Context: an optimization exercise on an open-source flow, tuned for small area, a short achievable clock period and few clock cycles per item. The choices shown serve that exercise and are no tape-out recipe. The RTL was checked by simulation tests, not by an equivalence proof against the original design. Some runs may be left out. An edit can pass the tests and still lose a function that they never use.

Fig. 1: run 1, I/O pins on the die edge
Pins as bars across the die edge, other pins in gray.
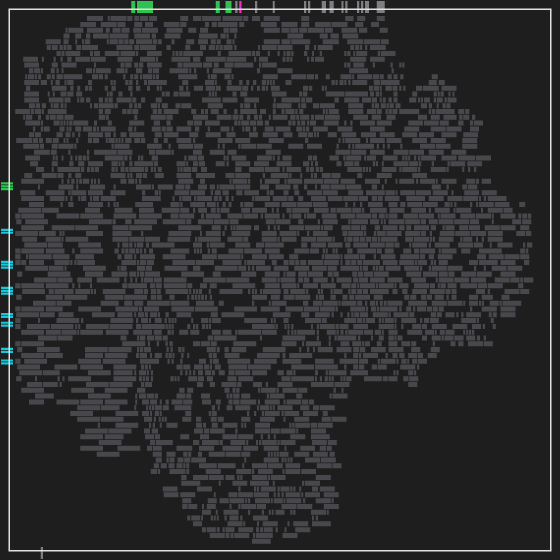
Fig. 2: run 1, cells by drive strength
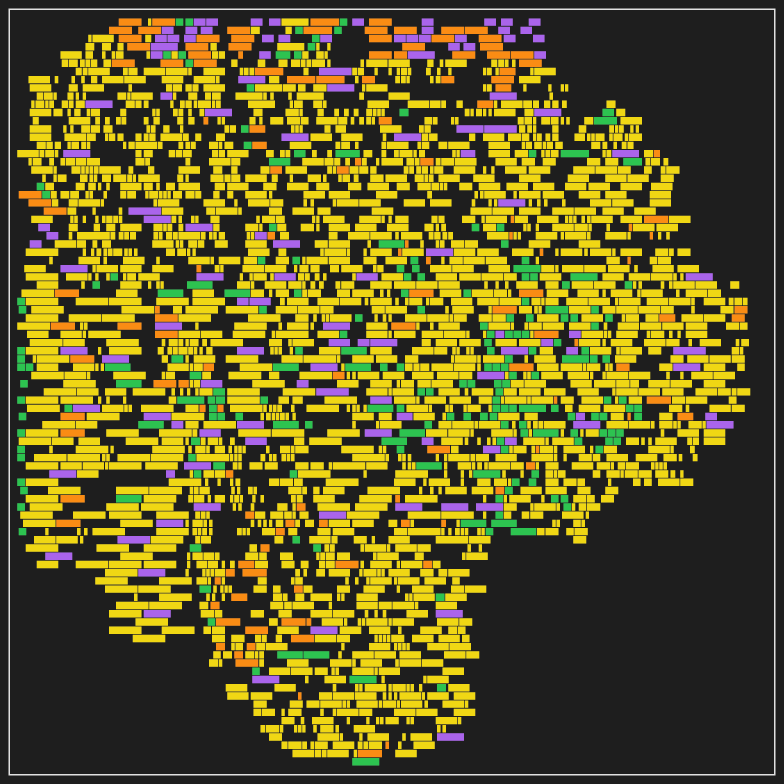
Fig. 3: run 1, layout detail
Region (51, 177) to (76, 202) µm. Cells in gray, sequential cells in the stronger gray; small squares are vias.
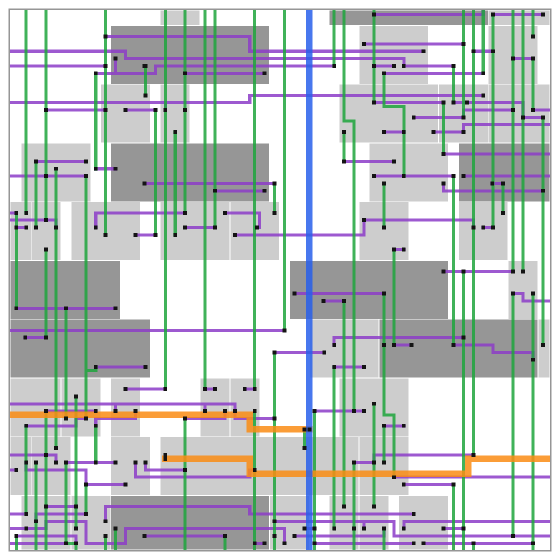
Fig. 4: run 1, port wiring
Bar = 100 µm.
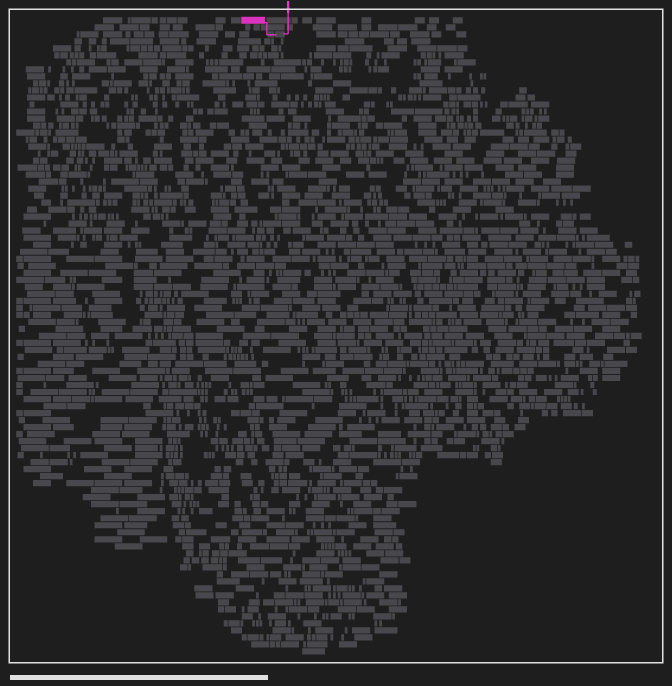
==> flow/design.v, too long to show whole: its modules and the start of the top module <==
// module csa_fa: 4 lines
// module csa_ha: 4 lines
// module filt_s1: 181 lines
// module filt_s2: 64 lines
// module pix_s1: 653 lines
// module pix_s2: 368 lines
// module upsample_csc: 148 lines
module upsample_csc (
    input  logic        clk,
    input  logic        resetn,
    input  logic        start,
    output logic        done,
    input  logic [15:0] sram_read_data,
    output logic [15:0] sram_write_data,
    output logic [17:0] sram_address,
    output logic        sram_we_n
);
  // ...
==> flow/flow/run.sh <==
#!/bin/bash
# Own layout flow: the standard synthesis unchanged, then the standard ORFS steps with
# stronger timing repair (a larger setup margin, all endpoints) and faster port buffers.
# Each step's full output goes to a log file in the work folder.
set -euo pipefail
bash standard.sh synth > synth.log 2>&1
bash standard.sh SETUP_SLACK_MARGIN=8.0 TNS_END_PERCENT=100 \
     BUFFER_PORTS_ARGS="-buffer_cell sky130_fd_sc_hd__buf_4" finish > layout.log 2>&1
==> flow/standard.sh <==
#!/bin/bash
# synth_recipe.tcl (not shown) runs the flow's synth.tcl, then flattens the netlist and writes it again
# the make line also repeats each setting of config.mk as NAME=value (left out here)
make -C /OpenROAD-flow-scripts/flow DESIGN_CONFIG=/design/flow/config.mk WORK_HOME=/design/flow/orfs CLKGATE_MAP_FILE= SYNTH_SCRIPT=/design/flow/synth_recipe.tcl "${@:-finish}"
==> flow/config.mk <==
export PLATFORM = sky130hd
export DESIGN_NAME = upsample_csc
export DESIGN_NICKNAME = upsample_csc
export VERILOG_FILES = /design/flow/design.v
export SDC_FILE = /design/flow/constraint.sdc
export NUM_CORES = 4
export LEC_CHECK = 0
export ABC_AREA = 0
export CAP_MARGIN = 20
export CORE_MARGIN = 2
export CORE_UTILIZATION = 40
export PLACE_DENSITY = 0.6
export SLEW_MARGIN = 20
==> flow/constraint.sdc <==
create_clock -name core_clock -period 11.0 [get_ports {clk}]
set_input_delay 2.2000 -clock core_clock [delete_from_list [all_inputs] [get_ports {clk}]]
set_output_delay 2.2000 -clock core_clock [all_outputs]
set_load 0.01 [all_outputs]
==> PnR_summary.wiki, run 1 <==
{| class="wikitable"
! Metric !! Value
|-
| Gate count after technology mapping || 2198
|-
| DRC violations left || 0
|-
| Setup total negative slack || 0 ns
|-
| Most area-hungry cell type in the Yosys netlist || sky130_fd_sc_hd__dfxtp_1
|-
| Critical Path AT || 1.24 ns
|-
| CTS Sinks || 451
|-
| Library cells used by synthesis || 71
|-
| Count of buffer and inverter cells on the critical path || 1
|-
| Critical-path cell list || buf_6
|-
| Maxcap violations || 0
|-
| Type of origin of the critical path || register
|-
| Number of gates resized after cts || 149
|-
| Highest attainable clock frequency || 291.0 MHz
|-
| Clock latency at the later pin of the worst-skew pair || 0.61 ns
|-
| Highest routed layer || met4
|-
| Worst reg2reg path depth || 10
|-
| Most frequent standard cell in the layout excluding fill and tap cells || sky130_fd_sc_hd__inv_1
|-
| Vias in the first global route || 16690
|-
| GRT Overall Usage || 18.56%
|-
| Sequential element share of the synthesized area || 41.85%
|-
| Status || timing/DRC/antenna clean
|-
| Clock tree from TritonCTS || built
|-
| Pre-Repair DR Iteration Count || 4
|-
| Clock transition at path regs || 0.06 ns
|-
| Total half-perimeter wirelength after legalization and detailed placement || 42.02 mm
|-
| Summed instance area of the synthesized netlist || 24780 µm²
|-
| Final core area utilization || 47.90%
|-
| Setup fix buffers added after clock tree synthesis || 63
|-
| Die Footprint || 63960 µm²
|-
| Simple-gate share of the synthesized area || 9.033%
|-
| Instance count after placement with tap cells included || 3011
|-
| Share of layout cells above drive strength 1 || 18.76%
|-
| Routed metal-1 wire length || 24.85 mm
|-
| Routed via count || 15710
|-
| Proportion of cell area occupied by registers || 35.68%
|-
| Vias per cell || 4.888
|-
| # Taps || 790
|-
| Rows || 91
|-
| Ys Warns || 1
|-
| Proportion of final cell area spent on non-clock buffers || 5.332%
|-
| Compound-Gate Fraction of Synth Area || 6.912%
|-
| Critical path peak fanout || 2
|-
| Tightest Hold Check Type || register to register
|-
| CP Depth || 1
|-
| Most frequent cells after synthesis || 364 x sky130_fd_sc_hd__inv_1, 312 x sky130_fd_sc_hd__dfxtp_1, 245 x sky130_fd_sc_hd__nand2_1, 243 x sky130_fd_sc_hd__fa_1, 217 x sky130_fd_sc_hd__ha_1
|-
| Grt met2 use || 31.68%
|-
| Most frequently used cell type in the post-synthesis netlist || sky130_fd_sc_hd__inv_1
|-
| Count of multi-input gates || 1340
|-
| Post-synth top area share || 25.21%
|-
| Tmin final || 3.436 ns
|-
| Post-Synth Adder-Cell Area || 30.59%
|-
| Filler Cell Count || 5436
|-
| Area contributors post-synth || sky130_fd_sc_hd__dfxtp_1 25%, sky130_fd_sc_hd__fa_1 20%, sky130_fd_sc_hd__edfxtp_1 16%
|-
| Hold Fails Final Rpt || 0
|-
| Multi-input gate area in the final layout || 13210 µm²
|-
| Std-Cell Core Area || 61480 µm²
|}
Testbench counts for the RTL of run 1, summed over its fixed seeds: cycles 960,175, pixels 384,000.
Back to the opening pictures, Fig. 1:
[magenta] done | pins: 1 | direction: output | edge: north
[green] sram_address | pins: 18 | direction: output | edge: 15 north, 3 west
[cyan] sram_read_data | pins: 16 | direction: input | edge: west
Die Width: 252.9 µm
buffers added on ports: 54
Die Y: 252.9 µm

Back to the opening pictures, Fig. 2:
[purple] drive 6 and up | cells: 119 | share: 4.9%
[orange] drive 2 | cells: 134 | share: 5.5%
[yellow] drive 1 or less | cells: 1970 | share: 81%
[green] drive 3 to 4 | cells: 202 | share: 8.3%
smallest setup slack after layout: 7.564 ns
post-route standard cell area excluding fillers: 29450 µm²
area growth from synthesis to final layout: 18.84%
Repair and plain buffers: 175

Back to the opening pictures, Fig. 3:
[blue] met4
[purple] met1
[orange] met3
[green] met2
most frequent: nand2_1 (9), dfxtp_1 (8), and2_1 (5)
cells with their middle in the window: 42
sequential cells in the window: 8

Back to the opening pictures, Fig. 4:
[magenta] done | direction: output | end cells: 1 | buffers: 1 | wire: 20.2 µm
ports placed on the boundary: 55

Fig. 5: run 1, wires after detailed routing
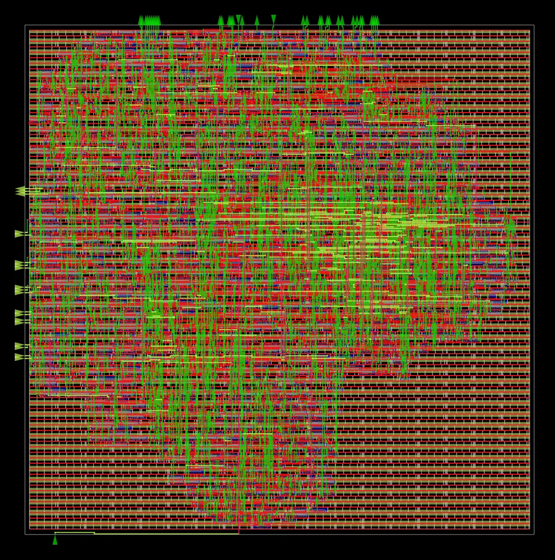

==> run 2: too many edits to list; what changed since run 1 <==
flow/design.v: 1428 -> 1405 lines; modules unchanged: 1
  upsample_csc: edited, 148 -> 1395 lines
  removed: csa_ha, filt_s1, filt_s2, pix_s1, pix_s2
--- a/flow/flow/run.sh
+++ b/flow/flow/run.sh
@@ -5,4 +5,4 @@
 set -euo pipefail
 bash standard.sh synth > synth.log 2>&1
-bash standard.sh SETUP_SLACK_MARGIN=8.0 TNS_END_PERCENT=100 \
+bash standard.sh SETUP_SLACK_MARGIN=7.5 TNS_END_PERCENT=100 \
      BUFFER_PORTS_ARGS="-buffer_cell sky130_fd_sc_hd__buf_4" finish > layout.log 2>&1
--- a/flow/config.mk
+++ b/flow/config.mk
@@ -9,5 +9,7 @@
 export CAP_MARGIN = 20
 export CORE_MARGIN = 2
-export CORE_UTILIZATION = 40
-export PLACE_DENSITY = 0.6
+export CORE_UTILIZATION = 55
+export PLACE_DENSITY = 0.7
 export SLEW_MARGIN = 20
+export SYNTH_HIERARCHICAL = 1
+export SYNTH_MINIMUM_KEEP_SIZE = 0
Fig. 6: run 2, wires after detailed routing
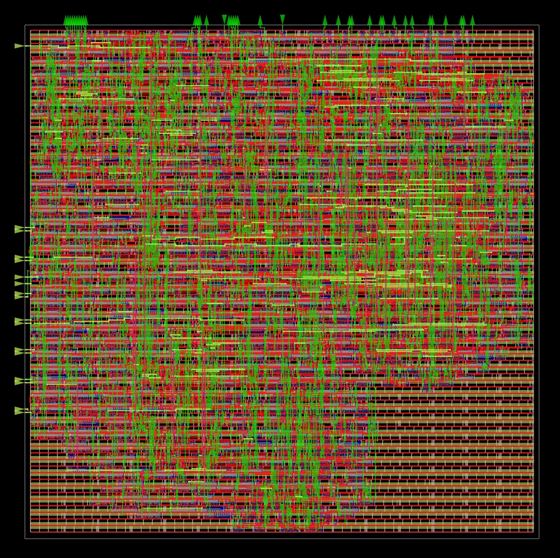
GRT Overall Usage: 23.86%
sum of routed wire length over all layers: 50.43 mm
met3 routed WL: 2.340 mm
amount of wire on met2 after detailed routing: 24.57 mm
routed metal-1 wire length: 21.72 mm

Fig. 7: run 2, I/O pins on the die edge
Pins as bars across the die edge, other pins in gray.
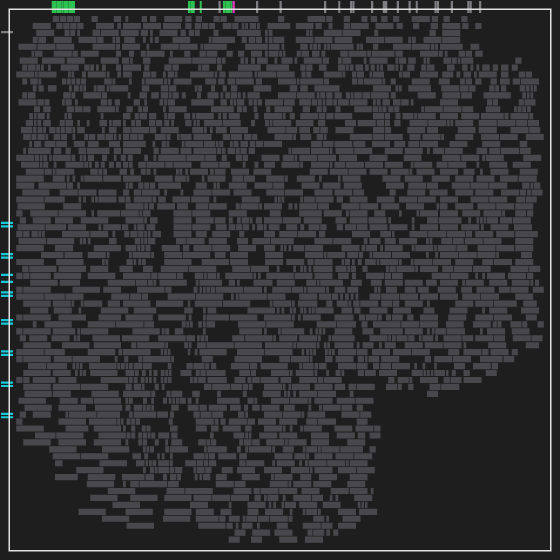
[green] sram_address | pins: 18 | direction: output | edge: north
[magenta] done | pins: 1 | direction: output | edge: north
[cyan] sram_read_data | pins: 16 | direction: input | edge: west
all pins by edge: 38 north, 17 west

==> run 2 against run 1 <==
  * Sequential share of layout area increased by 2.4 points
  * Area after synthesis shrank 4.3%
  * Wire length decreased by 12%
  * Clock skew down 0.0055 ns
  * Worst hold slack improved by 0.0042 ns
  * Via count shrank 7.2%
  * Cell count is 18% lower
  * Largest cell class unchanged
  * Global-route usage is 5.3 points higher
==> PnR_summary.wiki, run 2 <==
{| class="wikitable"
! Metric !! Value
|-
| Status || timing/DRC/antenna clean
|-
| Number of flops mapped to enable cells by yosys || 128
|-
| Tmin final || 3.443 ns (+0.006070 ns)
|-
| Clock tree from TritonCTS || built
|-
| Total half-perimeter wirelength after legalization and detailed placement || 37.45 mm (-11%)
|-
| Std-Cell Core Area || 42790 µm² (-30%)
|-
| Multi-input gate area in the final layout || 12820 µm² (-2.9%)
|-
| Slowest cell on the critical path || sky130_fd_sc_hd__dfstp_2
|-
| Largest cell class by area || multi-input combinational cells
|-
| # Taps || 546 (-31%)
|-
| CP endpoint kind || output port
|-
| Tightest Hold Check Type || register to register
|-
| Post-route non-filler standard cell count || 2641
|-
| Proportion of cell area occupied by registers || 38.12% (+2.4 points)
|-
| Rows || 76 (-16%)
|-
| Area contributors post-synth || sky130_fd_sc_hd__dfxtp_1 25%, sky130_fd_sc_hd__fa_1 21%, sky130_fd_sc_hd__edfxtp_1 16%
|-
| Kind of critical path || register to output port
|-
| Gate count after technology mapping || 1971 (-10%)
|-
| Setup fix buffers added after clock tree synthesis || 1 (-98%)
|-
| Count of buffer and inverter cells on the critical path || 1 (unchanged)
|-
| Number of gates resized after cts || 9 (-94%)
|-
| Share of layout cells above drive strength 1 || 10.50% (-8.3 points)
|-
| Met1 track demand over resource in global routing || 31.72%
|-
| First-pass GRT wire length || 82.14 mm
|-
| Instance count after placement with tap cells included || 2544 (-16%)
|-
| Worst reg2reg path depth || 6 (-4)
|-
| Ys Warns || 7 (+6)
|-
| Most area-hungry cell type in the Yosys netlist || sky130_fd_sc_hd__dfxtp_1
|-
| Simple-gate share of the synthesized area || 8.898% (-0.14 points)
|-
| Clock latency at the later pin of the worst-skew pair || 0.60 ns (about the same)
|-
| CTS Sinks || 436 (-3.3%)
|-
| Post-synth top area share || 25.08% (-0.13 points)
|-
| Clock transition at path regs || 0.06 ns (about the same)
|-
| Maxcap violations || 0 (unchanged)
|-
| Repair and plain buffers || 81 (-54%)
|-
| Fraction of area in multi-input gates || 48.45%
|-
| Routed via count || 14580 (-7.2%)
|-
| Top_reg_cell synth || sky130_fd_sc_hd__dfxtp_1
|-
| Most frequent standard cell in the layout excluding fill and tap cells || sky130_fd_sc_hd__dfxtp_1
|-
| Critical Path AT || 1.24 ns (about the same)
|-
| Critical path peak fanout || 2 (unchanged)
|-
| Smallest setup slack after layout || 7.558 ns (-0.006070 ns)
|-
| Vias in the first global route || 15520 (-7.0%)
|-
| Pre-Repair DR Iteration Count || 5 (+1)
|-
| Post-route standard cell area excluding fillers || 26460 µm² (-10%)
|-
| Final period util || 31.30%
|-
| Die Footprint || 44780 µm² (-30%)
|-
| Most frequent cells after synthesis || 297 x sky130_fd_sc_hd__dfxtp_1, 252 x sky130_fd_sc_hd__fa_1, 219 x sky130_fd_sc_hd__nand2_1, 209 x sky130_fd_sc_hd__ha_1, 189 x sky130_fd_sc_hd__inv_1
|-
| Ports placed on the boundary || 55 (unchanged)
|-
| Highest routed layer || met4
|-
| Setup total negative slack || 0 ns (unchanged)
|-
| Die Width || 211.6 µm (-16%)
|-
| Library cells used by synthesis || 77 (+8.5%)
|-
| Grt met2 use || 40.09% (+8.4 points)
|-
| Filler Cell Count || 3350 (-38%)
|-
| Proportion of final cell area spent on non-clock buffers || 2.313% (-3.0 points)
|-
| Compound-Gate Fraction of Synth Area || 7.806% (+0.89 points)
|-
| Number of sequential cells || 436
|-
| Summed instance area of the synthesized netlist || 23710 µm² (-4.3%)
|-
| Most frequently used cell type in the post-synthesis netlist || sky130_fd_sc_hd__dfxtp_1
|-
| Final core area utilization || 61.82% (+14 points)
|-
| Register-to-register setup slack || 7.68 ns
|-
| Area growth from synthesis to final layout || 11.59%
|-
| Post-Synth Adder-Cell Area || 32.31% (+1.7 points)
|-
| Highest attainable clock frequency || 290.5 MHz (-0.18%)
|-
| DRC violations left || 0 (unchanged)
|-
| Type of origin of the critical path || register
|-
| Hold Fails Final Rpt || 0 (unchanged)
|-
| Nets in the synthesized netlist || 2451
|-
| Vias per cell || 5.521 (+13%)
|-
| Critical-path cell list || buf_4
|-
| Placement Setup Slack || 6.778 ns
|-
| Sequential element share of the synthesized area || 42.47% (+0.63 points)
|-
| Busiest grt layer || met2
|-
| CP Depth || 1 (unchanged)
|-
| Count of multi-input gates || 1305 (-2.6%)
|-
| Die Y || 211.6 µm (-16%)
|-
| Buffers added on ports || 54 (unchanged)
|}
Testbench counts for the RTL of run 2, summed over its fixed seeds: cycles 960,175, pixels 384,000.
Fig. 8: run 2, layout detail
Region (40, 146) to (65, 171) µm. Cells in gray, sequential cells in the stronger gray; small squares are vias.
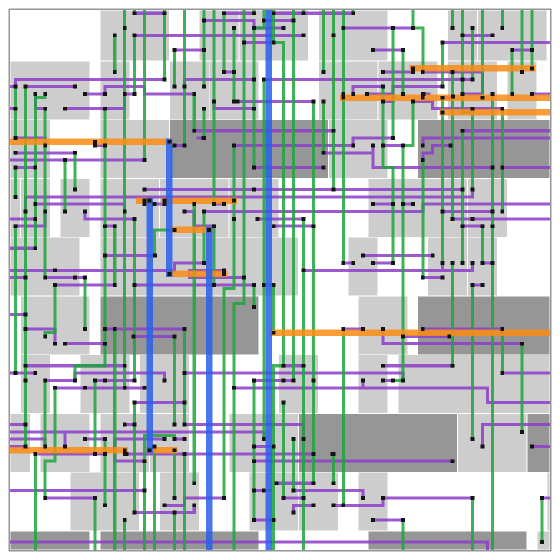
[blue] met4
[green] met2
[orange] met3
[purple] met1
most frequent: nand2_1 (8), xnor2_1 (5), dfxtp_1 (5)
sequential cells in the window: 5
cells with their middle in the window: 52

Fig. 9: run 2, port wiring
Bar = 50 µm.
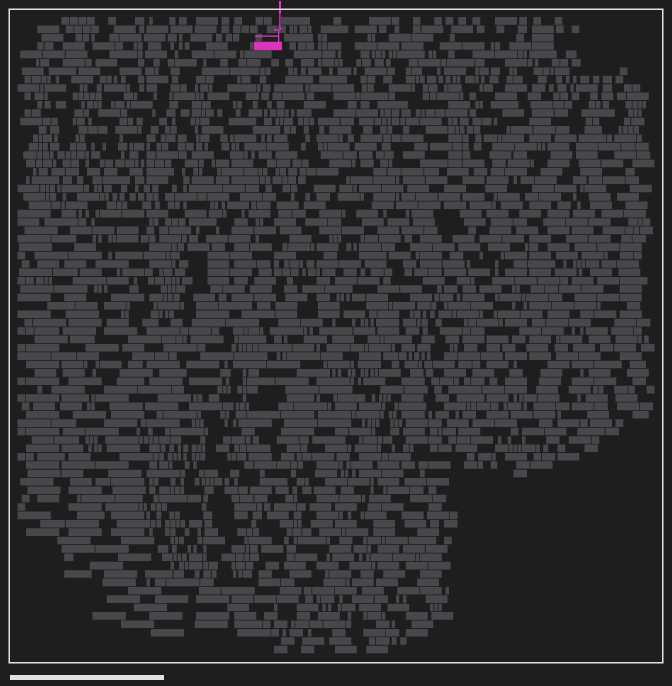

## Run 3: what changed since run 2
--- a/flow/config.mk
+++ b/flow/config.mk
@@ -9,6 +9,8 @@
 export CAP_MARGIN = 20
 export CORE_MARGIN = 2
 export CORE_UTILIZATION = 55
+export CTS_CLUSTER_DIAMETER = 100
+export CTS_CLUSTER_SIZE = 28
 export PLACE_DENSITY = 0.7
 export SLEW_MARGIN = 20
 export SYNTH_HIERARCHICAL = 1
Fig. 10: run 3, port wiring
Bar = 50 µm.
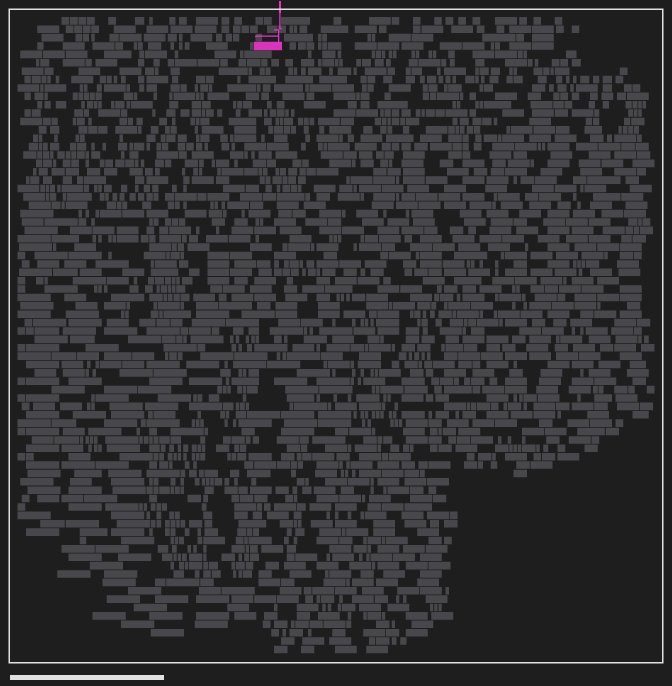
[magenta] done | direction: output | end cells: 1 | buffers: 1 | wire: 20.5 µm

Fig. 11: run 3, I/O pins on the die edge
Pins as bars across the die edge, other pins in gray.
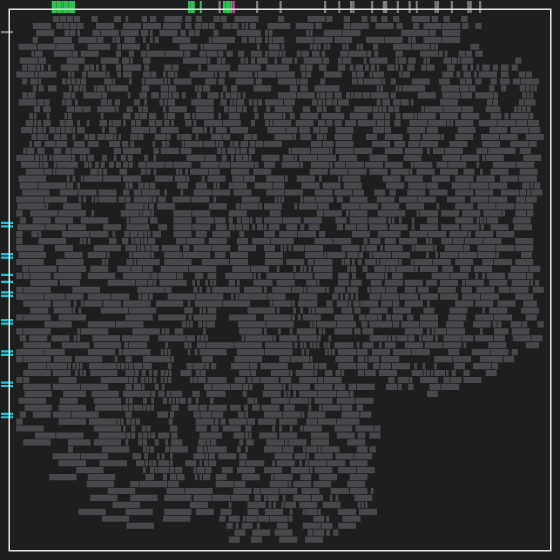
[green] sram_address | pins: 18 | direction: output | edge: north
[magenta] done | pins: 1 | direction: output | edge: north
[cyan] sram_read_data | pins: 16 | direction: input | edge: west
all pins by edge: 38 north, 17 west
Die Width: 211.6 µm
Die Y: 211.6 µm

==> run 3 against run 2 <==
  * Register-to-register slack gained 0.02 ns
  * Global-route usage shrank 0.82 points
  * Clock skew is essentially flat
  * Wire length shrank 2.8%
  * Area after synthesis is the same
  * First-iteration DRC count grew 6.2%
  * Critical endpoint unchanged
==> PnR_summary.wiki, run 3 <==
{| class="wikitable"
! Metric !! Value
|-
| Fraction of area in multi-input gates || 50.08% (+1.6 points)
|-
| Nets in the synthesized netlist || 2451 (unchanged)
|-
| Multi-input gate area in the final layout || 12830 µm² (+0.11%)
|-
| Most area-hungry cell type in the Yosys netlist || sky130_fd_sc_hd__dfxtp_1
|-
| Compound-Gate Fraction of Synth Area || 7.806% (unchanged)
|-
| Amount of wire on met2 after detailed routing || 24.30 mm (-1.1%)
|-
| Smallest setup slack after layout || 7.568 ns (+0.01064 ns)
|-
| Highest routed layer || met4
|-
| Vias in the first global route || 15160 (-2.3%)
|-
| Grt met2 use || 40.14% (+0.057 points)
|-
| Number of flops mapped to enable cells by yosys || 128 (unchanged)
|-
| Buffers added on ports || 54 (unchanged)
|-
| Top_reg_cell synth || sky130_fd_sc_hd__dfxtp_1
|-
| Summed instance area of the synthesized netlist || 23710 µm² (unchanged)
|-
| Die Footprint || 44780 µm² (unchanged)
|-
| Most frequent standard cell in the layout excluding fill and tap cells || sky130_fd_sc_hd__dfxtp_1
|-
| Proportion of cell area occupied by registers || 39.36% (+1.2 points)
|-
| Type of origin of the critical path || register
|-
| Count of buffer and inverter cells on the critical path || 1 (unchanged)
|-
| Vias per cell || 5.536 (+0.29%)
|-
| Kind of critical path || register to output port
|-
| Hold Fails Final Rpt || 0 (unchanged)
|-
| Status || timing/DRC/antenna clean
|-
| Sum of routed wire length over all layers || 49.02 mm (-2.8%)
|-
| Final period util || 31.20% (-0.097 points)
|-
| First-pass GRT wire length || 80.16 mm (-2.4%)
|-
| Total half-perimeter wirelength after legalization and detailed placement || 37.45 mm (unchanged)
|-
| Routed via count || 14370 (-1.5%)
|-
| Post-route standard cell area excluding fillers || 25620 µm² (-3.1%)
|-
| Tmin final || 3.432 ns (-0.01064 ns)
|-
| Routed metal-1 wire length || 21.49 mm (-1.1%)
|-
| Largest cell class by area || multi-input combinational cells
|-
| Critical path peak fanout || 2 (unchanged)
|-
| GRT Overall Usage || 23.05% (-0.82 points)
|-
| Area contributors post-synth || sky130_fd_sc_hd__dfxtp_1 25%, sky130_fd_sc_hd__fa_1 21%, sky130_fd_sc_hd__edfxtp_1 16%
|-
| CP endpoint kind || output port
|-
| Post-route non-filler standard cell count || 2595 (-1.7%)
|-
| Setup total negative slack || 0 ns (unchanged)
|-
| Rows || 76 (unchanged)
|-
| Final core area utilization || 59.88% (-1.9 points)
|-
| Ys Warns || 7 (unchanged)
|-
| Highest attainable clock frequency || 291.4 MHz (+0.31%)
|-
| Critical-path cell list || buf_4
|-
| Most frequent cells after synthesis || 297 x sky130_fd_sc_hd__dfxtp_1, 252 x sky130_fd_sc_hd__fa_1, 219 x sky130_fd_sc_hd__nand2_1, 209 x sky130_fd_sc_hd__ha_1, 189 x sky130_fd_sc_hd__inv_1
|-
| Pre-Repair DR Iteration Count || 5 (unchanged)
|-
| Post-synth top area share || 25.08% (unchanged)
|-
| Clock latency at the later pin of the worst-skew pair || 0.57 ns (-0.03 ns)
|-
| Clock transition at path regs || 0.11 ns (+0.05 ns)
|-
| Slowest cell on the critical path || sky130_fd_sc_hd__dfstp_2
|-
| Gate count after technology mapping || 1971 (unchanged)
|-
| DRC violations left || 0 (unchanged)
|-
| Worst reg2reg path depth || 8 (+2)
|-
| CP Depth || 1 (unchanged)
|-
| Register-to-register setup slack || 7.70 ns (+0.02 ns)
|-
| Number of sequential cells || 436 (unchanged)
|-
| Clock tree from TritonCTS || built
|-
| # Taps || 546 (unchanged)
|-
| Maxcap violations || 0 (unchanged)
|-
| Met1 track demand over resource in global routing || 30.70% (-1.0 points)
|-
| CTS Sinks || 436 (unchanged)
|-
| Std-Cell Core Area || 42790 µm² (unchanged)
|-
| Library cells used by synthesis || 77 (unchanged)
|-
| Number of gates resized after cts || 10 (+1)
|}
Fig. 12: run 3, cells by drive strength
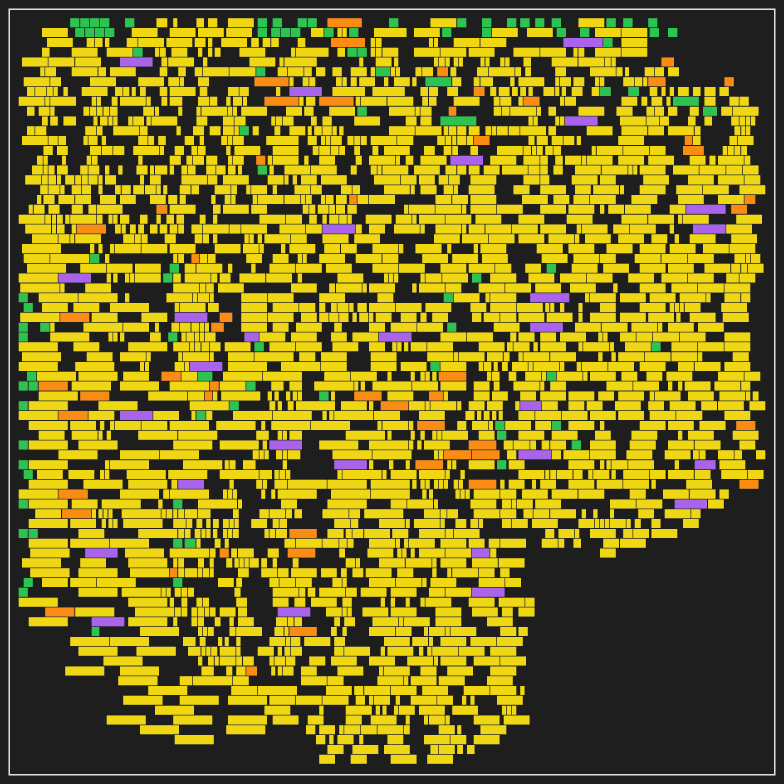
[purple] drive 6 and up | cells: 28 | share: 1.4%
[green] drive 3 to 4 | cells: 94 | share: 4.6%
[yellow] drive 1 or less | cells: 1875 | share: 92%
[orange] drive 2 | cells: 52 | share: 2.5%

Fig. 13: run 3, layout detail
Region (40, 146) to (65, 171) µm. Cells in gray, sequential cells in the stronger gray; small squares are vias.
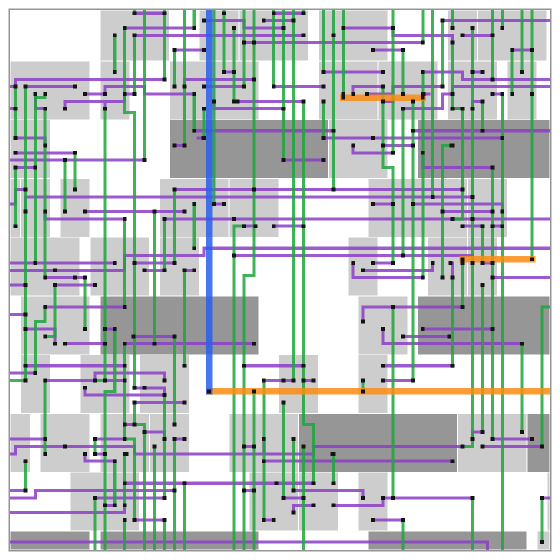

## Run 4: what changed since run 3
--- a/flow/config.mk
+++ b/flow/config.mk
@@ -10,7 +10,7 @@
 export CORE_MARGIN = 2
 export CORE_UTILIZATION = 55
 export CTS_CLUSTER_DIAMETER = 100
-export CTS_CLUSTER_SIZE = 28
+export CTS_CLUSTER_SIZE = 33
 export PLACE_DENSITY = 0.7
 export SLEW_MARGIN = 20
 export SYNTH_HIERARCHICAL = 1
Fig. 14: run 4, layout detail
Region (40, 146) to (65, 171) µm. Cells in gray, sequential cells in the stronger gray; small squares are vias.
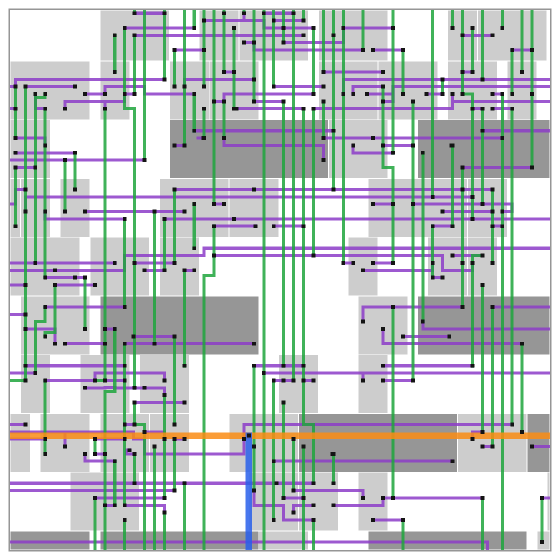
[orange] met3
[blue] met4
[purple] met1
[green] met2
most frequent: nand2_1 (8), xnor2_1 (5), dfxtp_1 (5)
cells with their middle in the window: 49
sequential cells in the window: 5

Fig. 15: run 4, wires after detailed routing
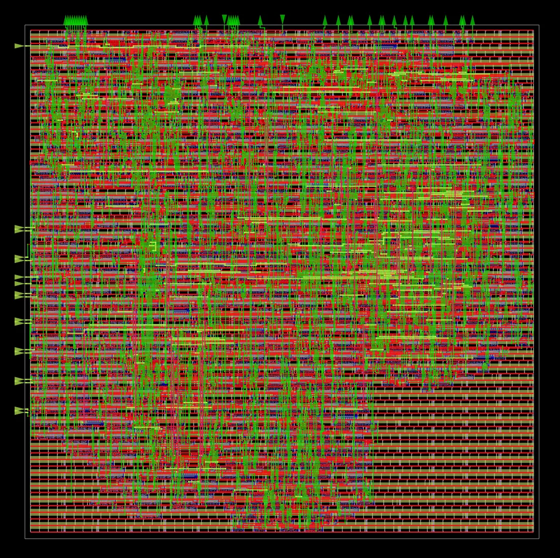
amount of wire on met2 after detailed routing: 24.27 mm
met3 routed WL: 2.030 mm
routed metal-1 wire length: 21.57 mm
sum of routed wire length over all layers: 49.18 mm

==> run 4 against run 3 <==
  * Worst hold slack improved by 0.0045 ns
  * Critical path depth did not move
  * First-iteration DRC count fell by 1.4%
  * Via count rose by 0.10%
  * Worst setup slack improved by 0.0027 ns
  * Register-to-register slack got worse by 0.04 ns
  * Flip-flop and latch count did not move
  * Sequential share of layout area rose by 0.16 points
  * Largest cell class unchanged
==> PnR_summary.wiki, run 4 <==
{| class="wikitable"
! Metric !! Value
|-
| Status || timing/DRC/antenna clean
|-
| Rows || 76 (unchanged)
|-
| Die Footprint || 44780 µm² (unchanged)
|-
| Maxcap violations || 0 (unchanged)
|-
| Area growth from synthesis to final layout || 7.626%
|-
| Number of flops mapped to enable cells by yosys || 128 (unchanged)
|-
| Worst reg2reg path depth || 18 (+10)
|-
| Buffers added on ports || 54 (unchanged)
|-
| Final period util || 31.17% (about the same)
|-
| Setup total negative slack || 0 ns (unchanged)
|-
| Count of buffer and inverter cells on the critical path || 1 (unchanged)
|-
| Tmin final || 3.429 ns (-0.002730 ns)
|-
| Met1 track demand over resource in global routing || 31.13% (+0.42 points)
|-
| Sequential cell area || 10090 µm²
|-
| Number of gates resized after cts || 10 (unchanged)
|-
| Smallest setup slack after layout || 7.571 ns (+0.002730 ns)
|-
| Std-Cell Core Area || 42790 µm² (unchanged)
|-
| CP endpoint kind || output port
|-
| Post-route non-filler standard cell count || 2591 (-0.15%)
|-
| GRT Overall Usage || 23.07% (+0.024 points)
|-
| First-pass GRT wire length || 80.18 mm (about the same)
|-
| Number of antenna-violating nets in the routed design || 0
|-
| Compound-Gate Fraction of Synth Area || 7.806% (unchanged)
|-
| Grt met2 use || 39.93% (-0.22 points)
|-
| Highest routed layer || met4
|-
| Type of origin of the critical path || register
|-
| Routability congestion estimate || 0.9026
|-
| Critical-path cell list || buf_4
|-
| Clock latency at the later pin of the worst-skew pair || 0.57 ns (about the same)
|-
| Clock transition at path regs || 0.12 ns (about the same)
|-
| Fraction of area in multi-input gates || 50.28% (+0.19 points)
|-
| Post-synth top area share || 25.08% (unchanged)
|-
| DRC violations left || 0 (unchanged)
|-
| CP Depth || 1 (unchanged)
|-
| Summed instance area of the synthesized netlist || 23710 µm² (unchanged)
|-
| Library cells used by synthesis || 77 (unchanged)
|-
| # Taps || 546 (unchanged)
|-
| Total half-perimeter wirelength after legalization and detailed placement || 37.45 mm (unchanged)
|-
| Multi-input gate area in the final layout || 12830 µm² (about the same)
|-
| Ys Warns || 7 (unchanged)
|-
| Unrepaired setup endpoints after global routing || yes
|-
| Global route overflow || 0
|-
| Most frequent cells after synthesis || 297 x sky130_fd_sc_hd__dfxtp_1, 252 x sky130_fd_sc_hd__fa_1, 219 x sky130_fd_sc_hd__nand2_1, 209 x sky130_fd_sc_hd__ha_1, 189 x sky130_fd_sc_hd__inv_1
|-
| Vias in the first global route || 15070 (-0.61%)
|-
| Die Width || 211.6 µm (unchanged)
|-
| Most area-hungry cell type in the Yosys netlist || sky130_fd_sc_hd__dfxtp_1
|-
| Area contributors post-synth || sky130_fd_sc_hd__dfxtp_1 25%, sky130_fd_sc_hd__fa_1 21%, sky130_fd_sc_hd__edfxtp_1 16%
|-
| Critical path peak fanout || 2 (unchanged)
|-
| Gate count after technology mapping || 1971 (unchanged)
|-
| Top_reg_cell synth || sky130_fd_sc_hd__dfxtp_1
|-
| Slowest cell on the critical path || sky130_fd_sc_hd__dfstp_2
|-
| Cell class contributing the biggest share of worst-path delay || flip-flops
|-
| CTS Sinks || 436 (unchanged)
|-
| Register-to-register setup slack || 7.66 ns (-0.04 ns)
|-
| Nets in the synthesized netlist || 2451 (unchanged)
|-
| Proportion of cell area occupied by registers || 39.53% (+0.16 points)
|-
| Pre-Repair DR Iteration Count || 5 (unchanged)
|-
| Die Y || 211.6 µm (unchanged)
|-
| Hold Fails Final Rpt || 0 (unchanged)
|-
| Largest cell class by area || multi-input combinational cells
|-
| Vias per cell || 5.551 (+0.26%)
|-
| Highest attainable clock frequency || 291.6 MHz (about the same)
|-
| Kind of critical path || register to output port
|-
| Layout Skew || 0.03571 ns
|-
| Routed via count || 14380 (+0.10%)
|-
| Most frequently used cell type in the post-synthesis netlist || sky130_fd_sc_hd__dfxtp_1
|-
| Most frequent standard cell in the layout excluding fill and tap cells || sky130_fd_sc_hd__dfxtp_1
|}
Fig. 16: run 4, cells by drive strength
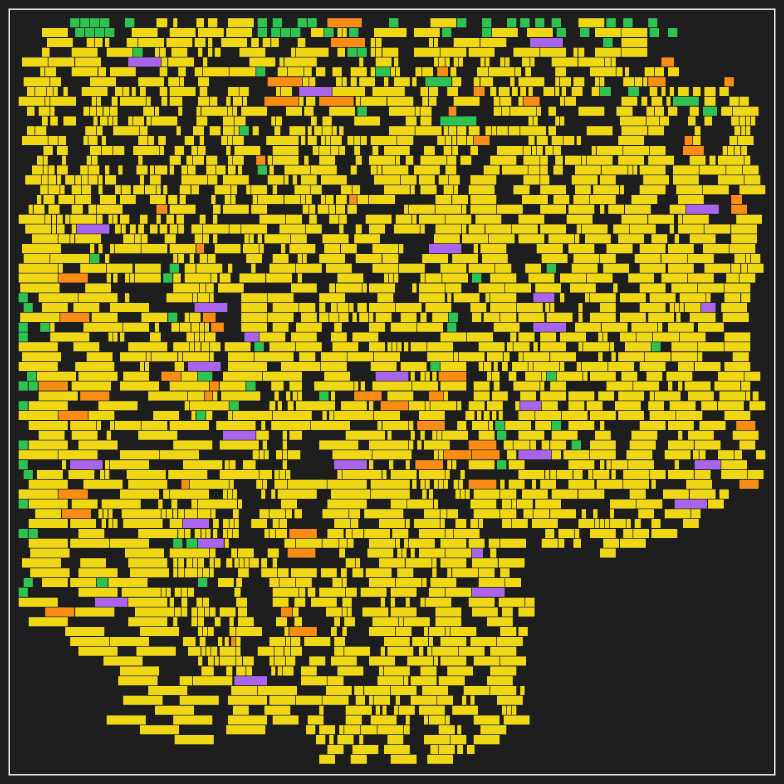
[purple] drive 6 and up | cells: 26 | share: 1.3%
[orange] drive 2 | cells: 52 | share: 2.5%
[green] drive 3 to 4 | cells: 93 | share: 4.5%
[yellow] drive 1 or less | cells: 1874 | share: 92%

Fig. 17: run 4, the clock tree on the layout
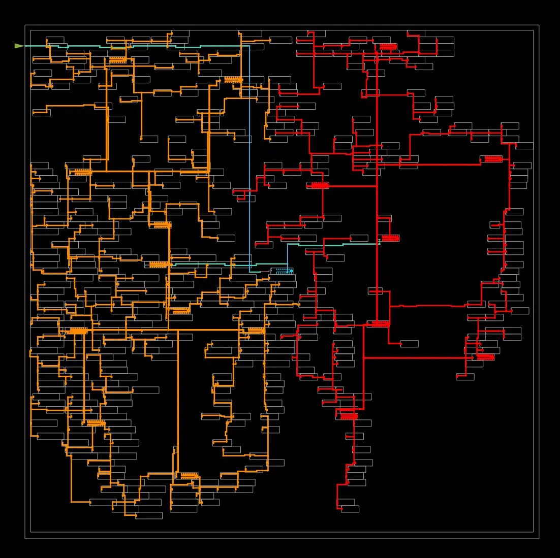

## Run 5: what changed since run 4
--- a/flow/config.mk
+++ b/flow/config.mk
@@ -6,11 +6,10 @@
 export NUM_CORES = 4
 export LEC_CHECK = 0
 export ABC_AREA = 0
+export ABC_CLOCK_PERIOD_IN_PS = 3500
 export CAP_MARGIN = 20
 export CORE_MARGIN = 2
 export CORE_UTILIZATION = 55
-export CTS_CLUSTER_DIAMETER = 100
-export CTS_CLUSTER_SIZE = 33
 export PLACE_DENSITY = 0.7
 export SLEW_MARGIN = 20
 export SYNTH_HIERARCHICAL = 1
Fig. 18: run 5, the clock tree on the layout
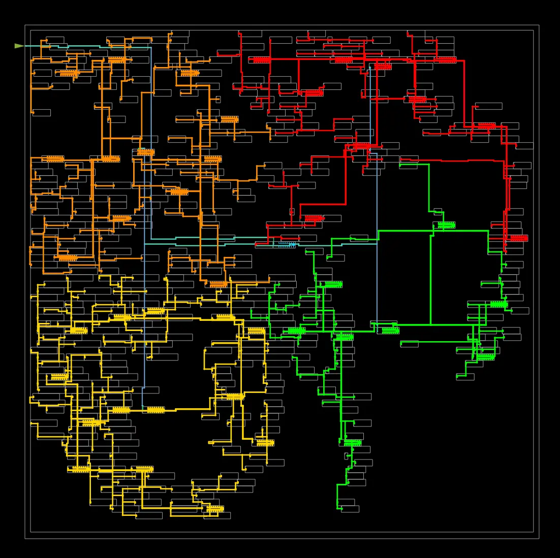
# H-tree levels: 2
CTS buffer count: 45
CTS Sinks: 436
number of sequential cells: 436

Fig. 19: run 5, cells by drive strength
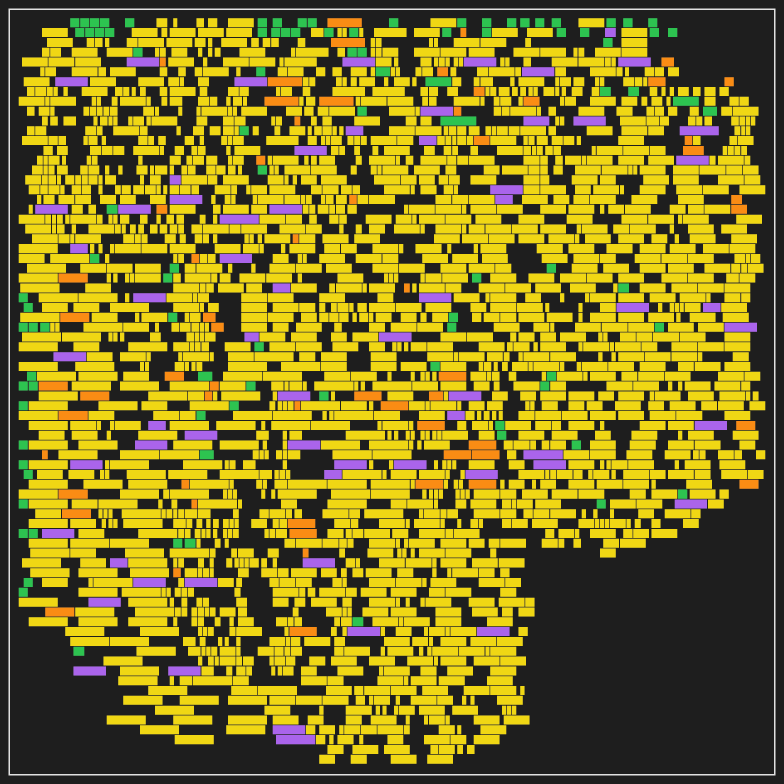
[purple] drive 6 and up | cells: 63 | share: 3.0%
[yellow] drive 1 or less | cells: 1875 | share: 89%
[orange] drive 2 | cells: 60 | share: 2.9%
[green] drive 3 to 4 | cells: 97 | share: 4.6%
area growth from synthesis to final layout: 11.59%
Repair and plain buffers: 81
smallest setup slack after layout: 7.558 ns

==> run 5 against run 4 <==
  * Cell count up 1.9%
  * Wire length is 2.5% higher
  * Largest cell class unchanged
  * Synthesized cell count unchanged
  * Via count up 1.4%
  * Worst setup slack worse by 0.013 ns
  * Worst hold slack worse by 0.012 ns
  * Still clean on timing, DRC and antenna
==> PnR_summary.wiki, run 5 <==
{| class="wikitable"
! Metric !! Value
|-
| Number of gates resized after cts || 9 (-1)
|-
| Routed via count || 14580 (+1.4%)
|-
| Largest cell class by area || multi-input combinational cells
|-
| Compound-Gate Fraction of Synth Area || 7.806% (unchanged)
|-
| Register-to-register setup slack || 7.68 ns (+0.02 ns)
|-
| Library cells used by synthesis || 77 (unchanged)
|-
| Top_reg_cell synth || sky130_fd_sc_hd__dfxtp_1
|-
| Routability congestion estimate || 0.9026 (unchanged)
|-
| Clock transition at path regs || 0.06 ns (-0.06 ns)
|-
| Most frequent cells after synthesis || 297 x sky130_fd_sc_hd__dfxtp_1, 252 x sky130_fd_sc_hd__fa_1, 219 x sky130_fd_sc_hd__nand2_1, 209 x sky130_fd_sc_hd__ha_1, 189 x sky130_fd_sc_hd__inv_1
|-
| Met1 track demand over resource in global routing || 31.72% (+0.60 points)
|-
| Most frequently used cell type in the post-synthesis netlist || sky130_fd_sc_hd__dfxtp_1
|-
| Highest routed layer || met4
|-
| Routed metal-1 wire length || 21.72 mm (+0.74%)
|-
| Met3 routed WL || 2.340 mm (+15%)
|-
| Area contributors post-synth || sky130_fd_sc_hd__dfxtp_1 25%, sky130_fd_sc_hd__fa_1 21%, sky130_fd_sc_hd__edfxtp_1 16%
|-
| Fraction of area in multi-input gates || 48.45% (-1.8 points)
|-
| Clock latency at the later pin of the worst-skew pair || 0.60 ns (+0.03 ns)
|-
| Sequential cell area || 10090 µm² (unchanged)
|-
| Die Footprint || 44780 µm² (unchanged)
|-
| Sum of routed wire length over all layers || 50.43 mm (+2.5%)
|-
| First-pass GRT wire length || 82.14 mm (+2.5%)
|-
| Cell class contributing the biggest share of worst-path delay || flip-flops
|-
| DRC violations left || 0 (unchanged)
|-
| Std-Cell Core Area || 42790 µm² (unchanged)
|-
| Post-synth top area share || 25.08% (unchanged)
|-
| Buffers added on ports || 54 (unchanged)
|-
| Number of flops mapped to enable cells by yosys || 128 (unchanged)
|-
| Tmin final || 3.443 ns (+0.01337 ns)
|-
| # Taps || 546 (unchanged)
|-
| Critical path peak fanout || 2 (unchanged)
|-
| CP endpoint kind || output port
|-
| Count of buffer and inverter cells on the critical path || 1 (unchanged)
|-
| Status || timing/DRC/antenna clean
|-
| Summed instance area of the synthesized netlist || 23710 µm² (unchanged)
|-
| Kind of critical path || register to output port
|-
| Total half-perimeter wirelength after legalization and detailed placement || 37.45 mm (unchanged)
|-
| Nets in the synthesized netlist || 2451 (unchanged)
|-
| Global route overflow || 0 (unchanged)
|-
| Pre-Repair DR Iteration Count || 5 (unchanged)
|-
| Final period util || 31.30% (+0.12 points)
|-
| Number of antenna-violating nets in the routed design || 0 (unchanged)
|-
| GRT Overall Usage || 23.86% (+0.79 points)
|-
| Grt met2 use || 40.09% (+0.16 points)
|-
| Multi-input gate area in the final layout || 12820 µm² (about the same)
|-
| Hold Fails Final Rpt || 0 (unchanged)
|-
| Die Y || 211.6 µm (unchanged)
|-
| Gate count after technology mapping || 1971 (unchanged)
|-
| Layout Skew || 0.03586 ns (+0.0001435 ns)
|-
| Setup total negative slack || 0 ns (unchanged)
|-
| Vias in the first global route || 15520 (+2.9%)
|}
## Run 6: what changed since run 5
--- a/flow/flow/run.sh
+++ b/flow/flow/run.sh
@@ -4,5 +4,5 @@
 # Each step's full output goes to a log file in the work folder.
 set -euo pipefail
 bash standard.sh synth > synth.log 2>&1
-bash standard.sh SETUP_SLACK_MARGIN=7.5 TNS_END_PERCENT=100 \
+bash standard.sh SETUP_SLACK_MARGIN=7.2 TNS_END_PERCENT=100 \
      BUFFER_PORTS_ARGS="-buffer_cell sky130_fd_sc_hd__buf_4" finish > layout.log 2>&1
--- a/flow/config.mk
+++ b/flow/config.mk
@@ -6,10 +6,11 @@
 export NUM_CORES = 4
 export LEC_CHECK = 0
 export ABC_AREA = 0
-export ABC_CLOCK_PERIOD_IN_PS = 3500
 export CAP_MARGIN = 20
 export CORE_MARGIN = 2
 export CORE_UTILIZATION = 55
+export CTS_CLUSTER_DIAMETER = 100
+export CTS_CLUSTER_SIZE = 28
 export PLACE_DENSITY = 0.7
 export SLEW_MARGIN = 20
 export SYNTH_HIERARCHICAL = 1
Fig. 20: run 6, I/O pins on the die edge
Pins as bars across the die edge, other pins in gray.
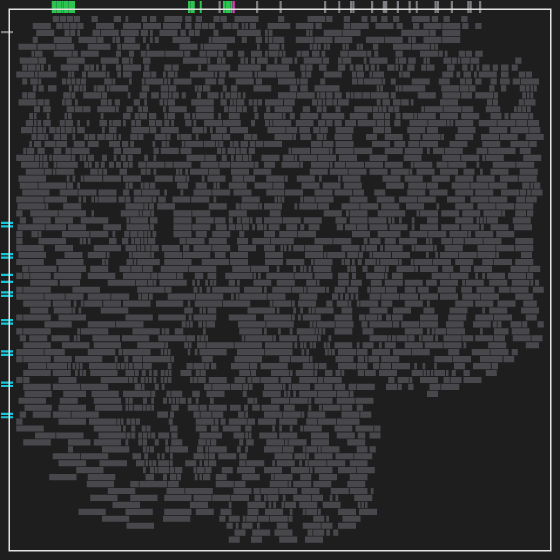
[magenta] done | pins: 1 | direction: output | edge: north
[green] sram_address | pins: 18 | direction: output | edge: north
[cyan] sram_read_data | pins: 16 | direction: input | edge: west
all pins by edge: 38 north, 17 west

Fig. 21: run 6, the clock tree on the layout
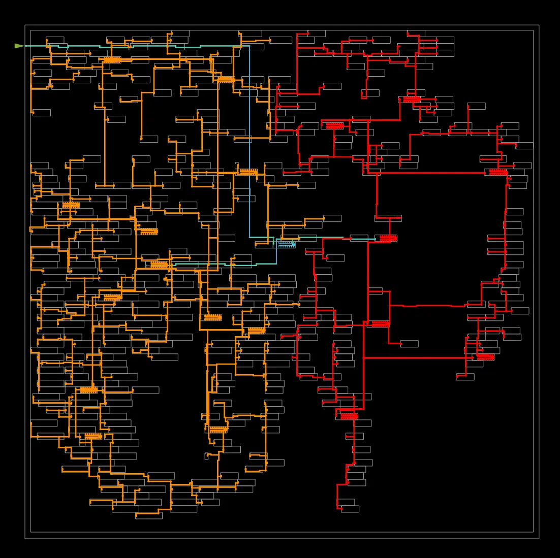
library cell used as clock root buffer: sky130_fd_sc_hd__clkbuf_16
# H-tree levels: 1
CTS buffer count: 20

==> run 6 against run 5 <==
  * Worst setup slack lost 0.14 ns
  * Area after synthesis did not move
  * First-iteration DRC count grew 3.3%
  * Non-clock buffer count decreased by 12
  * Sequential share of layout area rose by 1.5 points
  * Cell count down 2.3%
  * Worst hold slack improved by 0.0071 ns
  * Register-to-register slack worse by 0.26 ns
  * Clock skew fell by 0.0040 ns
  * Flip-flop and latch count stayed put
  * Clock-buffer cell count down 33
  * Critical path type is now register to register
  * Critical endpoint is now mb[34]
==> PnR_summary.wiki, run 6 <==
{| class="wikitable"
! Metric !! Value
|-
| Number of flops mapped to enable cells by yosys || 128 (unchanged)
|-
| CTS Sinks || 436 (unchanged)
|-
| Routed metal-1 wire length || 21.46 mm (-1.2%)
|-
| Clock latency at the later pin of the worst-skew pair || 0.57 ns (-0.03 ns)
|-
| Highest routed layer || met4
|-
| Repair and plain buffers || 69 (-15%)
|-
| Critical path peak fanout || 6 (+4)
|-
| Fraction of area in multi-input gates || 50.26% (+1.8 points)
|-
| GRT Overall Usage || 23.02% (-0.84 points)
|-
| Cell class contributing the biggest share of worst-path delay || adder cells
|-
| Status || timing/DRC/antenna clean
|-
| # Taps || 546 (unchanged)
|-
| Area growth from synthesis to final layout || 7.346%
|-
| Number of antenna-violating nets in the routed design || 0 (unchanged)
|-
| Most frequently used cell type in the post-synthesis netlist || sky130_fd_sc_hd__dfxtp_1
|-
| Kind of critical path || register to register
|-
| Multi-input gate area in the final layout || 12790 µm² (-0.22%)
|-
| Summed instance area of the synthesized netlist || 23710 µm² (unchanged)
|-
| Most frequent cells after synthesis || 297 x sky130_fd_sc_hd__dfxtp_1, 252 x sky130_fd_sc_hd__fa_1, 219 x sky130_fd_sc_hd__nand2_1, 209 x sky130_fd_sc_hd__ha_1, 189 x sky130_fd_sc_hd__inv_1
|-
| Die Y || 211.6 µm (unchanged)
|-
| Routed via count || 14260 (-2.2%)
|-
| Met1 track demand over resource in global routing || 30.73% (-0.99 points)
|-
| Layout Skew || 0.03185 ns (-0.004008 ns)
|-
| Routability congestion estimate || 0.9026 (unchanged)
|-
| Std-Cell Core Area || 42790 µm² (unchanged)
|-
| DRC violations left || 0 (unchanged)
|-
| Setup total negative slack || 0 ns (unchanged)
|-
| Vias in the first global route || 15160 (-2.3%)
|-
| First-pass GRT wire length || 80.07 mm (-2.5%)
|-
| Number of sequential cells || 436 (unchanged)
|-
| Count of buffer and inverter cells on the critical path || 1 (unchanged)
|-
| Met3 routed WL || 1.888 mm (-19%)
|-
| Register-to-register setup slack || 7.42 ns (-0.26 ns)
|-
| Top_reg_cell synth || sky130_fd_sc_hd__dfxtp_1
|-
| Buffers added on ports || 54 (unchanged)
|-
| Die Footprint || 44780 µm² (unchanged)
|-
| Compound-Gate Fraction of Synth Area || 7.806% (unchanged)
|-
| Global route overflow || 0 (unchanged)
|-
| Largest cell class by area || multi-input combinational cells
|-
| Pre-Repair DR Iteration Count || 5 (unchanged)
|}
Fig. 22: run 6, port wiring
Bar = 50 µm.
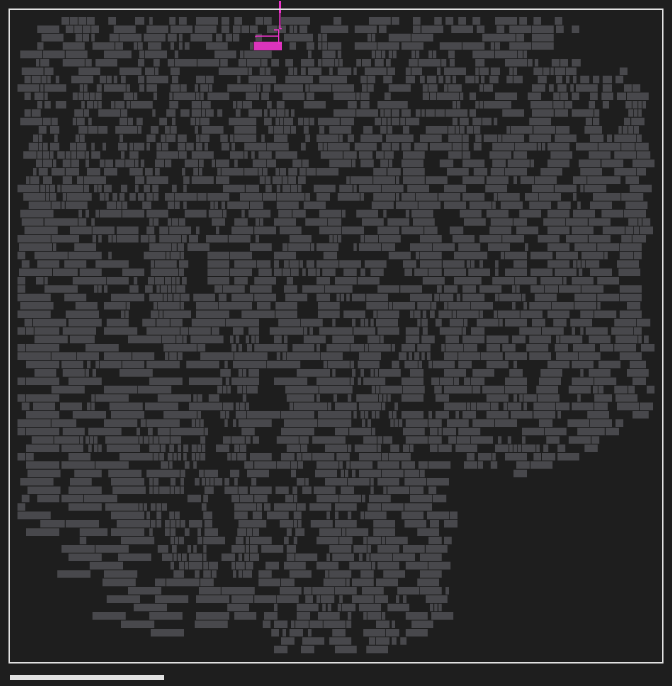
[magenta] done | direction: output | end cells: 1 | buffers: 1 | wire: 20.5 µm

Fig. 23: run 6, cells by drive strength
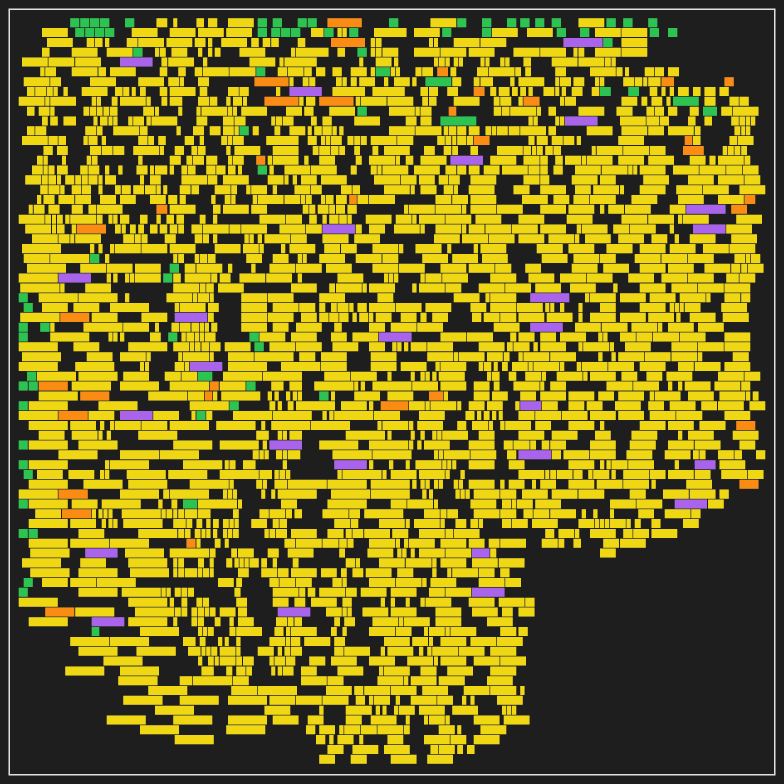

## Run 7: what changed since run 6
--- a/flow/flow/run.sh
+++ b/flow/flow/run.sh
@@ -4,5 +4,5 @@
 # Each step's full output goes to a log file in the work folder.
 set -euo pipefail
 bash standard.sh synth > synth.log 2>&1
-bash standard.sh SETUP_SLACK_MARGIN=7.2 TNS_END_PERCENT=100 \
+bash standard.sh SETUP_SLACK_MARGIN=7.7 TNS_END_PERCENT=100 \
      BUFFER_PORTS_ARGS="-buffer_cell sky130_fd_sc_hd__buf_4" finish > layout.log 2>&1
Fig. 24: run 7, cells by drive strength
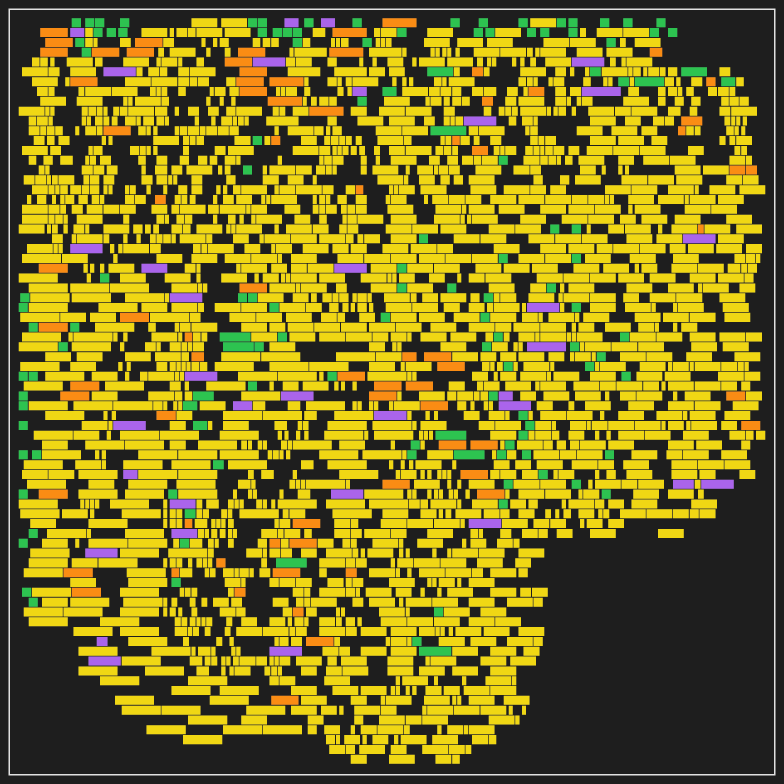
[orange] drive 2 | cells: 73 | share: 3.5%
[yellow] drive 1 or less | cells: 1839 | share: 89%
[purple] drive 6 and up | cells: 34 | share: 1.6%
[green] drive 3 to 4 | cells: 125 | share: 6.0%

Fig. 25: run 7, I/O pins on the die edge
Pins as bars across the die edge, other pins in gray.
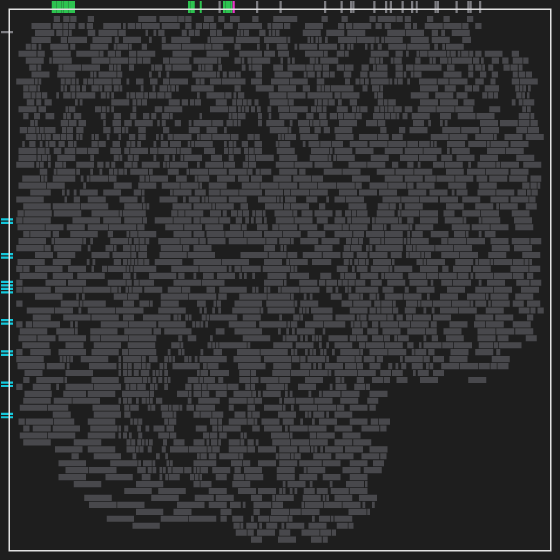
[cyan] sram_read_data | pins: 16 | direction: input | edge: west
[magenta] done | pins: 1 | direction: output | edge: north
[green] sram_address | pins: 18 | direction: output | edge: north
all pins by edge: 38 north, 17 west

Fig. 26: run 7, port wiring
Bar = 50 µm.
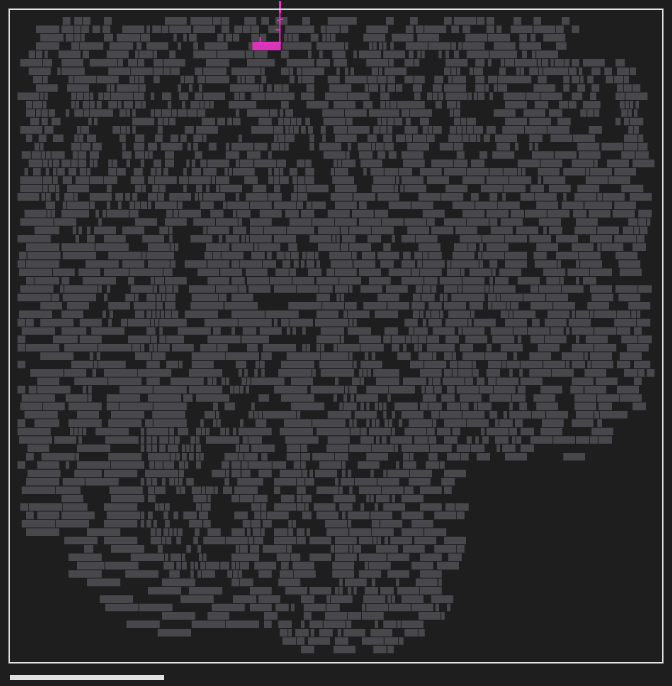
[magenta] done | direction: output | end cells: 1 | buffers: 1 | wire: 21.7 µm

==> run 7 against run 6 <==
  * Still clean
  * Core utilization grew 1.1 points
  * Non-clock buffer count grew 37
==> PnR_summary.wiki, run 7 <==
{| class="wikitable"
! Metric !! Value
|-
| Status || timing/DRC/antenna clean
|-
| Std-Cell Core Area || 42790 µm² (unchanged)
|-
| Tmin final || 3.448 ns
|-
| Simple-gate share of the synthesized area || 8.898%
|-
| Ys Warns || 7
|-
| Proportion of cell area occupied by registers || 39.09%
|-
| Die Y || 211.6 µm (unchanged)
|-
| Initial core utilization || 55.40%
|-
| DRC violations left || 0 (unchanged)
|-
| Most area-hungry cell type in the Yosys netlist || sky130_fd_sc_hd__dfxtp_1
|-
| Nets in the synthesized netlist || 2451
|-
| Count of final setup violators || 0
|-
| Hold Fails Final Rpt || 0
|-
| Pre-Repair DR Iteration Count || 5 (unchanged)
|-
| Library cells used by synthesis || 77
|-
| Top_reg_cell synth || sky130_fd_sc_hd__dfxtp_1
|-
| Tightest Hold Check Type || register to register
|-
| Kind of critical path || register to output port
|-
| Count of buffer and inverter cells on the critical path || 1 (unchanged)
|-
| Amount of wire on met2 after detailed routing || 23.83 mm
|-
| Maximum number of pins on one net before global-route repair || 83
|-
| Repair and plain buffers || 106 (+54%)
|-
| CP endpoint kind || output port
|-
| Slowest cell on the critical path || sky130_fd_sc_hd__dfstp_2
|-
| Post-route standard cell area excluding fillers || 25910 µm²
|-
| Vias in the first global route || 15000 (-1.0%)
|-
| Grt met2 use || 38.77%
|-
| GRT Overall Usage || 22.78% (-0.24 points)
|-
| # H-tree levels || 1 (unchanged)
|-
| Gate count after technology mapping || 1971
|-
| Number of flops mapped to enable cells by yosys || 128 (unchanged)
|-
| Post-synth top area share || 25.08%
|-
| Placement Setup Slack || 6.829 ns
|-
| Library cell used as clock root buffer || sky130_fd_sc_hd__clkbuf_16
|-
| Inverters || 189
|-
| Clock latency at the later pin of the worst-skew pair || 0.58 ns (about the same)
|-
| Met1 track demand over resource in global routing || 31.05% (+0.32 points)
|-
| Number of max-slew violations in the final report || 0
|-
| Global route overflow || 0 (unchanged)
|-
| Routed via count || 14460 (+1.3%)
|-
| Met3 routed WL || 2.475 mm (+31%)
|-
| Dominant combinational cell family by area after synthesis || adder cells
|-
| Unrepaired setup endpoints after global routing || yes
|-
| Layout Skew || 0.03743 ns (+0.005577 ns)
|-
| CTS Sinks || 436 (unchanged)
|-
| Routed metal-1 wire length || 21.58 mm (+0.56%)
|-
| Fraction of area in multi-input gates || 49.70% (-0.56 points)
|-
| Most frequent cells after synthesis || 297 x sky130_fd_sc_hd__dfxtp_1, 252 x sky130_fd_sc_hd__fa_1, 219 x sky130_fd_sc_hd__nand2_1, 209 x sky130_fd_sc_hd__ha_1, 189 x sky130_fd_sc_hd__inv_1
|-
| Rows || 76
|-
| Number of flip-flops in the largest register || 96
|-
| Cell class contributing the biggest share of worst-path delay || flip-flops
|-
| Compound-Gate Fraction of Synth Area || 7.806% (unchanged)
|-
| Routability congestion estimate || 0.9115 (+0.99%)
|-
| Largest cell class by area || multi-input combinational cells
|-
| Critical-path cell list || buf_6
|-
| Tightest hold margin || 0.3277 ns
|-
| Die Footprint || 44780 µm² (unchanged)
|-
| Number of gates resized after cts || 39
|-
| # Taps || 546 (unchanged)
|-
| Critical path peak fanout || 2 (-4)
|-
| Highest routed layer || met4
|-
| Met3 Usage GRT || 3.115%
|-
| Vias per cell || 5.524
|-
| Number of buffers on the longest clock path || 3
|-
| CP Depth || 1
|-
| Setup fix buffers added after clock tree synthesis || 10
|-
| First-pass GRT wire length || 78.85 mm (-1.5%)
|-
| Sequential element share of the synthesized area || 42.47%
|-
| Number of sequential cells || 436 (unchanged)
|-
| Summed instance area of the synthesized netlist || 23710 µm² (unchanged)
|-
| Max transition margin || 32.01%
|-
| Number of antenna-violating nets in the routed design || 0 (unchanged)
|-
| Busiest grt layer || met2
|-
| Fraction of synthesized area in multiplexers || 1.525%
|-
| Hold Path Stages || 0
|-
| Die Width || 211.6 µm
|-
| Share of layout cells above drive strength 1 || 11.20%
|-
| Maxcap violations || 0
|-
| Post-Synth Adder-Cell Area || 32.31%
|-
| Multi-input gate area in the final layout || 12880 µm² (+0.70%)
|-
| Instance count after placement with tap cells included || 2541
|-
| CTS buffer count || 20 (unchanged)
|-
| Clk_buf instances || 29
|-
| Final period util || 31.34%
|-
| Register-to-register setup slack || 7.76 ns (+0.34 ns)
|-
| Worst Path Required || 8.80 ns
|-
| Buffers added on ports || 54 (unchanged)
|-
| Most frequently used cell type in the post-synthesis netlist || sky130_fd_sc_hd__dfxtp_1
|-
| Setup total negative slack || 0 ns (unchanged)
|-
| Area growth from synthesis to final layout || 9.310%
|-
| Initial antenna violation count || 0
|}
Fig. 27: run 7, the clock tree on the layout
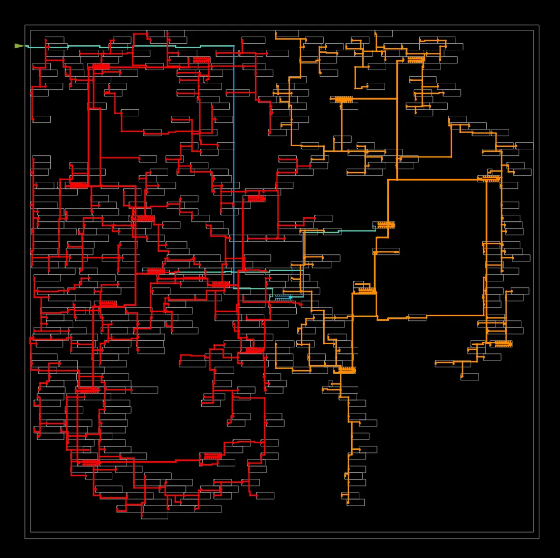

## Run 8: what changed since run 7
--- a/flow/flow/run.sh
+++ b/flow/flow/run.sh
@@ -4,5 +4,5 @@
 # Each step's full output goes to a log file in the work folder.
 set -euo pipefail
 bash standard.sh synth > synth.log 2>&1
-bash standard.sh SETUP_SLACK_MARGIN=7.7 TNS_END_PERCENT=100 \
+bash standard.sh SETUP_SLACK_MARGIN=7.5 TNS_END_PERCENT=100 \
      BUFFER_PORTS_ARGS="-buffer_cell sky130_fd_sc_hd__buf_4" finish > layout.log 2>&1
--- a/flow/config.mk
+++ b/flow/config.mk
@@ -8,10 +8,8 @@
 export ABC_AREA = 0
 export CAP_MARGIN = 20
 export CORE_MARGIN = 2
-export CORE_UTILIZATION = 55
-export CTS_CLUSTER_DIAMETER = 100
-export CTS_CLUSTER_SIZE = 28
-export PLACE_DENSITY = 0.7
+export CORE_UTILIZATION = 40
+export PLACE_DENSITY = 0.6
 export SLEW_MARGIN = 20
 export SYNTH_HIERARCHICAL = 1
 export SYNTH_MINIMUM_KEEP_SIZE = 0
Fig. 28: run 8, the clock tree on the layout
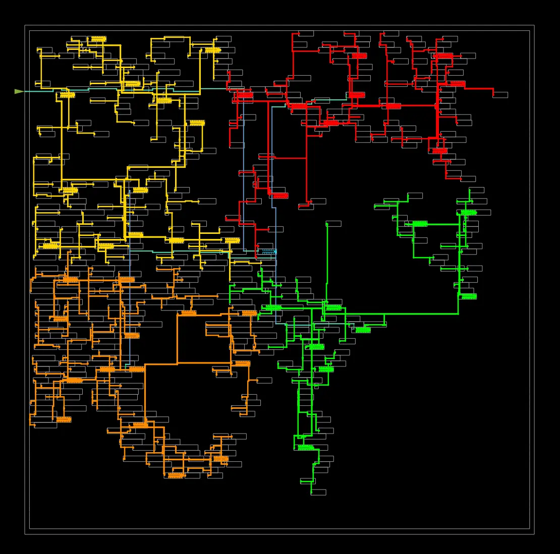
CTS buffer count: 47
# H-tree levels: 2

Fig. 29: run 8, wires after detailed routing
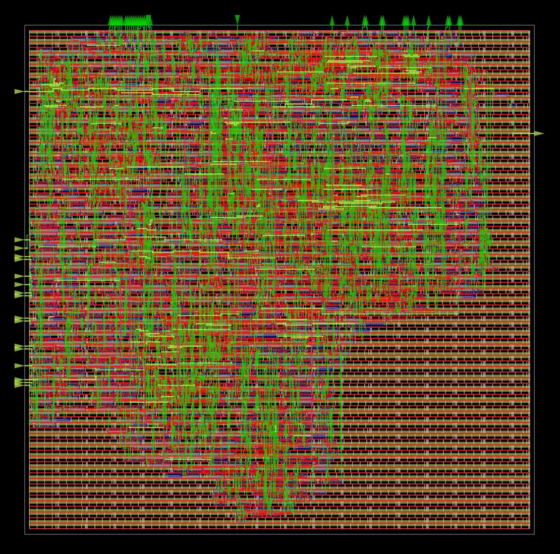
routed metal-1 wire length: 22.52 mm
mean routed wirelength per cell: 17.73 µm
amount of wire on met2 after detailed routing: 25.31 mm
highest routed layer: met4

==> run 8 against run 7 <==
  * Still clean on timing, DRC and antenna
  * Non-clock buffer count fell by 27
  * Clock skew fell by 0.014 ns
  * Wire length rose by 3.5%
  * Register-to-register slack got worse by 0.16 ns
  * Synthesized cell count did not move
==> PnR_summary.wiki, run 8 <==
{| class="wikitable"
! Metric !! Value
|-
| Status || timing/DRC/antenna clean
|-
| Count of buffer and inverter cells on the critical path || 1 (unchanged)
|-
| Number of sequential cells || 436 (unchanged)
|-
| Hold Path Stages || 0 (unchanged)
|-
| Rows || 89 (+17%)
|-
| Routed via count || 14380 (-0.51%)
|-
| Most area-hungry cell type in the Yosys netlist || sky130_fd_sc_hd__dfxtp_1
|-
| Slowest cell on the critical path || sky130_fd_sc_hd__dfstp_2
|-
| Vias in the first global route || 15030 (+0.21%)
|-
| First-pass GRT wire length || 82.01 mm (+4.0%)
|-
| Vias per cell || 5.011 (-9.3%)
|-
| Hold Fails Final Rpt || 0 (unchanged)
|-
| Met3 routed WL || 2.085 mm (-16%)
|-
| Layout Skew || 0.02318 ns (-0.01425 ns)
|-
| Number of buffers on the longest clock path || 3 (unchanged)
|-
| Proportion of cell area occupied by registers || 37.47% (-1.6 points)
|-
| Kind of critical path || register to output port
|-
| Dominant combinational cell family by area after synthesis || adder cells
|-
| Tightest hold margin || 0.3258 ns (-0.001927 ns)
|-
| Crit-path max cell delay || 0.55 ns
|-
| GRT Overall Usage || 17.28% (-5.5 points)
|-
| Proportion of final cell area spent on non-clock buffers || 2.305%
|-
| DRC violations left || 0 (unchanged)
|-
| Share of layout cells above drive strength 1 || 10.44% (-0.76 points)
|-
| Most frequently used cell type in the post-synthesis netlist || sky130_fd_sc_hd__dfxtp_1
|-
| Library cell used as clock root buffer || sky130_fd_sc_hd__clkbuf_16
|-
| CP Depth || 1 (unchanged)
|-
| Post-route standard cell area excluding fillers || 26930 µm² (+3.9%)
|-
| Final period util || 31.39% (+0.049 points)
|-
| Busiest grt layer || met2
|-
| Critical path peak fanout || 2 (unchanged)
|-
| Initial antenna violation count || 0 (unchanged)
|-
| Simple-gate share of the synthesized area || 8.898% (unchanged)
|-
| Die Footprint || 61230 µm² (+37%)
|-
| Count of final setup violators || 0 (unchanged)
|-
| Total half-perimeter wirelength after legalization and detailed placement || 38.36 mm
|-
| Multi-input gate area in the final layout || 12820 µm² (-0.44%)
|-
| Gate count after technology mapping || 1971 (unchanged)
|-
| CTS Sinks || 436 (unchanged)
|-
| Most frequent cells after synthesis || 297 x sky130_fd_sc_hd__dfxtp_1, 252 x sky130_fd_sc_hd__fa_1, 219 x sky130_fd_sc_hd__nand2_1, 209 x sky130_fd_sc_hd__ha_1, 189 x sky130_fd_sc_hd__inv_1
|-
| Number of flip-flops in the largest register || 96 (unchanged)
|-
| Maxcap violations || 0 (unchanged)
|-
| Area growth from synthesis to final layout || 13.57%
|-
| Fraction of synthesized area in multiplexers || 1.525% (unchanged)
|-
| Sequential element share of the synthesized area || 42.47% (unchanged)
|-
| Routability congestion estimate || 0.8808 (-3.4%)
|-
| Top_reg_cell synth || sky130_fd_sc_hd__dfxtp_1
|-
| Clk_buf instances || 60 (+110%)
|-
| Library cells used by synthesis || 77 (unchanged)
|-
| Global route overflow || 0 (unchanged)
|-
| Pre-Repair DR Iteration Count || 5 (unchanged)
|-
| Clock latency at the later pin of the worst-skew pair || 0.60 ns (+0.02 ns)
|-
| Std-Cell Core Area || 58800 µm² (+37%)
|-
| Maximum number of pins on one net before global-route repair || 75 (-9.6%)
|-
| Number of flops mapped to enable cells by yosys || 128 (unchanged)
|-
| Max transition margin || 38.99% (+7.0 points)
|-
| Setup total negative slack || 0 ns (unchanged)
|-
| Fraction of area in multi-input gates || 47.63% (-2.1 points)
|-
| Number of antenna-violating nets in the routed design || 0 (unchanged)
|-
| Instance count after placement with tap cells included || 2769 (+9.0%)
|-
| Ys Warns || 7 (unchanged)
|-
| Tightest Hold Check Type || register to register
|-
| Setup fix buffers added after clock tree synthesis || 0 (-10)
|-
| Number of max-slew violations in the final report || 0 (unchanged)
|-
| Grt met2 use || 29.96% (-8.8 points)
|-
| CP endpoint kind || output port
|-
| Largest cell class by area || multi-input combinational cells
|-
| Number of gates resized after cts || 11 (-72%)
|-
| Tmin final || 3.453 ns (+0.005370 ns)
|-
| Worst Path Required || 8.80 ns (about the same)
|-
| Nets in the synthesized netlist || 2451 (unchanged)
|-
| Initial core utilization || 40.32% (-15 points)
|-
| Unrepaired setup endpoints after global routing || no
|-
| Ports placed on the boundary || 55
|-
| Compound-Gate Fraction of Synth Area || 7.806% (unchanged)
|-
| Post-synth top area share || 25.08% (unchanged)
|-
| Register-to-register setup slack || 7.60 ns (-0.16 ns)
|-
| # Taps || 773 (+42%)
|-
| Buffers added on ports || 54 (unchanged)
|-
| Inverters || 189 (unchanged)
|-
| Post-Synth Adder-Cell Area || 32.31% (unchanged)
|-
| Critical-path cell list || buf_6
|-
| Summed instance area of the synthesized netlist || 23710 µm² (unchanged)
|-
| Cell class contributing the biggest share of worst-path delay || flip-flops
|}
Fig. 30: run 8, I/O pins on the die edge
Pins as bars across the die edge, other pins in gray.
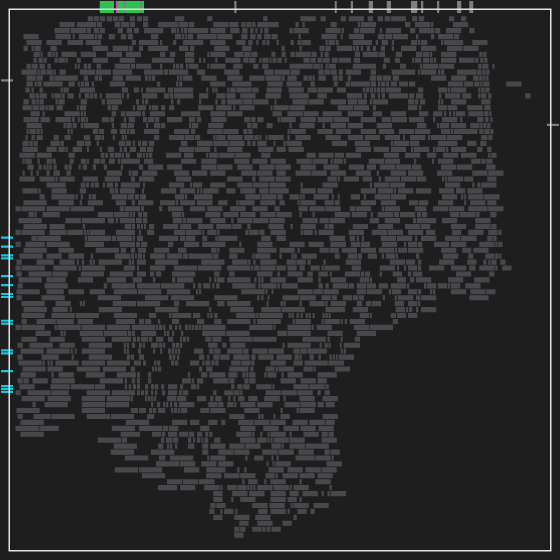
[green] sram_address | pins: 18 | direction: output | edge: north
[magenta] done | pins: 1 | direction: output | edge: north
[cyan] sram_read_data | pins: 16 | direction: input | edge: west
all pins by edge: 37 north, 17 west, 1 east
Die Y: 247.5 µm
Die Width: 247.5 µm

Fig. 31: run 8, layout detail
Region (49, 173) to (74, 198) µm. Cells in gray, sequential cells in the stronger gray; small squares are vias.
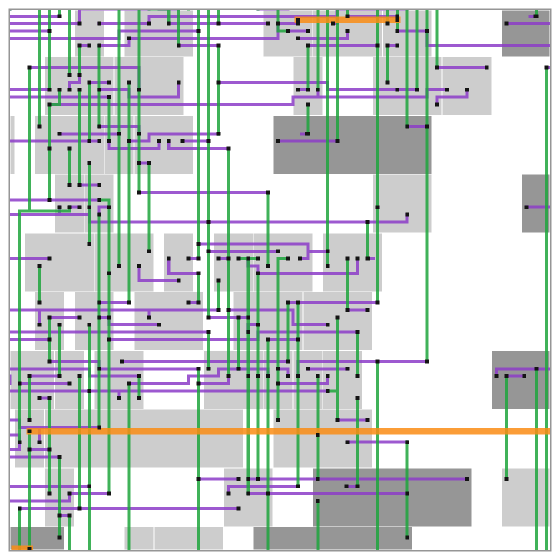

## Run 9: what changed since run 8
--- a/flow/design.v
+++ b/flow/design.v
@@ -19,6 +19,7 @@
 );
 logic        run;
 logic        start_d;
+logic        we;          
 logic [2:0]  k;           
 logic        fpar;        
 logic [2:0]  lead;        
@@ -27,13 +28,14 @@
 logic [17:0] ra;          
 wire go   = ~run & ~done & start & ~start_d;
 wire k4   = (k == 3'd4);
-wire last = ~sram_we_n & (&sram_address);    
+wire last = we & (&sram_address);             
+assign sram_we_n = ~we;
 always_ff @(posedge clk or negedge resetn) begin
     if (~resetn) begin
         run       <= 1'b0;
         start_d   <= 1'b0;
         done      <= 1'b0;
-        sram_we_n <= 1'b1;
+        we        <= 1'b0;
         k         <= 3'd0;
         fpar      <= 1'b0;
         lead      <= 3'd7;
@@ -55,7 +57,7 @@
             done <= 1'b1;
             run  <= 1'b0;
         end
-        sram_we_n <= ~(run & ~last & (lead == 3'd0) & (k <= 3'd2));
+        we <= run & ~last & (lead == 3'd0) & (k <= 3'd2);
     end
 end
 wire [18:0] uv_addr = {{2{yc[16]}}, yc} + (fpar ? 19'd115205 : 19'd76805);
@@ -92,11 +94,14 @@
     if (k == 3'd1 &&  fpar) uw <= sram_read_data;
     if (k == 3'd1 && ~fpar) vw <= sram_read_data;
 end
-wire j0   = (jc == 8'd0);
-wire j1   = (jc == 8'd1);
-wire j157 = (jc == 8'd157);
-wire j158 = (jc == 8'd158);
-wire j159 = (jc == 8'd159);
+logic j0, j1, j157, j158, j159;
+always_ff @(posedge clk) begin
+    j0   <= (jc == 8'd0);
+    j1   <= (jc == 8'd1);
+    j157 <= (jc == 8'd157);
+    j158 <= (jc == 8'd158);
+    j159 <= (jc == 8'd159);
+end
 wire [7:0] t0 = ch[7:0], t1 = ch[23:16], t2 = ch[39:32], t3 = ch[55:48], t4 = ch[71:64], t5 = ch[87:80];
 wire [7:0] la  = j0 ? t2 : j1 ? t1 : t0;
 wire [7:0] lb  = j0 ? t2 : t1;
--- a/flow/config.mk
+++ b/flow/config.mk
@@ -8,8 +8,10 @@
 export ABC_AREA = 0
 export CAP_MARGIN = 20
 export CORE_MARGIN = 2
-export CORE_UTILIZATION = 40
-export PLACE_DENSITY = 0.6
+export CORE_UTILIZATION = 55
+export CTS_CLUSTER_DIAMETER = 100
+export CTS_CLUSTER_SIZE = 28
+export PLACE_DENSITY = 0.7
 export SLEW_MARGIN = 20
 export SYNTH_HIERARCHICAL = 1
 export SYNTH_MINIMUM_KEEP_SIZE = 0
Fig. 32: run 9, layout detail
Region (41, 147) to (66, 172) µm. Cells in gray, sequential cells in the stronger gray; small squares are vias.
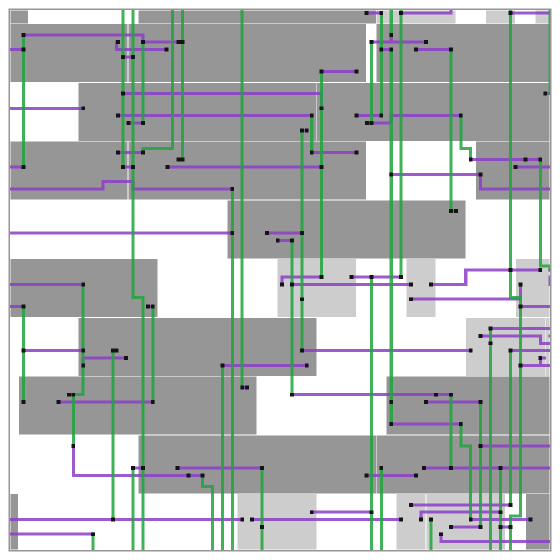
[purple] met1
[green] met2
cells with their middle in the window: 19
most frequent: edfxtp_1 (12), mux2i_1 (4), nor2_1 (2)
sequential cells in the window: 12

Fig. 33: run 9, I/O pins on the die edge
Pins as bars across the die edge, other pins in gray.
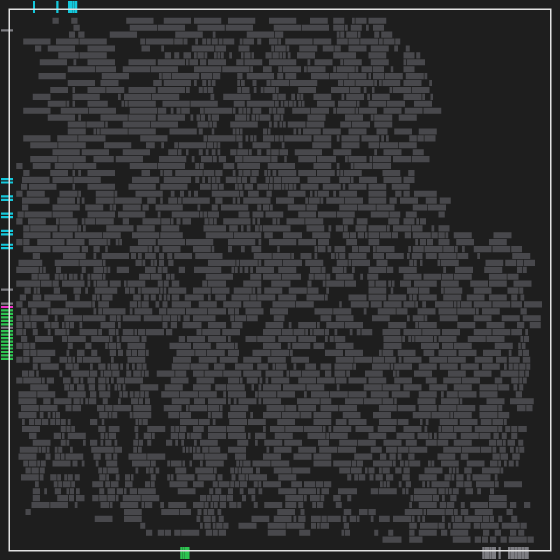
[magenta] done | pins: 1 | direction: output | edge: west
[cyan] sram_read_data | pins: 16 | direction: input | edge: 10 west, 6 north
[green] sram_address | pins: 18 | direction: output | edge: 14 west, 4 south
all pins by edge: 29 west, 20 south, 6 north

==> run 9 against run 8 <==
  * Synthesized cell count increased by 0.56%
  * Flip-flop and latch count is 5 higher
  * Via count decreased by 1.8%
  * Die area fell by 26%
  * Worst setup slack gained 0.035 ns
  * Maximum frequency up 1.0%
  * Wire length shrank 5.4%
  * Critical endpoint is now mg[9]
  * Highest routed layer unchanged
==> PnR_summary.wiki, run 9 <==
{| class="wikitable"
! Metric !! Value
|-
| Status || timing/DRC/antenna clean
|-
| Ports placed on the boundary || 55 (unchanged)
|-
| Maxcap violations || 0 (unchanged)
|-
| Number of flip-flops in the largest register || 96 (unchanged)
|-
| Amount of wire on met2 after detailed routing || 22.90 mm (-9.5%)
|-
| Number of buffers on the longest clock path || 3 (unchanged)
|-
| Most frequent cells after synthesis || 302 x sky130_fd_sc_hd__dfxtp_1, 252 x sky130_fd_sc_hd__fa_1, 216 x sky130_fd_sc_hd__inv_1, 209 x sky130_fd_sc_hd__ha_1, 173 x sky130_fd_sc_hd__nand2_1
|-
| Crit-path max cell delay || 0.73 ns (+0.18 ns)
|-
| Post-Synth Adder-Cell Area || 32.09% (-0.22 points)
|-
| Register-to-register setup slack || 7.58 ns (-0.02 ns)
|-
| Top_reg_cell synth || sky130_fd_sc_hd__dfxtp_1
|-
| CP endpoint kind || register
|-
| Compound-Gate Fraction of Synth Area || 8.712% (+0.91 points)
|-
| Slowest cell on the critical path || sky130_fd_sc_hd__dfxtp_1
|-
| Library cell used as clock root buffer || sky130_fd_sc_hd__clkbuf_16
|-
| Die Width || 212.3 µm (-14%)
|-
| Final period util || 31.07% (-0.32 points)
|-
| Rows || 76 (-15%)
|-
| Number of sequential cells || 441 (+1.1%)
|-
| Global route overflow || 0 (unchanged)
|-
| Gate count after technology mapping || 1982 (+0.56%)
|-
| Critical-path cell list || inv_1 > fa_1 > fa_1 > fa_1 > fa_1
|-
| Post-route standard cell area excluding fillers || 25550 µm² (-5.1%)
|-
| Highest routed layer || met4
|-
| Maximum number of pins on one net before global-route repair || 94 (+25%)
|-
| First-pass GRT wire length || 77.80 mm (-5.1%)
|-
| Count of buffer and inverter cells on the critical path || 1 (unchanged)
|-
| Max transition margin || 38.02% (-0.97 points)
|-
| Clk_buf instances || 27 (-55%)
|-
| Grt met2 use || 36.66% (+6.7 points)
|-
| Largest cell class by area || multi-input combinational cells
|-
| Cell class contributing the biggest share of worst-path delay || adder cells
|-
| Routability congestion estimate || 0.8627 (-2.1%)
|-
| Layout Skew || 0.02714 ns (+0.003962 ns)
|-
| Hold Fails Final Rpt || 0 (unchanged)
|-
| Fraction of synthesized area in multiplexers || 2.002% (+0.48 points)
|-
| Post-synth top area share || 25.33% (+0.25 points)
|-
| Vias per cell || 5.396 (+7.7%)
|-
| Proportion of cell area occupied by registers || 39.89% (+2.4 points)
|-
| Number of gates resized after cts || 7 (-4)
|-
| Dominant combinational cell family by area after synthesis || adder cells
|-
| Inverters || 216 (+14%)
|-
| Die Y || 212.3 µm (-14%)
|-
| Mean routed wirelength per cell || 18.38 µm (+3.7%)
|-
| CTS Sinks || 441 (+1.1%)
|-
| GRT Overall Usage || 22.20% (+4.9 points)
|-
| Count of final setup violators || 0 (unchanged)
|-
| Initial core utilization || 55.53% (+15 points)
|}
Testbench counts for the RTL of run 9, summed over its fixed seeds: cycles 960,175, pixels 384,000.
Fig. 34: run 9, port wiring
Bar = 50 µm.
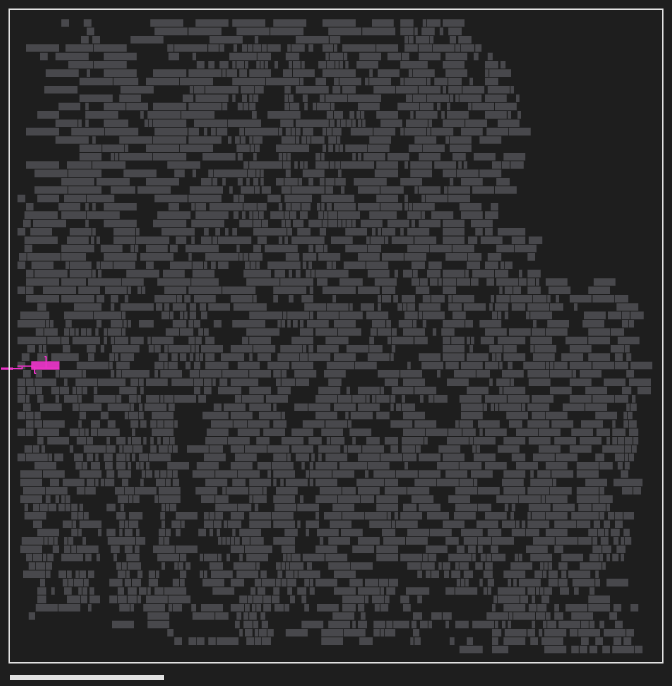
[magenta] done | direction: output | end cells: 1 | buffers: 1 | wire: 24.7 µm

Fig. 35: run 9, cells by drive strength
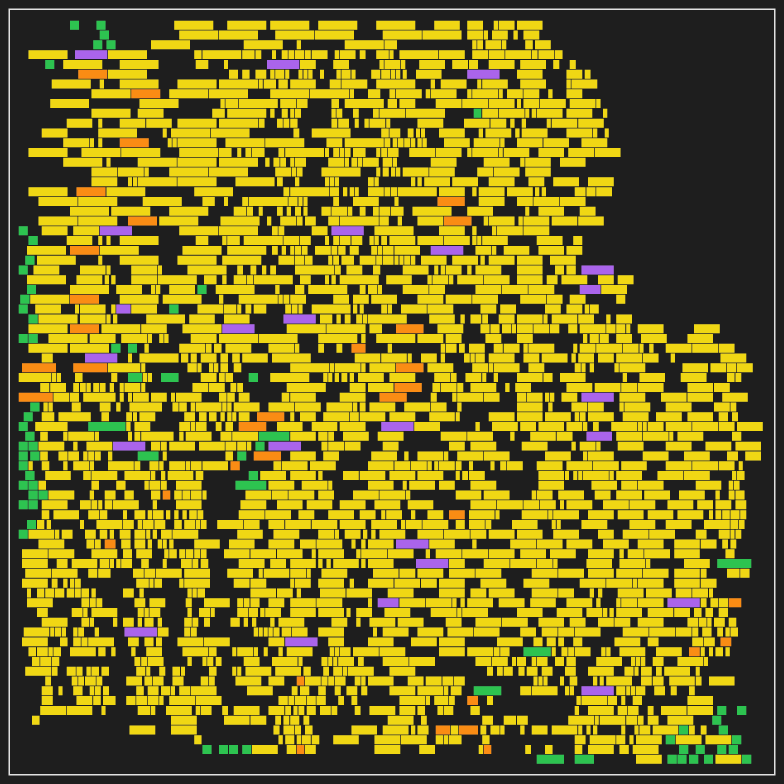

## Run 10: what changed since run 9
--- a/flow/flow/run.sh
+++ b/flow/flow/run.sh
@@ -4,5 +4,5 @@
 # Each step's full output goes to a log file in the work folder.
 set -euo pipefail
 bash standard.sh synth > synth.log 2>&1
-bash standard.sh SETUP_SLACK_MARGIN=7.5 TNS_END_PERCENT=100 \
+bash standard.sh SETUP_SLACK_MARGIN=7.8 TNS_END_PERCENT=100 \
      BUFFER_PORTS_ARGS="-buffer_cell sky130_fd_sc_hd__buf_4" finish > layout.log 2>&1
Fig. 36: run 10, cells by drive strength
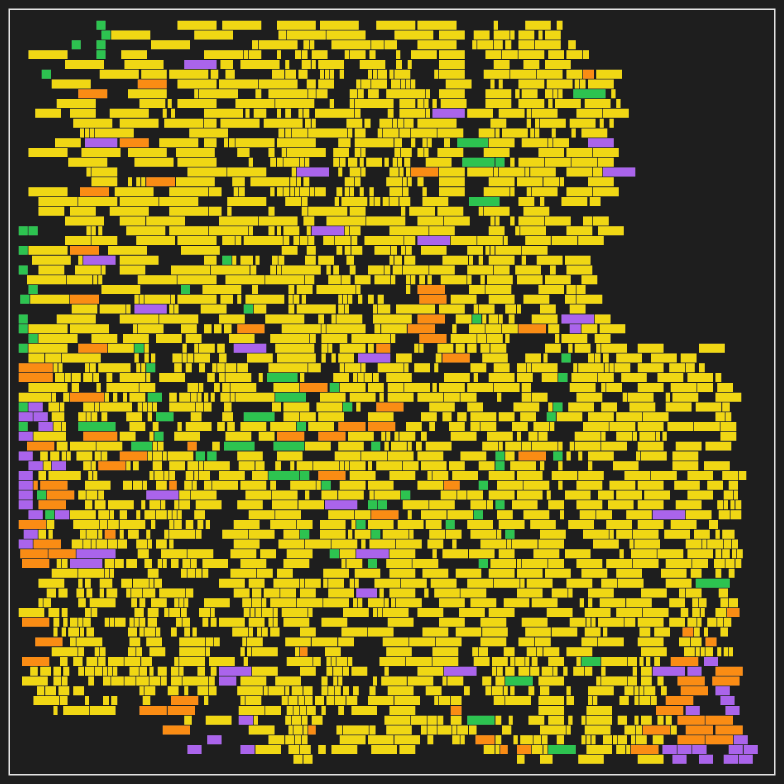
[green] drive 3 to 4 | cells: 76 | share: 3.7%
[purple] drive 6 and up | cells: 61 | share: 3.0%
[yellow] drive 1 or less | cells: 1845 | share: 90%
[orange] drive 2 | cells: 79 | share: 3.8%
post-route standard cell area excluding fillers: 26030 µm²
smallest setup slack after layout: 7.661 ns
Repair and plain buffers: 88

Fig. 37: run 10, I/O pins on the die edge
Pins as bars across the die edge, other pins in gray.
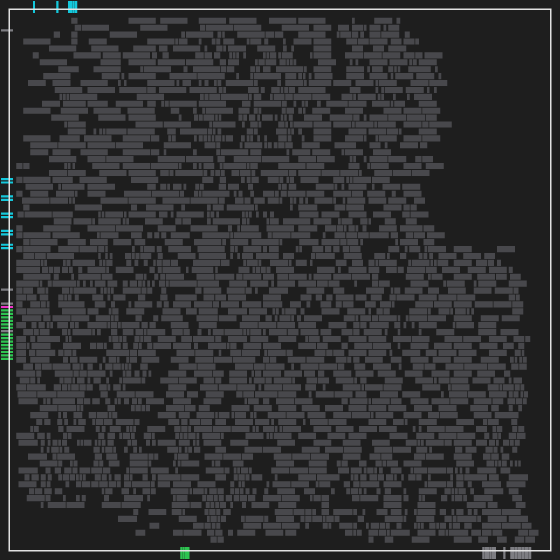
[green] sram_address | pins: 18 | direction: output | edge: 14 west, 4 south
[cyan] sram_read_data | pins: 16 | direction: input | edge: 10 west, 6 north
[magenta] done | pins: 1 | direction: output | edge: west

Fig. 38: run 10, the clock tree on the layout
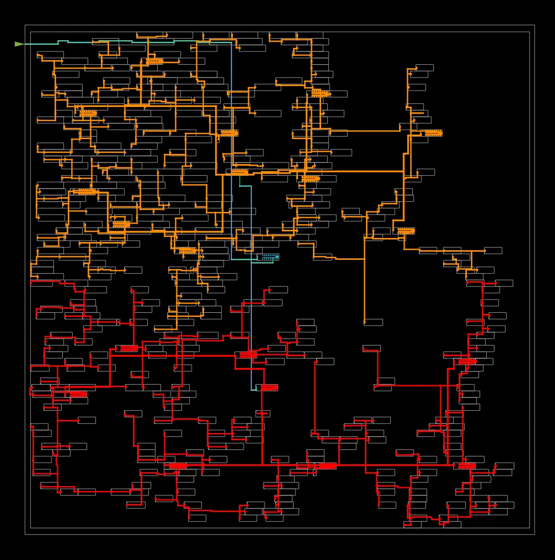
CTS buffer count: 20
CTS Sinks: 441
number of sequential cells: 441

==> run 10 against run 9 <==
  * Global-route usage is 0.23 points higher
  * Area after synthesis did not move
  * Synthesized cell count is the same
  * Flip-flop and latch count stayed put
  * Clock skew shrank 0.0022 ns
  * Critical path type is now register to output port
  * Cell count rose by 1.1%
  * Core utilization up 1.1 points
  * Worst hold slack gained 0.0020 ns
  * Still clean
  * First-iteration DRC count is 20% higher
==> PnR_summary.wiki, run 10 <==
{| class="wikitable"
! Metric !! Value
|-
| Met3 routed WL || 2.425 mm
|-
| Setup total negative slack || 0 ns
|-
| Compound-Gate Fraction of Synth Area || 8.712% (unchanged)
|-
| Share of layout cells above drive strength 1 || 10.48%
|-
| Detailed Route Iter0 Violations || 1031
|-
| Xor/xnor share of the synthesized area || 2.972%
|-
| Inverters || 216 (unchanged)
|-
| Grt met2 use || 37.00% (+0.34 points)
|-
| Routed via count || 14280
|-
| GRT Overall Usage || 22.43% (+0.23 points)
|-
| Placement Setup Slack || 7.522 ns
|-
| Post-synth top area share || 25.33% (unchanged)
|-
| Actual transition at the worst max-transition pin || 0.9549 ns
|-
| Number of antenna-violating nets in the routed design || 0
|-
| Nets in the synthesized netlist || 2462
|-
| Rows || 76 (unchanged)
|-
| Final period util || 30.36% (-0.71 points)
|-
| Count of buffer and inverter cells on the critical path || 2 (+1)
|-
| First-pass GRT wire length || 78.33 mm (+0.68%)
|-
| Number of gates resized after cts || 86 (+79)
|-
| Slowest cell on the critical path || sky130_fd_sc_hd__dfrtp_1
|-
| Die Width || 212.3 µm (unchanged)
|-
| Proportion of cell area occupied by registers || 39.44% (-0.44 points)
|-
| Instance count after placement with tap cells included || 2586
|-
| Initial antenna violation count || 1
|-
| Dominant combinational cell family by area after synthesis || adder cells
|-
| Initial core utilization || 55.53% (unchanged)
|-
| Fraction of synthesized area in multiplexers || 2.002% (unchanged)
|-
| Busiest grt layer || met2
|-
| Clk_buf instances || 30 (+11%)
|-
| Simple-gate share of the synthesized area || 7.517%
|-
| Highest attainable clock frequency || 299.5 MHz
|-
| Vias per cell || 5.395 (about the same)
|-
| Post-synthesis sequential element count || 441
|-
| Register-to-register setup slack || 7.80 ns (+0.22 ns)
|-
| Highest routed layer || met5
|-
| Proportion of final cell area spent on non-clock buffers || 3.057%
|-
| Critical-path cell list || inv_2 > buf_6
|-
| Library cells used by synthesis || 68
|-
| Count of final setup violators || 0 (unchanged)
|-
| Ys Warns || 7
|-
| Tightest Hold Check Type || register to register
|-
| Maximum number of pins on one net before global-route repair || 77 (-18%)
|-
| Maxcap violations || 0 (unchanged)
|-
| Library cell used as clock root buffer || sky130_fd_sc_hd__clkbuf_16
|-
| Number of buffers added to fix hold violations after cts || 0
|-
| # Taps || 585
|-
| Filler Cell Count || 3443
|-
| Routed metal-1 wire length || 22.29 mm
|-
| Ports placed on the boundary || 55 (unchanged)
|-
| Clock tree from TritonCTS || built
|-
| Commonest cells after routing, fill and taps aside || 252 x sky130_fd_sc_hd__fa_1, 243 x sky130_fd_sc_hd__dfxtp_1, 210 x sky130_fd_sc_hd__inv_1
|-
| Max transition margin || 36.34% (-1.7 points)
|-
| Die Y || 212.3 µm (unchanged)
|-
| Fraction of area in multi-input gates || 49.11%
|-
| Gate count after technology mapping || 1982 (unchanged)
|-
| Hold Fails Final Rpt || 0 (unchanged)
|-
| Sequential element share of the synthesized area || 42.60%
|-
| Share of async-settable or async-resettable flops after synthesis || 2.494%
|-
| Amount of wire on met2 after detailed routing || 23.20 mm (+1.3%)
|-
| Critical path peak fanout || 2
|-
| Summed instance area of the synthesized netlist || 23870 µm²
|-
| Die Footprint || 45080 µm²
|-
| DRC violations left || 0
|-
| Met1 track demand over resource in global routing || 31.43%
|-
| Layout Skew || 0.02498 ns (-0.002160 ns)
|-
| Top_reg_cell synth || sky130_fd_sc_hd__dfxtp_1
|-
| Clock latency at the later pin of the worst-skew pair || 0.56 ns
|-
| Post-Synth Adder-Cell Area || 32.09% (unchanged)
|-
| Worst reg2reg path depth || 8
|-
| Global route overflow || 0 (unchanged)
|-
| Status || timing/DRC/antenna clean
|-
| Routability congestion estimate || 0.8985 (+4.1%)
|-
| Cell class contributing the biggest share of worst-path delay || flip-flops
|-
| Kind of critical path || register to output port
|-
| Crit-path max cell delay || 0.42 ns (-0.31 ns)
|-
| Mean routed wirelength per cell || 18.60 µm (+1.2%)
|-
| Number of flops mapped to enable cells by yosys || 128
|-
| Most frequent cells after synthesis || 302 x sky130_fd_sc_hd__dfxtp_1, 252 x sky130_fd_sc_hd__fa_1, 216 x sky130_fd_sc_hd__inv_1, 209 x sky130_fd_sc_hd__ha_1, 173 x sky130_fd_sc_hd__nand2_1
|-
| Largest cell class by area || multi-input combinational cells
|-
| Std-Cell Core Area || 42980 µm²
|-
| Number of flip-flops in the largest register || 96 (unchanged)
|-
| CP endpoint kind || output port
|-
| Area growth from synthesis to final layout || 9.053%
|-
| Number of buffers on the longest clock path || 3 (unchanged)
|-
| Met3 Usage GRT || 3.087%
|-
| Sum of routed wire length over all layers || 49.21 mm
|-
| Buffers added on ports || 54
|-
| Count of multi-input gates || 1282
|}
Fig. 39: run 10, port wiring
Bar = 50 µm.
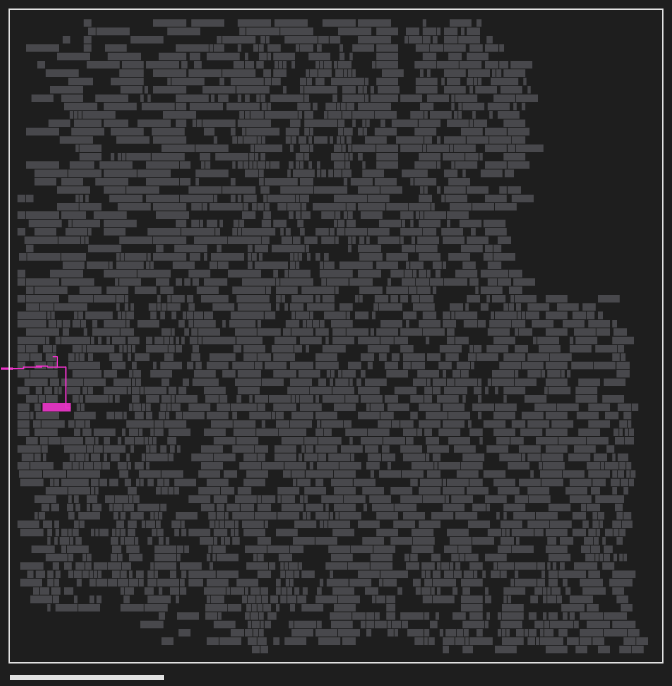

## Run 11: large edit since run 10, in outline
flow/design.v: 1410 -> 1192 lines; modules unchanged: 1
  upsample_csc: edited, 1400 -> 1182 lines
Fig. 40: run 11, port wiring
Bar = 50 µm.
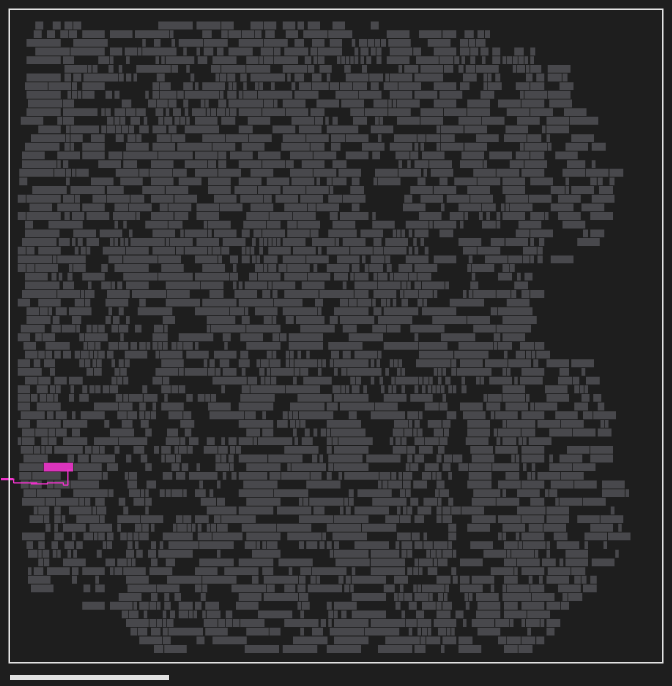
[magenta] done | direction: output | end cells: 1 | buffers: 1 | wire: 27.9 µm

Fig. 41: run 11, layout detail
Region (39, 141) to (64, 166) µm. Cells in gray, sequential cells in the stronger gray; small squares are vias.
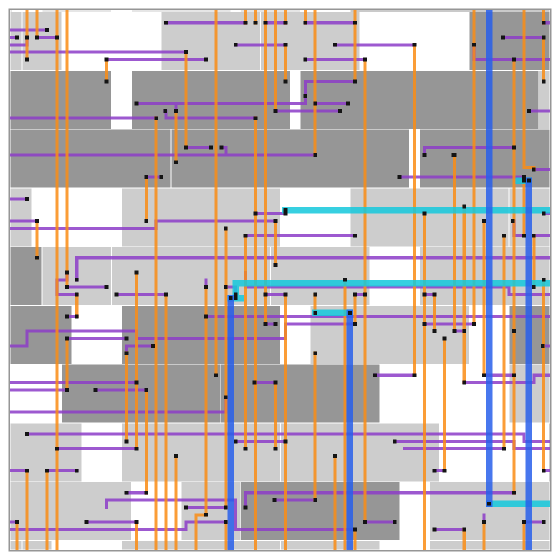
[cyan] met3
[purple] met1
[orange] met2
[blue] met4
most frequent: fa_1 (8), dfxtp_1 (8), ha_1 (4)
sequential cells in the window: 11
cells with their middle in the window: 28

Fig. 42: run 11, the clock tree on the layout
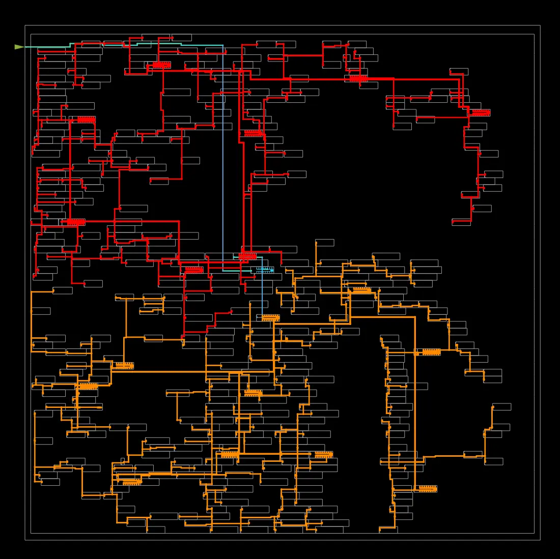
CTS Sinks: 398
# H-tree levels: 1
CTS buffer count: 19
number of sequential cells: 398

==> run 11 against run 10 <==
  * Clock-buffer cell count down 1
  * Still clean
  * Maximum frequency is 0.35% higher
  * Die area down 7.0%
  * Sequential share of layout area grew 0.42 points
  * Core utilization up 0.91 points
  * Critical endpoint unchanged
==> PnR_summary.wiki, run 11 <==
{| class="wikitable"
! Metric !! Value
|-
| Share of layout cells above drive strength 1 || 11.34% (+0.86 points)
|-
| Commonest cells after routing, fill and taps aside || 235 x sky130_fd_sc_hd__fa_1, 205 x sky130_fd_sc_hd__inv_1, 181 x sky130_fd_sc_hd__dfxtp_1
|-
| Met1 track demand over resource in global routing || 32.98% (+1.6 points)
|-
| Ys Warns || 7 (unchanged)
|-
| GRT Overall Usage || 23.61% (+1.2 points)
|-
| Post-Synth Adder-Cell Area || 30.41% (-1.7 points)
|-
| Initial antenna violation count || 1 (unchanged)
|-
| Tightest Hold Check Type || register to register
|-
| Smallest setup slack after layout || 7.672 ns (+0.01172 ns)
|-
| Busiest grt layer || met2
|-
| # Taps || 525 (-10%)
|-
| Critical-path cell list || inv_2 > buf_6
|-
| Post-synth top area share || 22.34% (-3.0 points)
|-
| Layout Skew || 0.02840 ns (+0.003411 ns)
|-
| Amount of wire on met2 after detailed routing || 22.98 mm (-0.93%)
|-
| Repair and plain buffers || 113 (+28%)
|-
| Count of multi-input gates || 1191 (-7.1%)
|-
| Post-route standard cell area excluding fillers || 24420 µm² (-6.2%)
|-
| Status || timing/DRC/antenna clean
|-
| Area growth from synthesis to final layout || 10.15%
|-
| Die Width || 204.8 µm (-3.5%)
|-
| Count of buffer and inverter cells on the critical path || 2 (unchanged)
|-
| Inverters || 213 (-1.4%)
|-
| Slowest cell on the critical path || sky130_fd_sc_hd__dfrtp_1
|-
| Gate count after technology mapping || 1849 (-6.7%)
|-
| Maximum number of pins on one net before global-route repair || 89 (+16%)
|-
| Proportion of final cell area spent on non-clock buffers || 4.267% (+1.2 points)
|-
| Maxcap violations || 0 (unchanged)
|-
| Number of buffers added to fix hold violations after cts || 0 (unchanged)
|-
| DRC violations left || 0 (unchanged)
|-
| Clk_buf instances || 29 (-3.3%)
|-
| Clock latency at the later pin of the worst-skew pair || 0.55 ns (about the same)
|-
| Critical path peak fanout || 2 (unchanged)
|-
| Hold Fails Final Rpt || 0 (unchanged)
|-
| Global route overflow || 0 (unchanged)
|-
| Library cell used as clock root buffer || sky130_fd_sc_hd__clkbuf_16
|-
| Die Y || 204.8 µm (-3.5%)
|-
| Worst reg2reg path depth || 9 (+1)
|-
| Met3 routed WL || 2.283 mm (-5.9%)
|-
| Filler Cell Count || 3107 (-9.8%)
|-
| Register-to-register setup slack || 7.83 ns (+0.03 ns)
|-
| Actual transition at the worst max-transition pin || 0.8344 ns (-0.1205 ns)
|-
| Compound-Gate Fraction of Synth Area || 7.786% (-0.93 points)
|-
| Top_reg_cell synth || sky130_fd_sc_hd__dfxtp_1
|-
| Clock tree from TritonCTS || built
|-
| Detailed Route Iter0 Violations || 970 (-5.9%)
|-
| Vias per cell || 5.452 (+1.0%)
|-
| First-pass GRT wire length || 75.97 mm (-3.0%)
|-
| Count of final setup violators || 0 (unchanged)
|-
| Most frequent cells after synthesis || 235 x sky130_fd_sc_hd__fa_1, 222 x sky130_fd_sc_hd__dfxtp_1, 211 x sky130_fd_sc_hd__inv_1, 165 x sky130_fd_sc_hd__edfxtp_1, 163 x sky130_fd_sc_hd__ha_1
|-
| Initial core utilization || 55.81% (+0.28 points)
|-
| Max transition margin || 44.29% (+8.0 points)
|-
| Routability congestion estimate || 0.9092 (+1.2%)
|-
| Routed via count || 13490 (-5.5%)
|-
| Std-Cell Core Area || 39730 µm² (-7.6%)
|-
| Rows || 73 (-3.9%)
|-
| Setup total negative slack || 0 ns (unchanged)
|}
Testbench counts for the RTL of run 11, summed over its fixed seeds: cycles 960,180, pixels 384,000.
Fig. 43: run 11, cells by drive strength
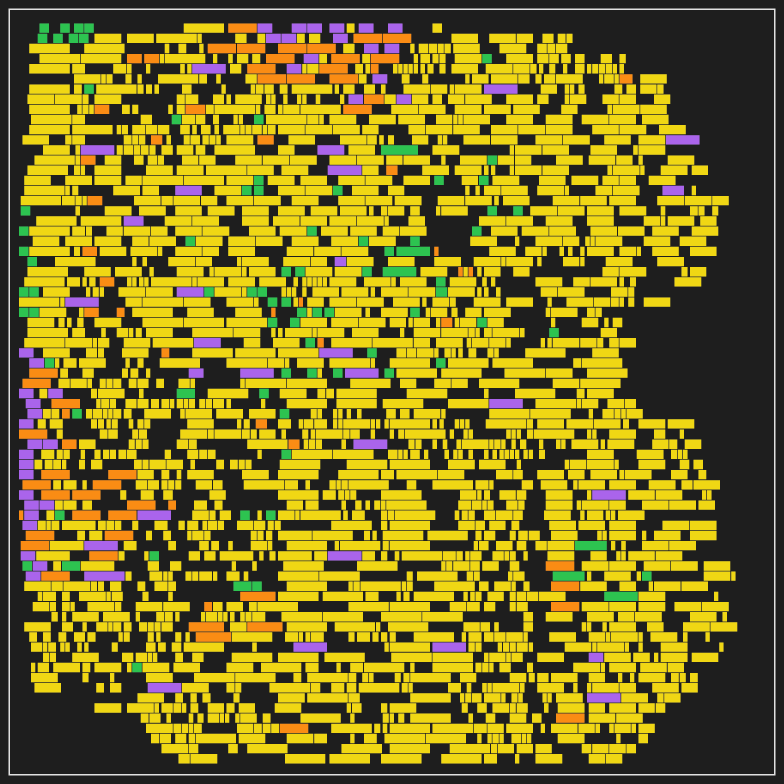

## Run 12: what changed since run 11
--- a/flow/flow/run.sh
+++ b/flow/flow/run.sh
@@ -4,5 +4,5 @@
 # Each step's full output goes to a log file in the work folder.
 set -euo pipefail
 bash standard.sh synth > synth.log 2>&1
-bash standard.sh SETUP_SLACK_MARGIN=7.8 TNS_END_PERCENT=100 \
+bash standard.sh SETUP_SLACK_MARGIN=7.5 TNS_END_PERCENT=100 \
      BUFFER_PORTS_ARGS="-buffer_cell sky130_fd_sc_hd__buf_4" finish > layout.log 2>&1
Fig. 44: run 12, cells by drive strength
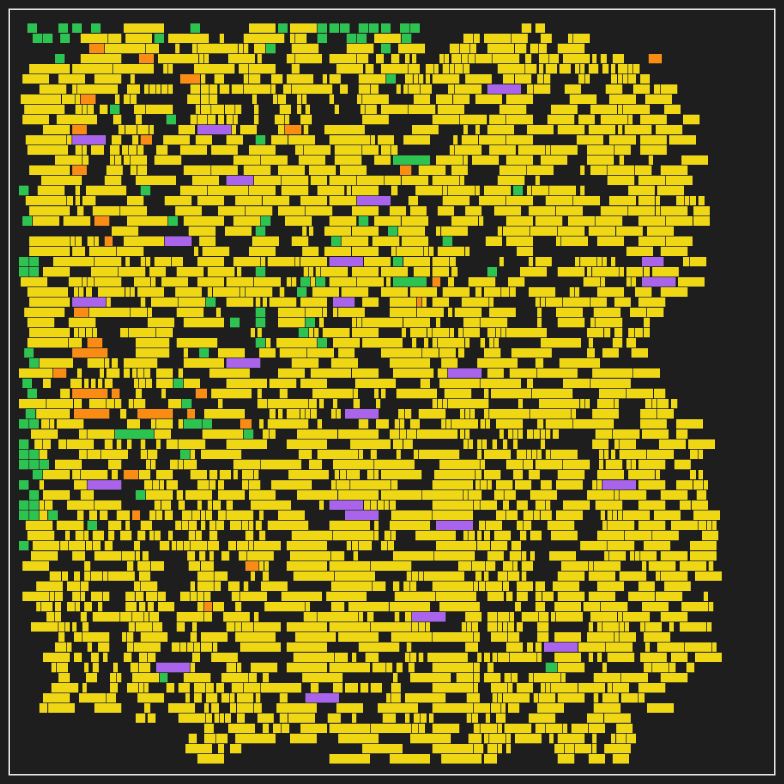
[yellow] drive 1 or less | cells: 1777 | share: 92%
[purple] drive 6 and up | cells: 23 | share: 1.2%
[orange] drive 2 | cells: 29 | share: 1.5%
[green] drive 3 to 4 | cells: 94 | share: 4.9%

Fig. 45: run 12, port wiring
Bar = 50 µm.
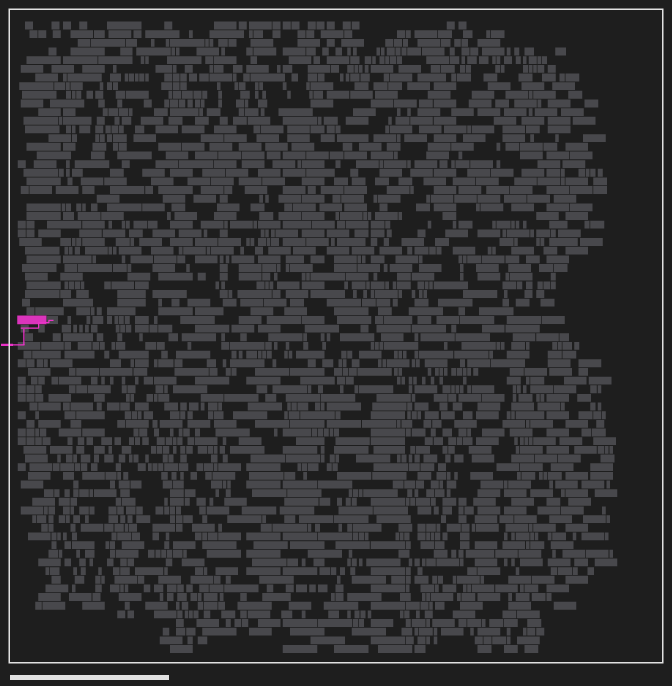
[magenta] done | direction: output | end cells: 1 | buffers: 1 | wire: 21.3 µm

==> run 12 against run 11 <==
  * Non-clock buffer count decreased by 24
  * Still clean
  * Maximum frequency fell by 0.28%
  * Critical path depth is 8 higher
  * Synthesized cell count is the same
  * Wire length down 2.0%
  * Highest routed layer is now met4
  * First-iteration DRC count grew 6.4%
  * Clock-buffer cell count decreased by 1
==> PnR_summary.wiki, run 12 <==
{| class="wikitable"
! Metric !! Value
|-
| Post-Synth Adder-Cell Area || 30.41% (unchanged)
|-
| Layout Skew || 0.03397 ns (+0.005578 ns)
|-
| Clock latency at the later pin of the worst-skew pair || 0.56 ns (about the same)
|-
| Most frequent cells after synthesis || 235 x sky130_fd_sc_hd__fa_1, 222 x sky130_fd_sc_hd__dfxtp_1, 211 x sky130_fd_sc_hd__inv_1, 165 x sky130_fd_sc_hd__edfxtp_1, 163 x sky130_fd_sc_hd__ha_1
|-
| Initial antenna violation count || 0 (-1)
|-
| First-pass GRT wire length || 75.47 mm (-0.66%)
|-
| Routability congestion estimate || 0.9375 (+3.1%)
|-
| Maxcap violations || 0 (unchanged)
|-
| Rows || 73 (unchanged)
|-
| Busiest grt layer || met2
|-
| Number of buffers added to fix hold violations after cts || 0 (unchanged)
|-
| Max transition margin || 36.66% (-7.6 points)
|-
| Met3 routed WL || 2.295 mm (+0.53%)
|-
| Register-to-register setup slack || 7.66 ns (-0.17 ns)
|-
| Library cell used as clock root buffer || sky130_fd_sc_hd__clkbuf_16
|-
| Tightest Hold Check Type || register to register
|-
| Worst reg2reg path depth || 10 (+1)
|-
| DRC violations left || 0 (unchanged)
|-
| Amount of wire on met2 after detailed routing || 22.88 mm (-0.45%)
|-
| Met1 track demand over resource in global routing || 32.66% (-0.32 points)
|-
| Std-Cell Core Area || 39730 µm² (unchanged)
|-
| # H-tree levels || 1 (unchanged)
|-
| Compound-Gate Fraction of Synth Area || 7.786% (unchanged)
|-
| # Taps || 525 (unchanged)
|-
| Area growth from synthesis to final layout || 8.001%
|-
| Slowest cell on the critical path || sky130_fd_sc_hd__fa_1
|-
| Setup total negative slack || 0 ns (unchanged)
|-
| Filler Cell Count || 3190 (+2.7%)
|-
| Maximum number of pins on one net before global-route repair || 90 (+1.1%)
|-
| CTS buffer count || 18 (-1)
|-
| Top_reg_cell synth || sky130_fd_sc_hd__dfxtp_1
|-
| Initial core utilization || 55.81% (unchanged)
|-
| Vias per cell || 5.444 (-0.14%)
|-
| Count of multi-input gates || 1191 (unchanged)
|-
| Critical path peak fanout || 8 (+6)
|-
| Smallest setup slack after layout || 7.663 ns (-0.009280 ns)
|-
| Count of final setup violators || 0 (unchanged)
|-
| CTS Sinks || 398 (unchanged)
|-
| Hold Fails Final Rpt || 0 (unchanged)
|-
| Status || timing/DRC/antenna clean
|-
| Share of layout cells above drive strength 1 || 7.592% (-3.7 points)
|-
| Number of sequential cells || 398 (unchanged)
|-
| Ys Warns || 7 (unchanged)
|-
| Gate count after technology mapping || 1849 (unchanged)
|-
| Actual transition at the worst max-transition pin || 0.9488 ns (+0.1143 ns)
|-
| Die Y || 204.8 µm (unchanged)
|-
| Die Width || 204.8 µm (unchanged)
|-
| Clock tree from TritonCTS || built
|-
| Post-route standard cell area excluding fillers || 23950 µm² (-1.9%)
|}
Fig. 46: run 12, layout detail
Region (39, 141) to (64, 166) µm. Cells in gray, sequential cells in the stronger gray; small squares are vias.
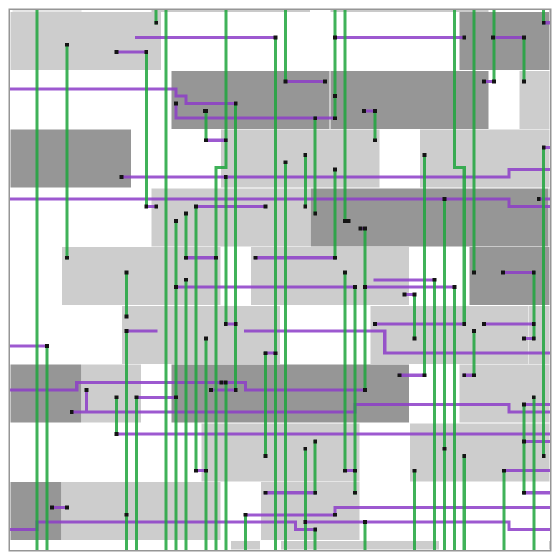
[green] met2
[purple] met1
cells with their middle in the window: 21
sequential cells in the window: 7
most frequent: fa_1 (10), dfxtp_1 (4), edfxtp_1 (3)

[re-timing with driven ports]
No port has a modelled driver above. Below, the same layouts with a new extraction and two added sets of constraints. Step 1: set_driving_cell puts a clkbuf_16 on clk and a buf_2 on each other input, an assumption about the parent block. Step 2 also shifts input and output timing later by t, the mid clock arrival at the registers, as if the neighbouring blocks saw the same clock. Three values: ideal ports, drivers, drivers and shift; two values: the first two.
| run | t, ns | setup slack, ns | hold WS [ns] |
|---|---|---|---|
| run 1 | 0.647 | 7.564 / 7.505 / 7.710 | 0.323 / 0.323 / 0.323 |
| run 2 | 0.639 | 7.558 / 7.502 / 7.627 | 0.327 / 0.327 / 0.327 |
| run 3 | 0.611 | 7.568 / 7.514 / 7.632 | 0.335 / 0.335 / 0.335 |
| run 4 | 0.607 | 7.571 / 7.515 / 7.635 | 0.339 / 0.339 / 0.339 |
| run 5 | 0.639 | 7.558 / 7.502 / 7.627 | 0.327 / 0.327 / 0.327 |
| run 6 | 0.611 | 7.421 / 7.421 / 7.421 | 0.334 / 0.334 / 0.334 |
| run 7 | 0.623 | 7.552 / 7.493 / 7.644 | 0.328 / 0.328 / 0.328 |
| run 8 | 0.645 | 7.547 / 7.490 / 7.604 | 0.326 / 0.326 / 0.326 |
| run 9 | 0.615 | 7.582 / 7.582 / 7.582 | 0.336 / 0.336 / 0.336 |
| run 10 | 0.608 | 7.661 / 7.606 / 7.658 | 0.338 / 0.338 / 0.338 |
| run 11 | 0.591 | 7.672 / 7.617 / 7.706 | 0.335 / 0.335 / 0.335 |
| run 12 | 0.599 | 7.663 / 7.616 / 7.490 | 0.337 / 0.337 / 0.337 |
After both steps every run listed still meets setup and hold. The setup slack of run 12, which loses most, moves by -0.047 ns with the drivers and by -0.173 ns with both steps.
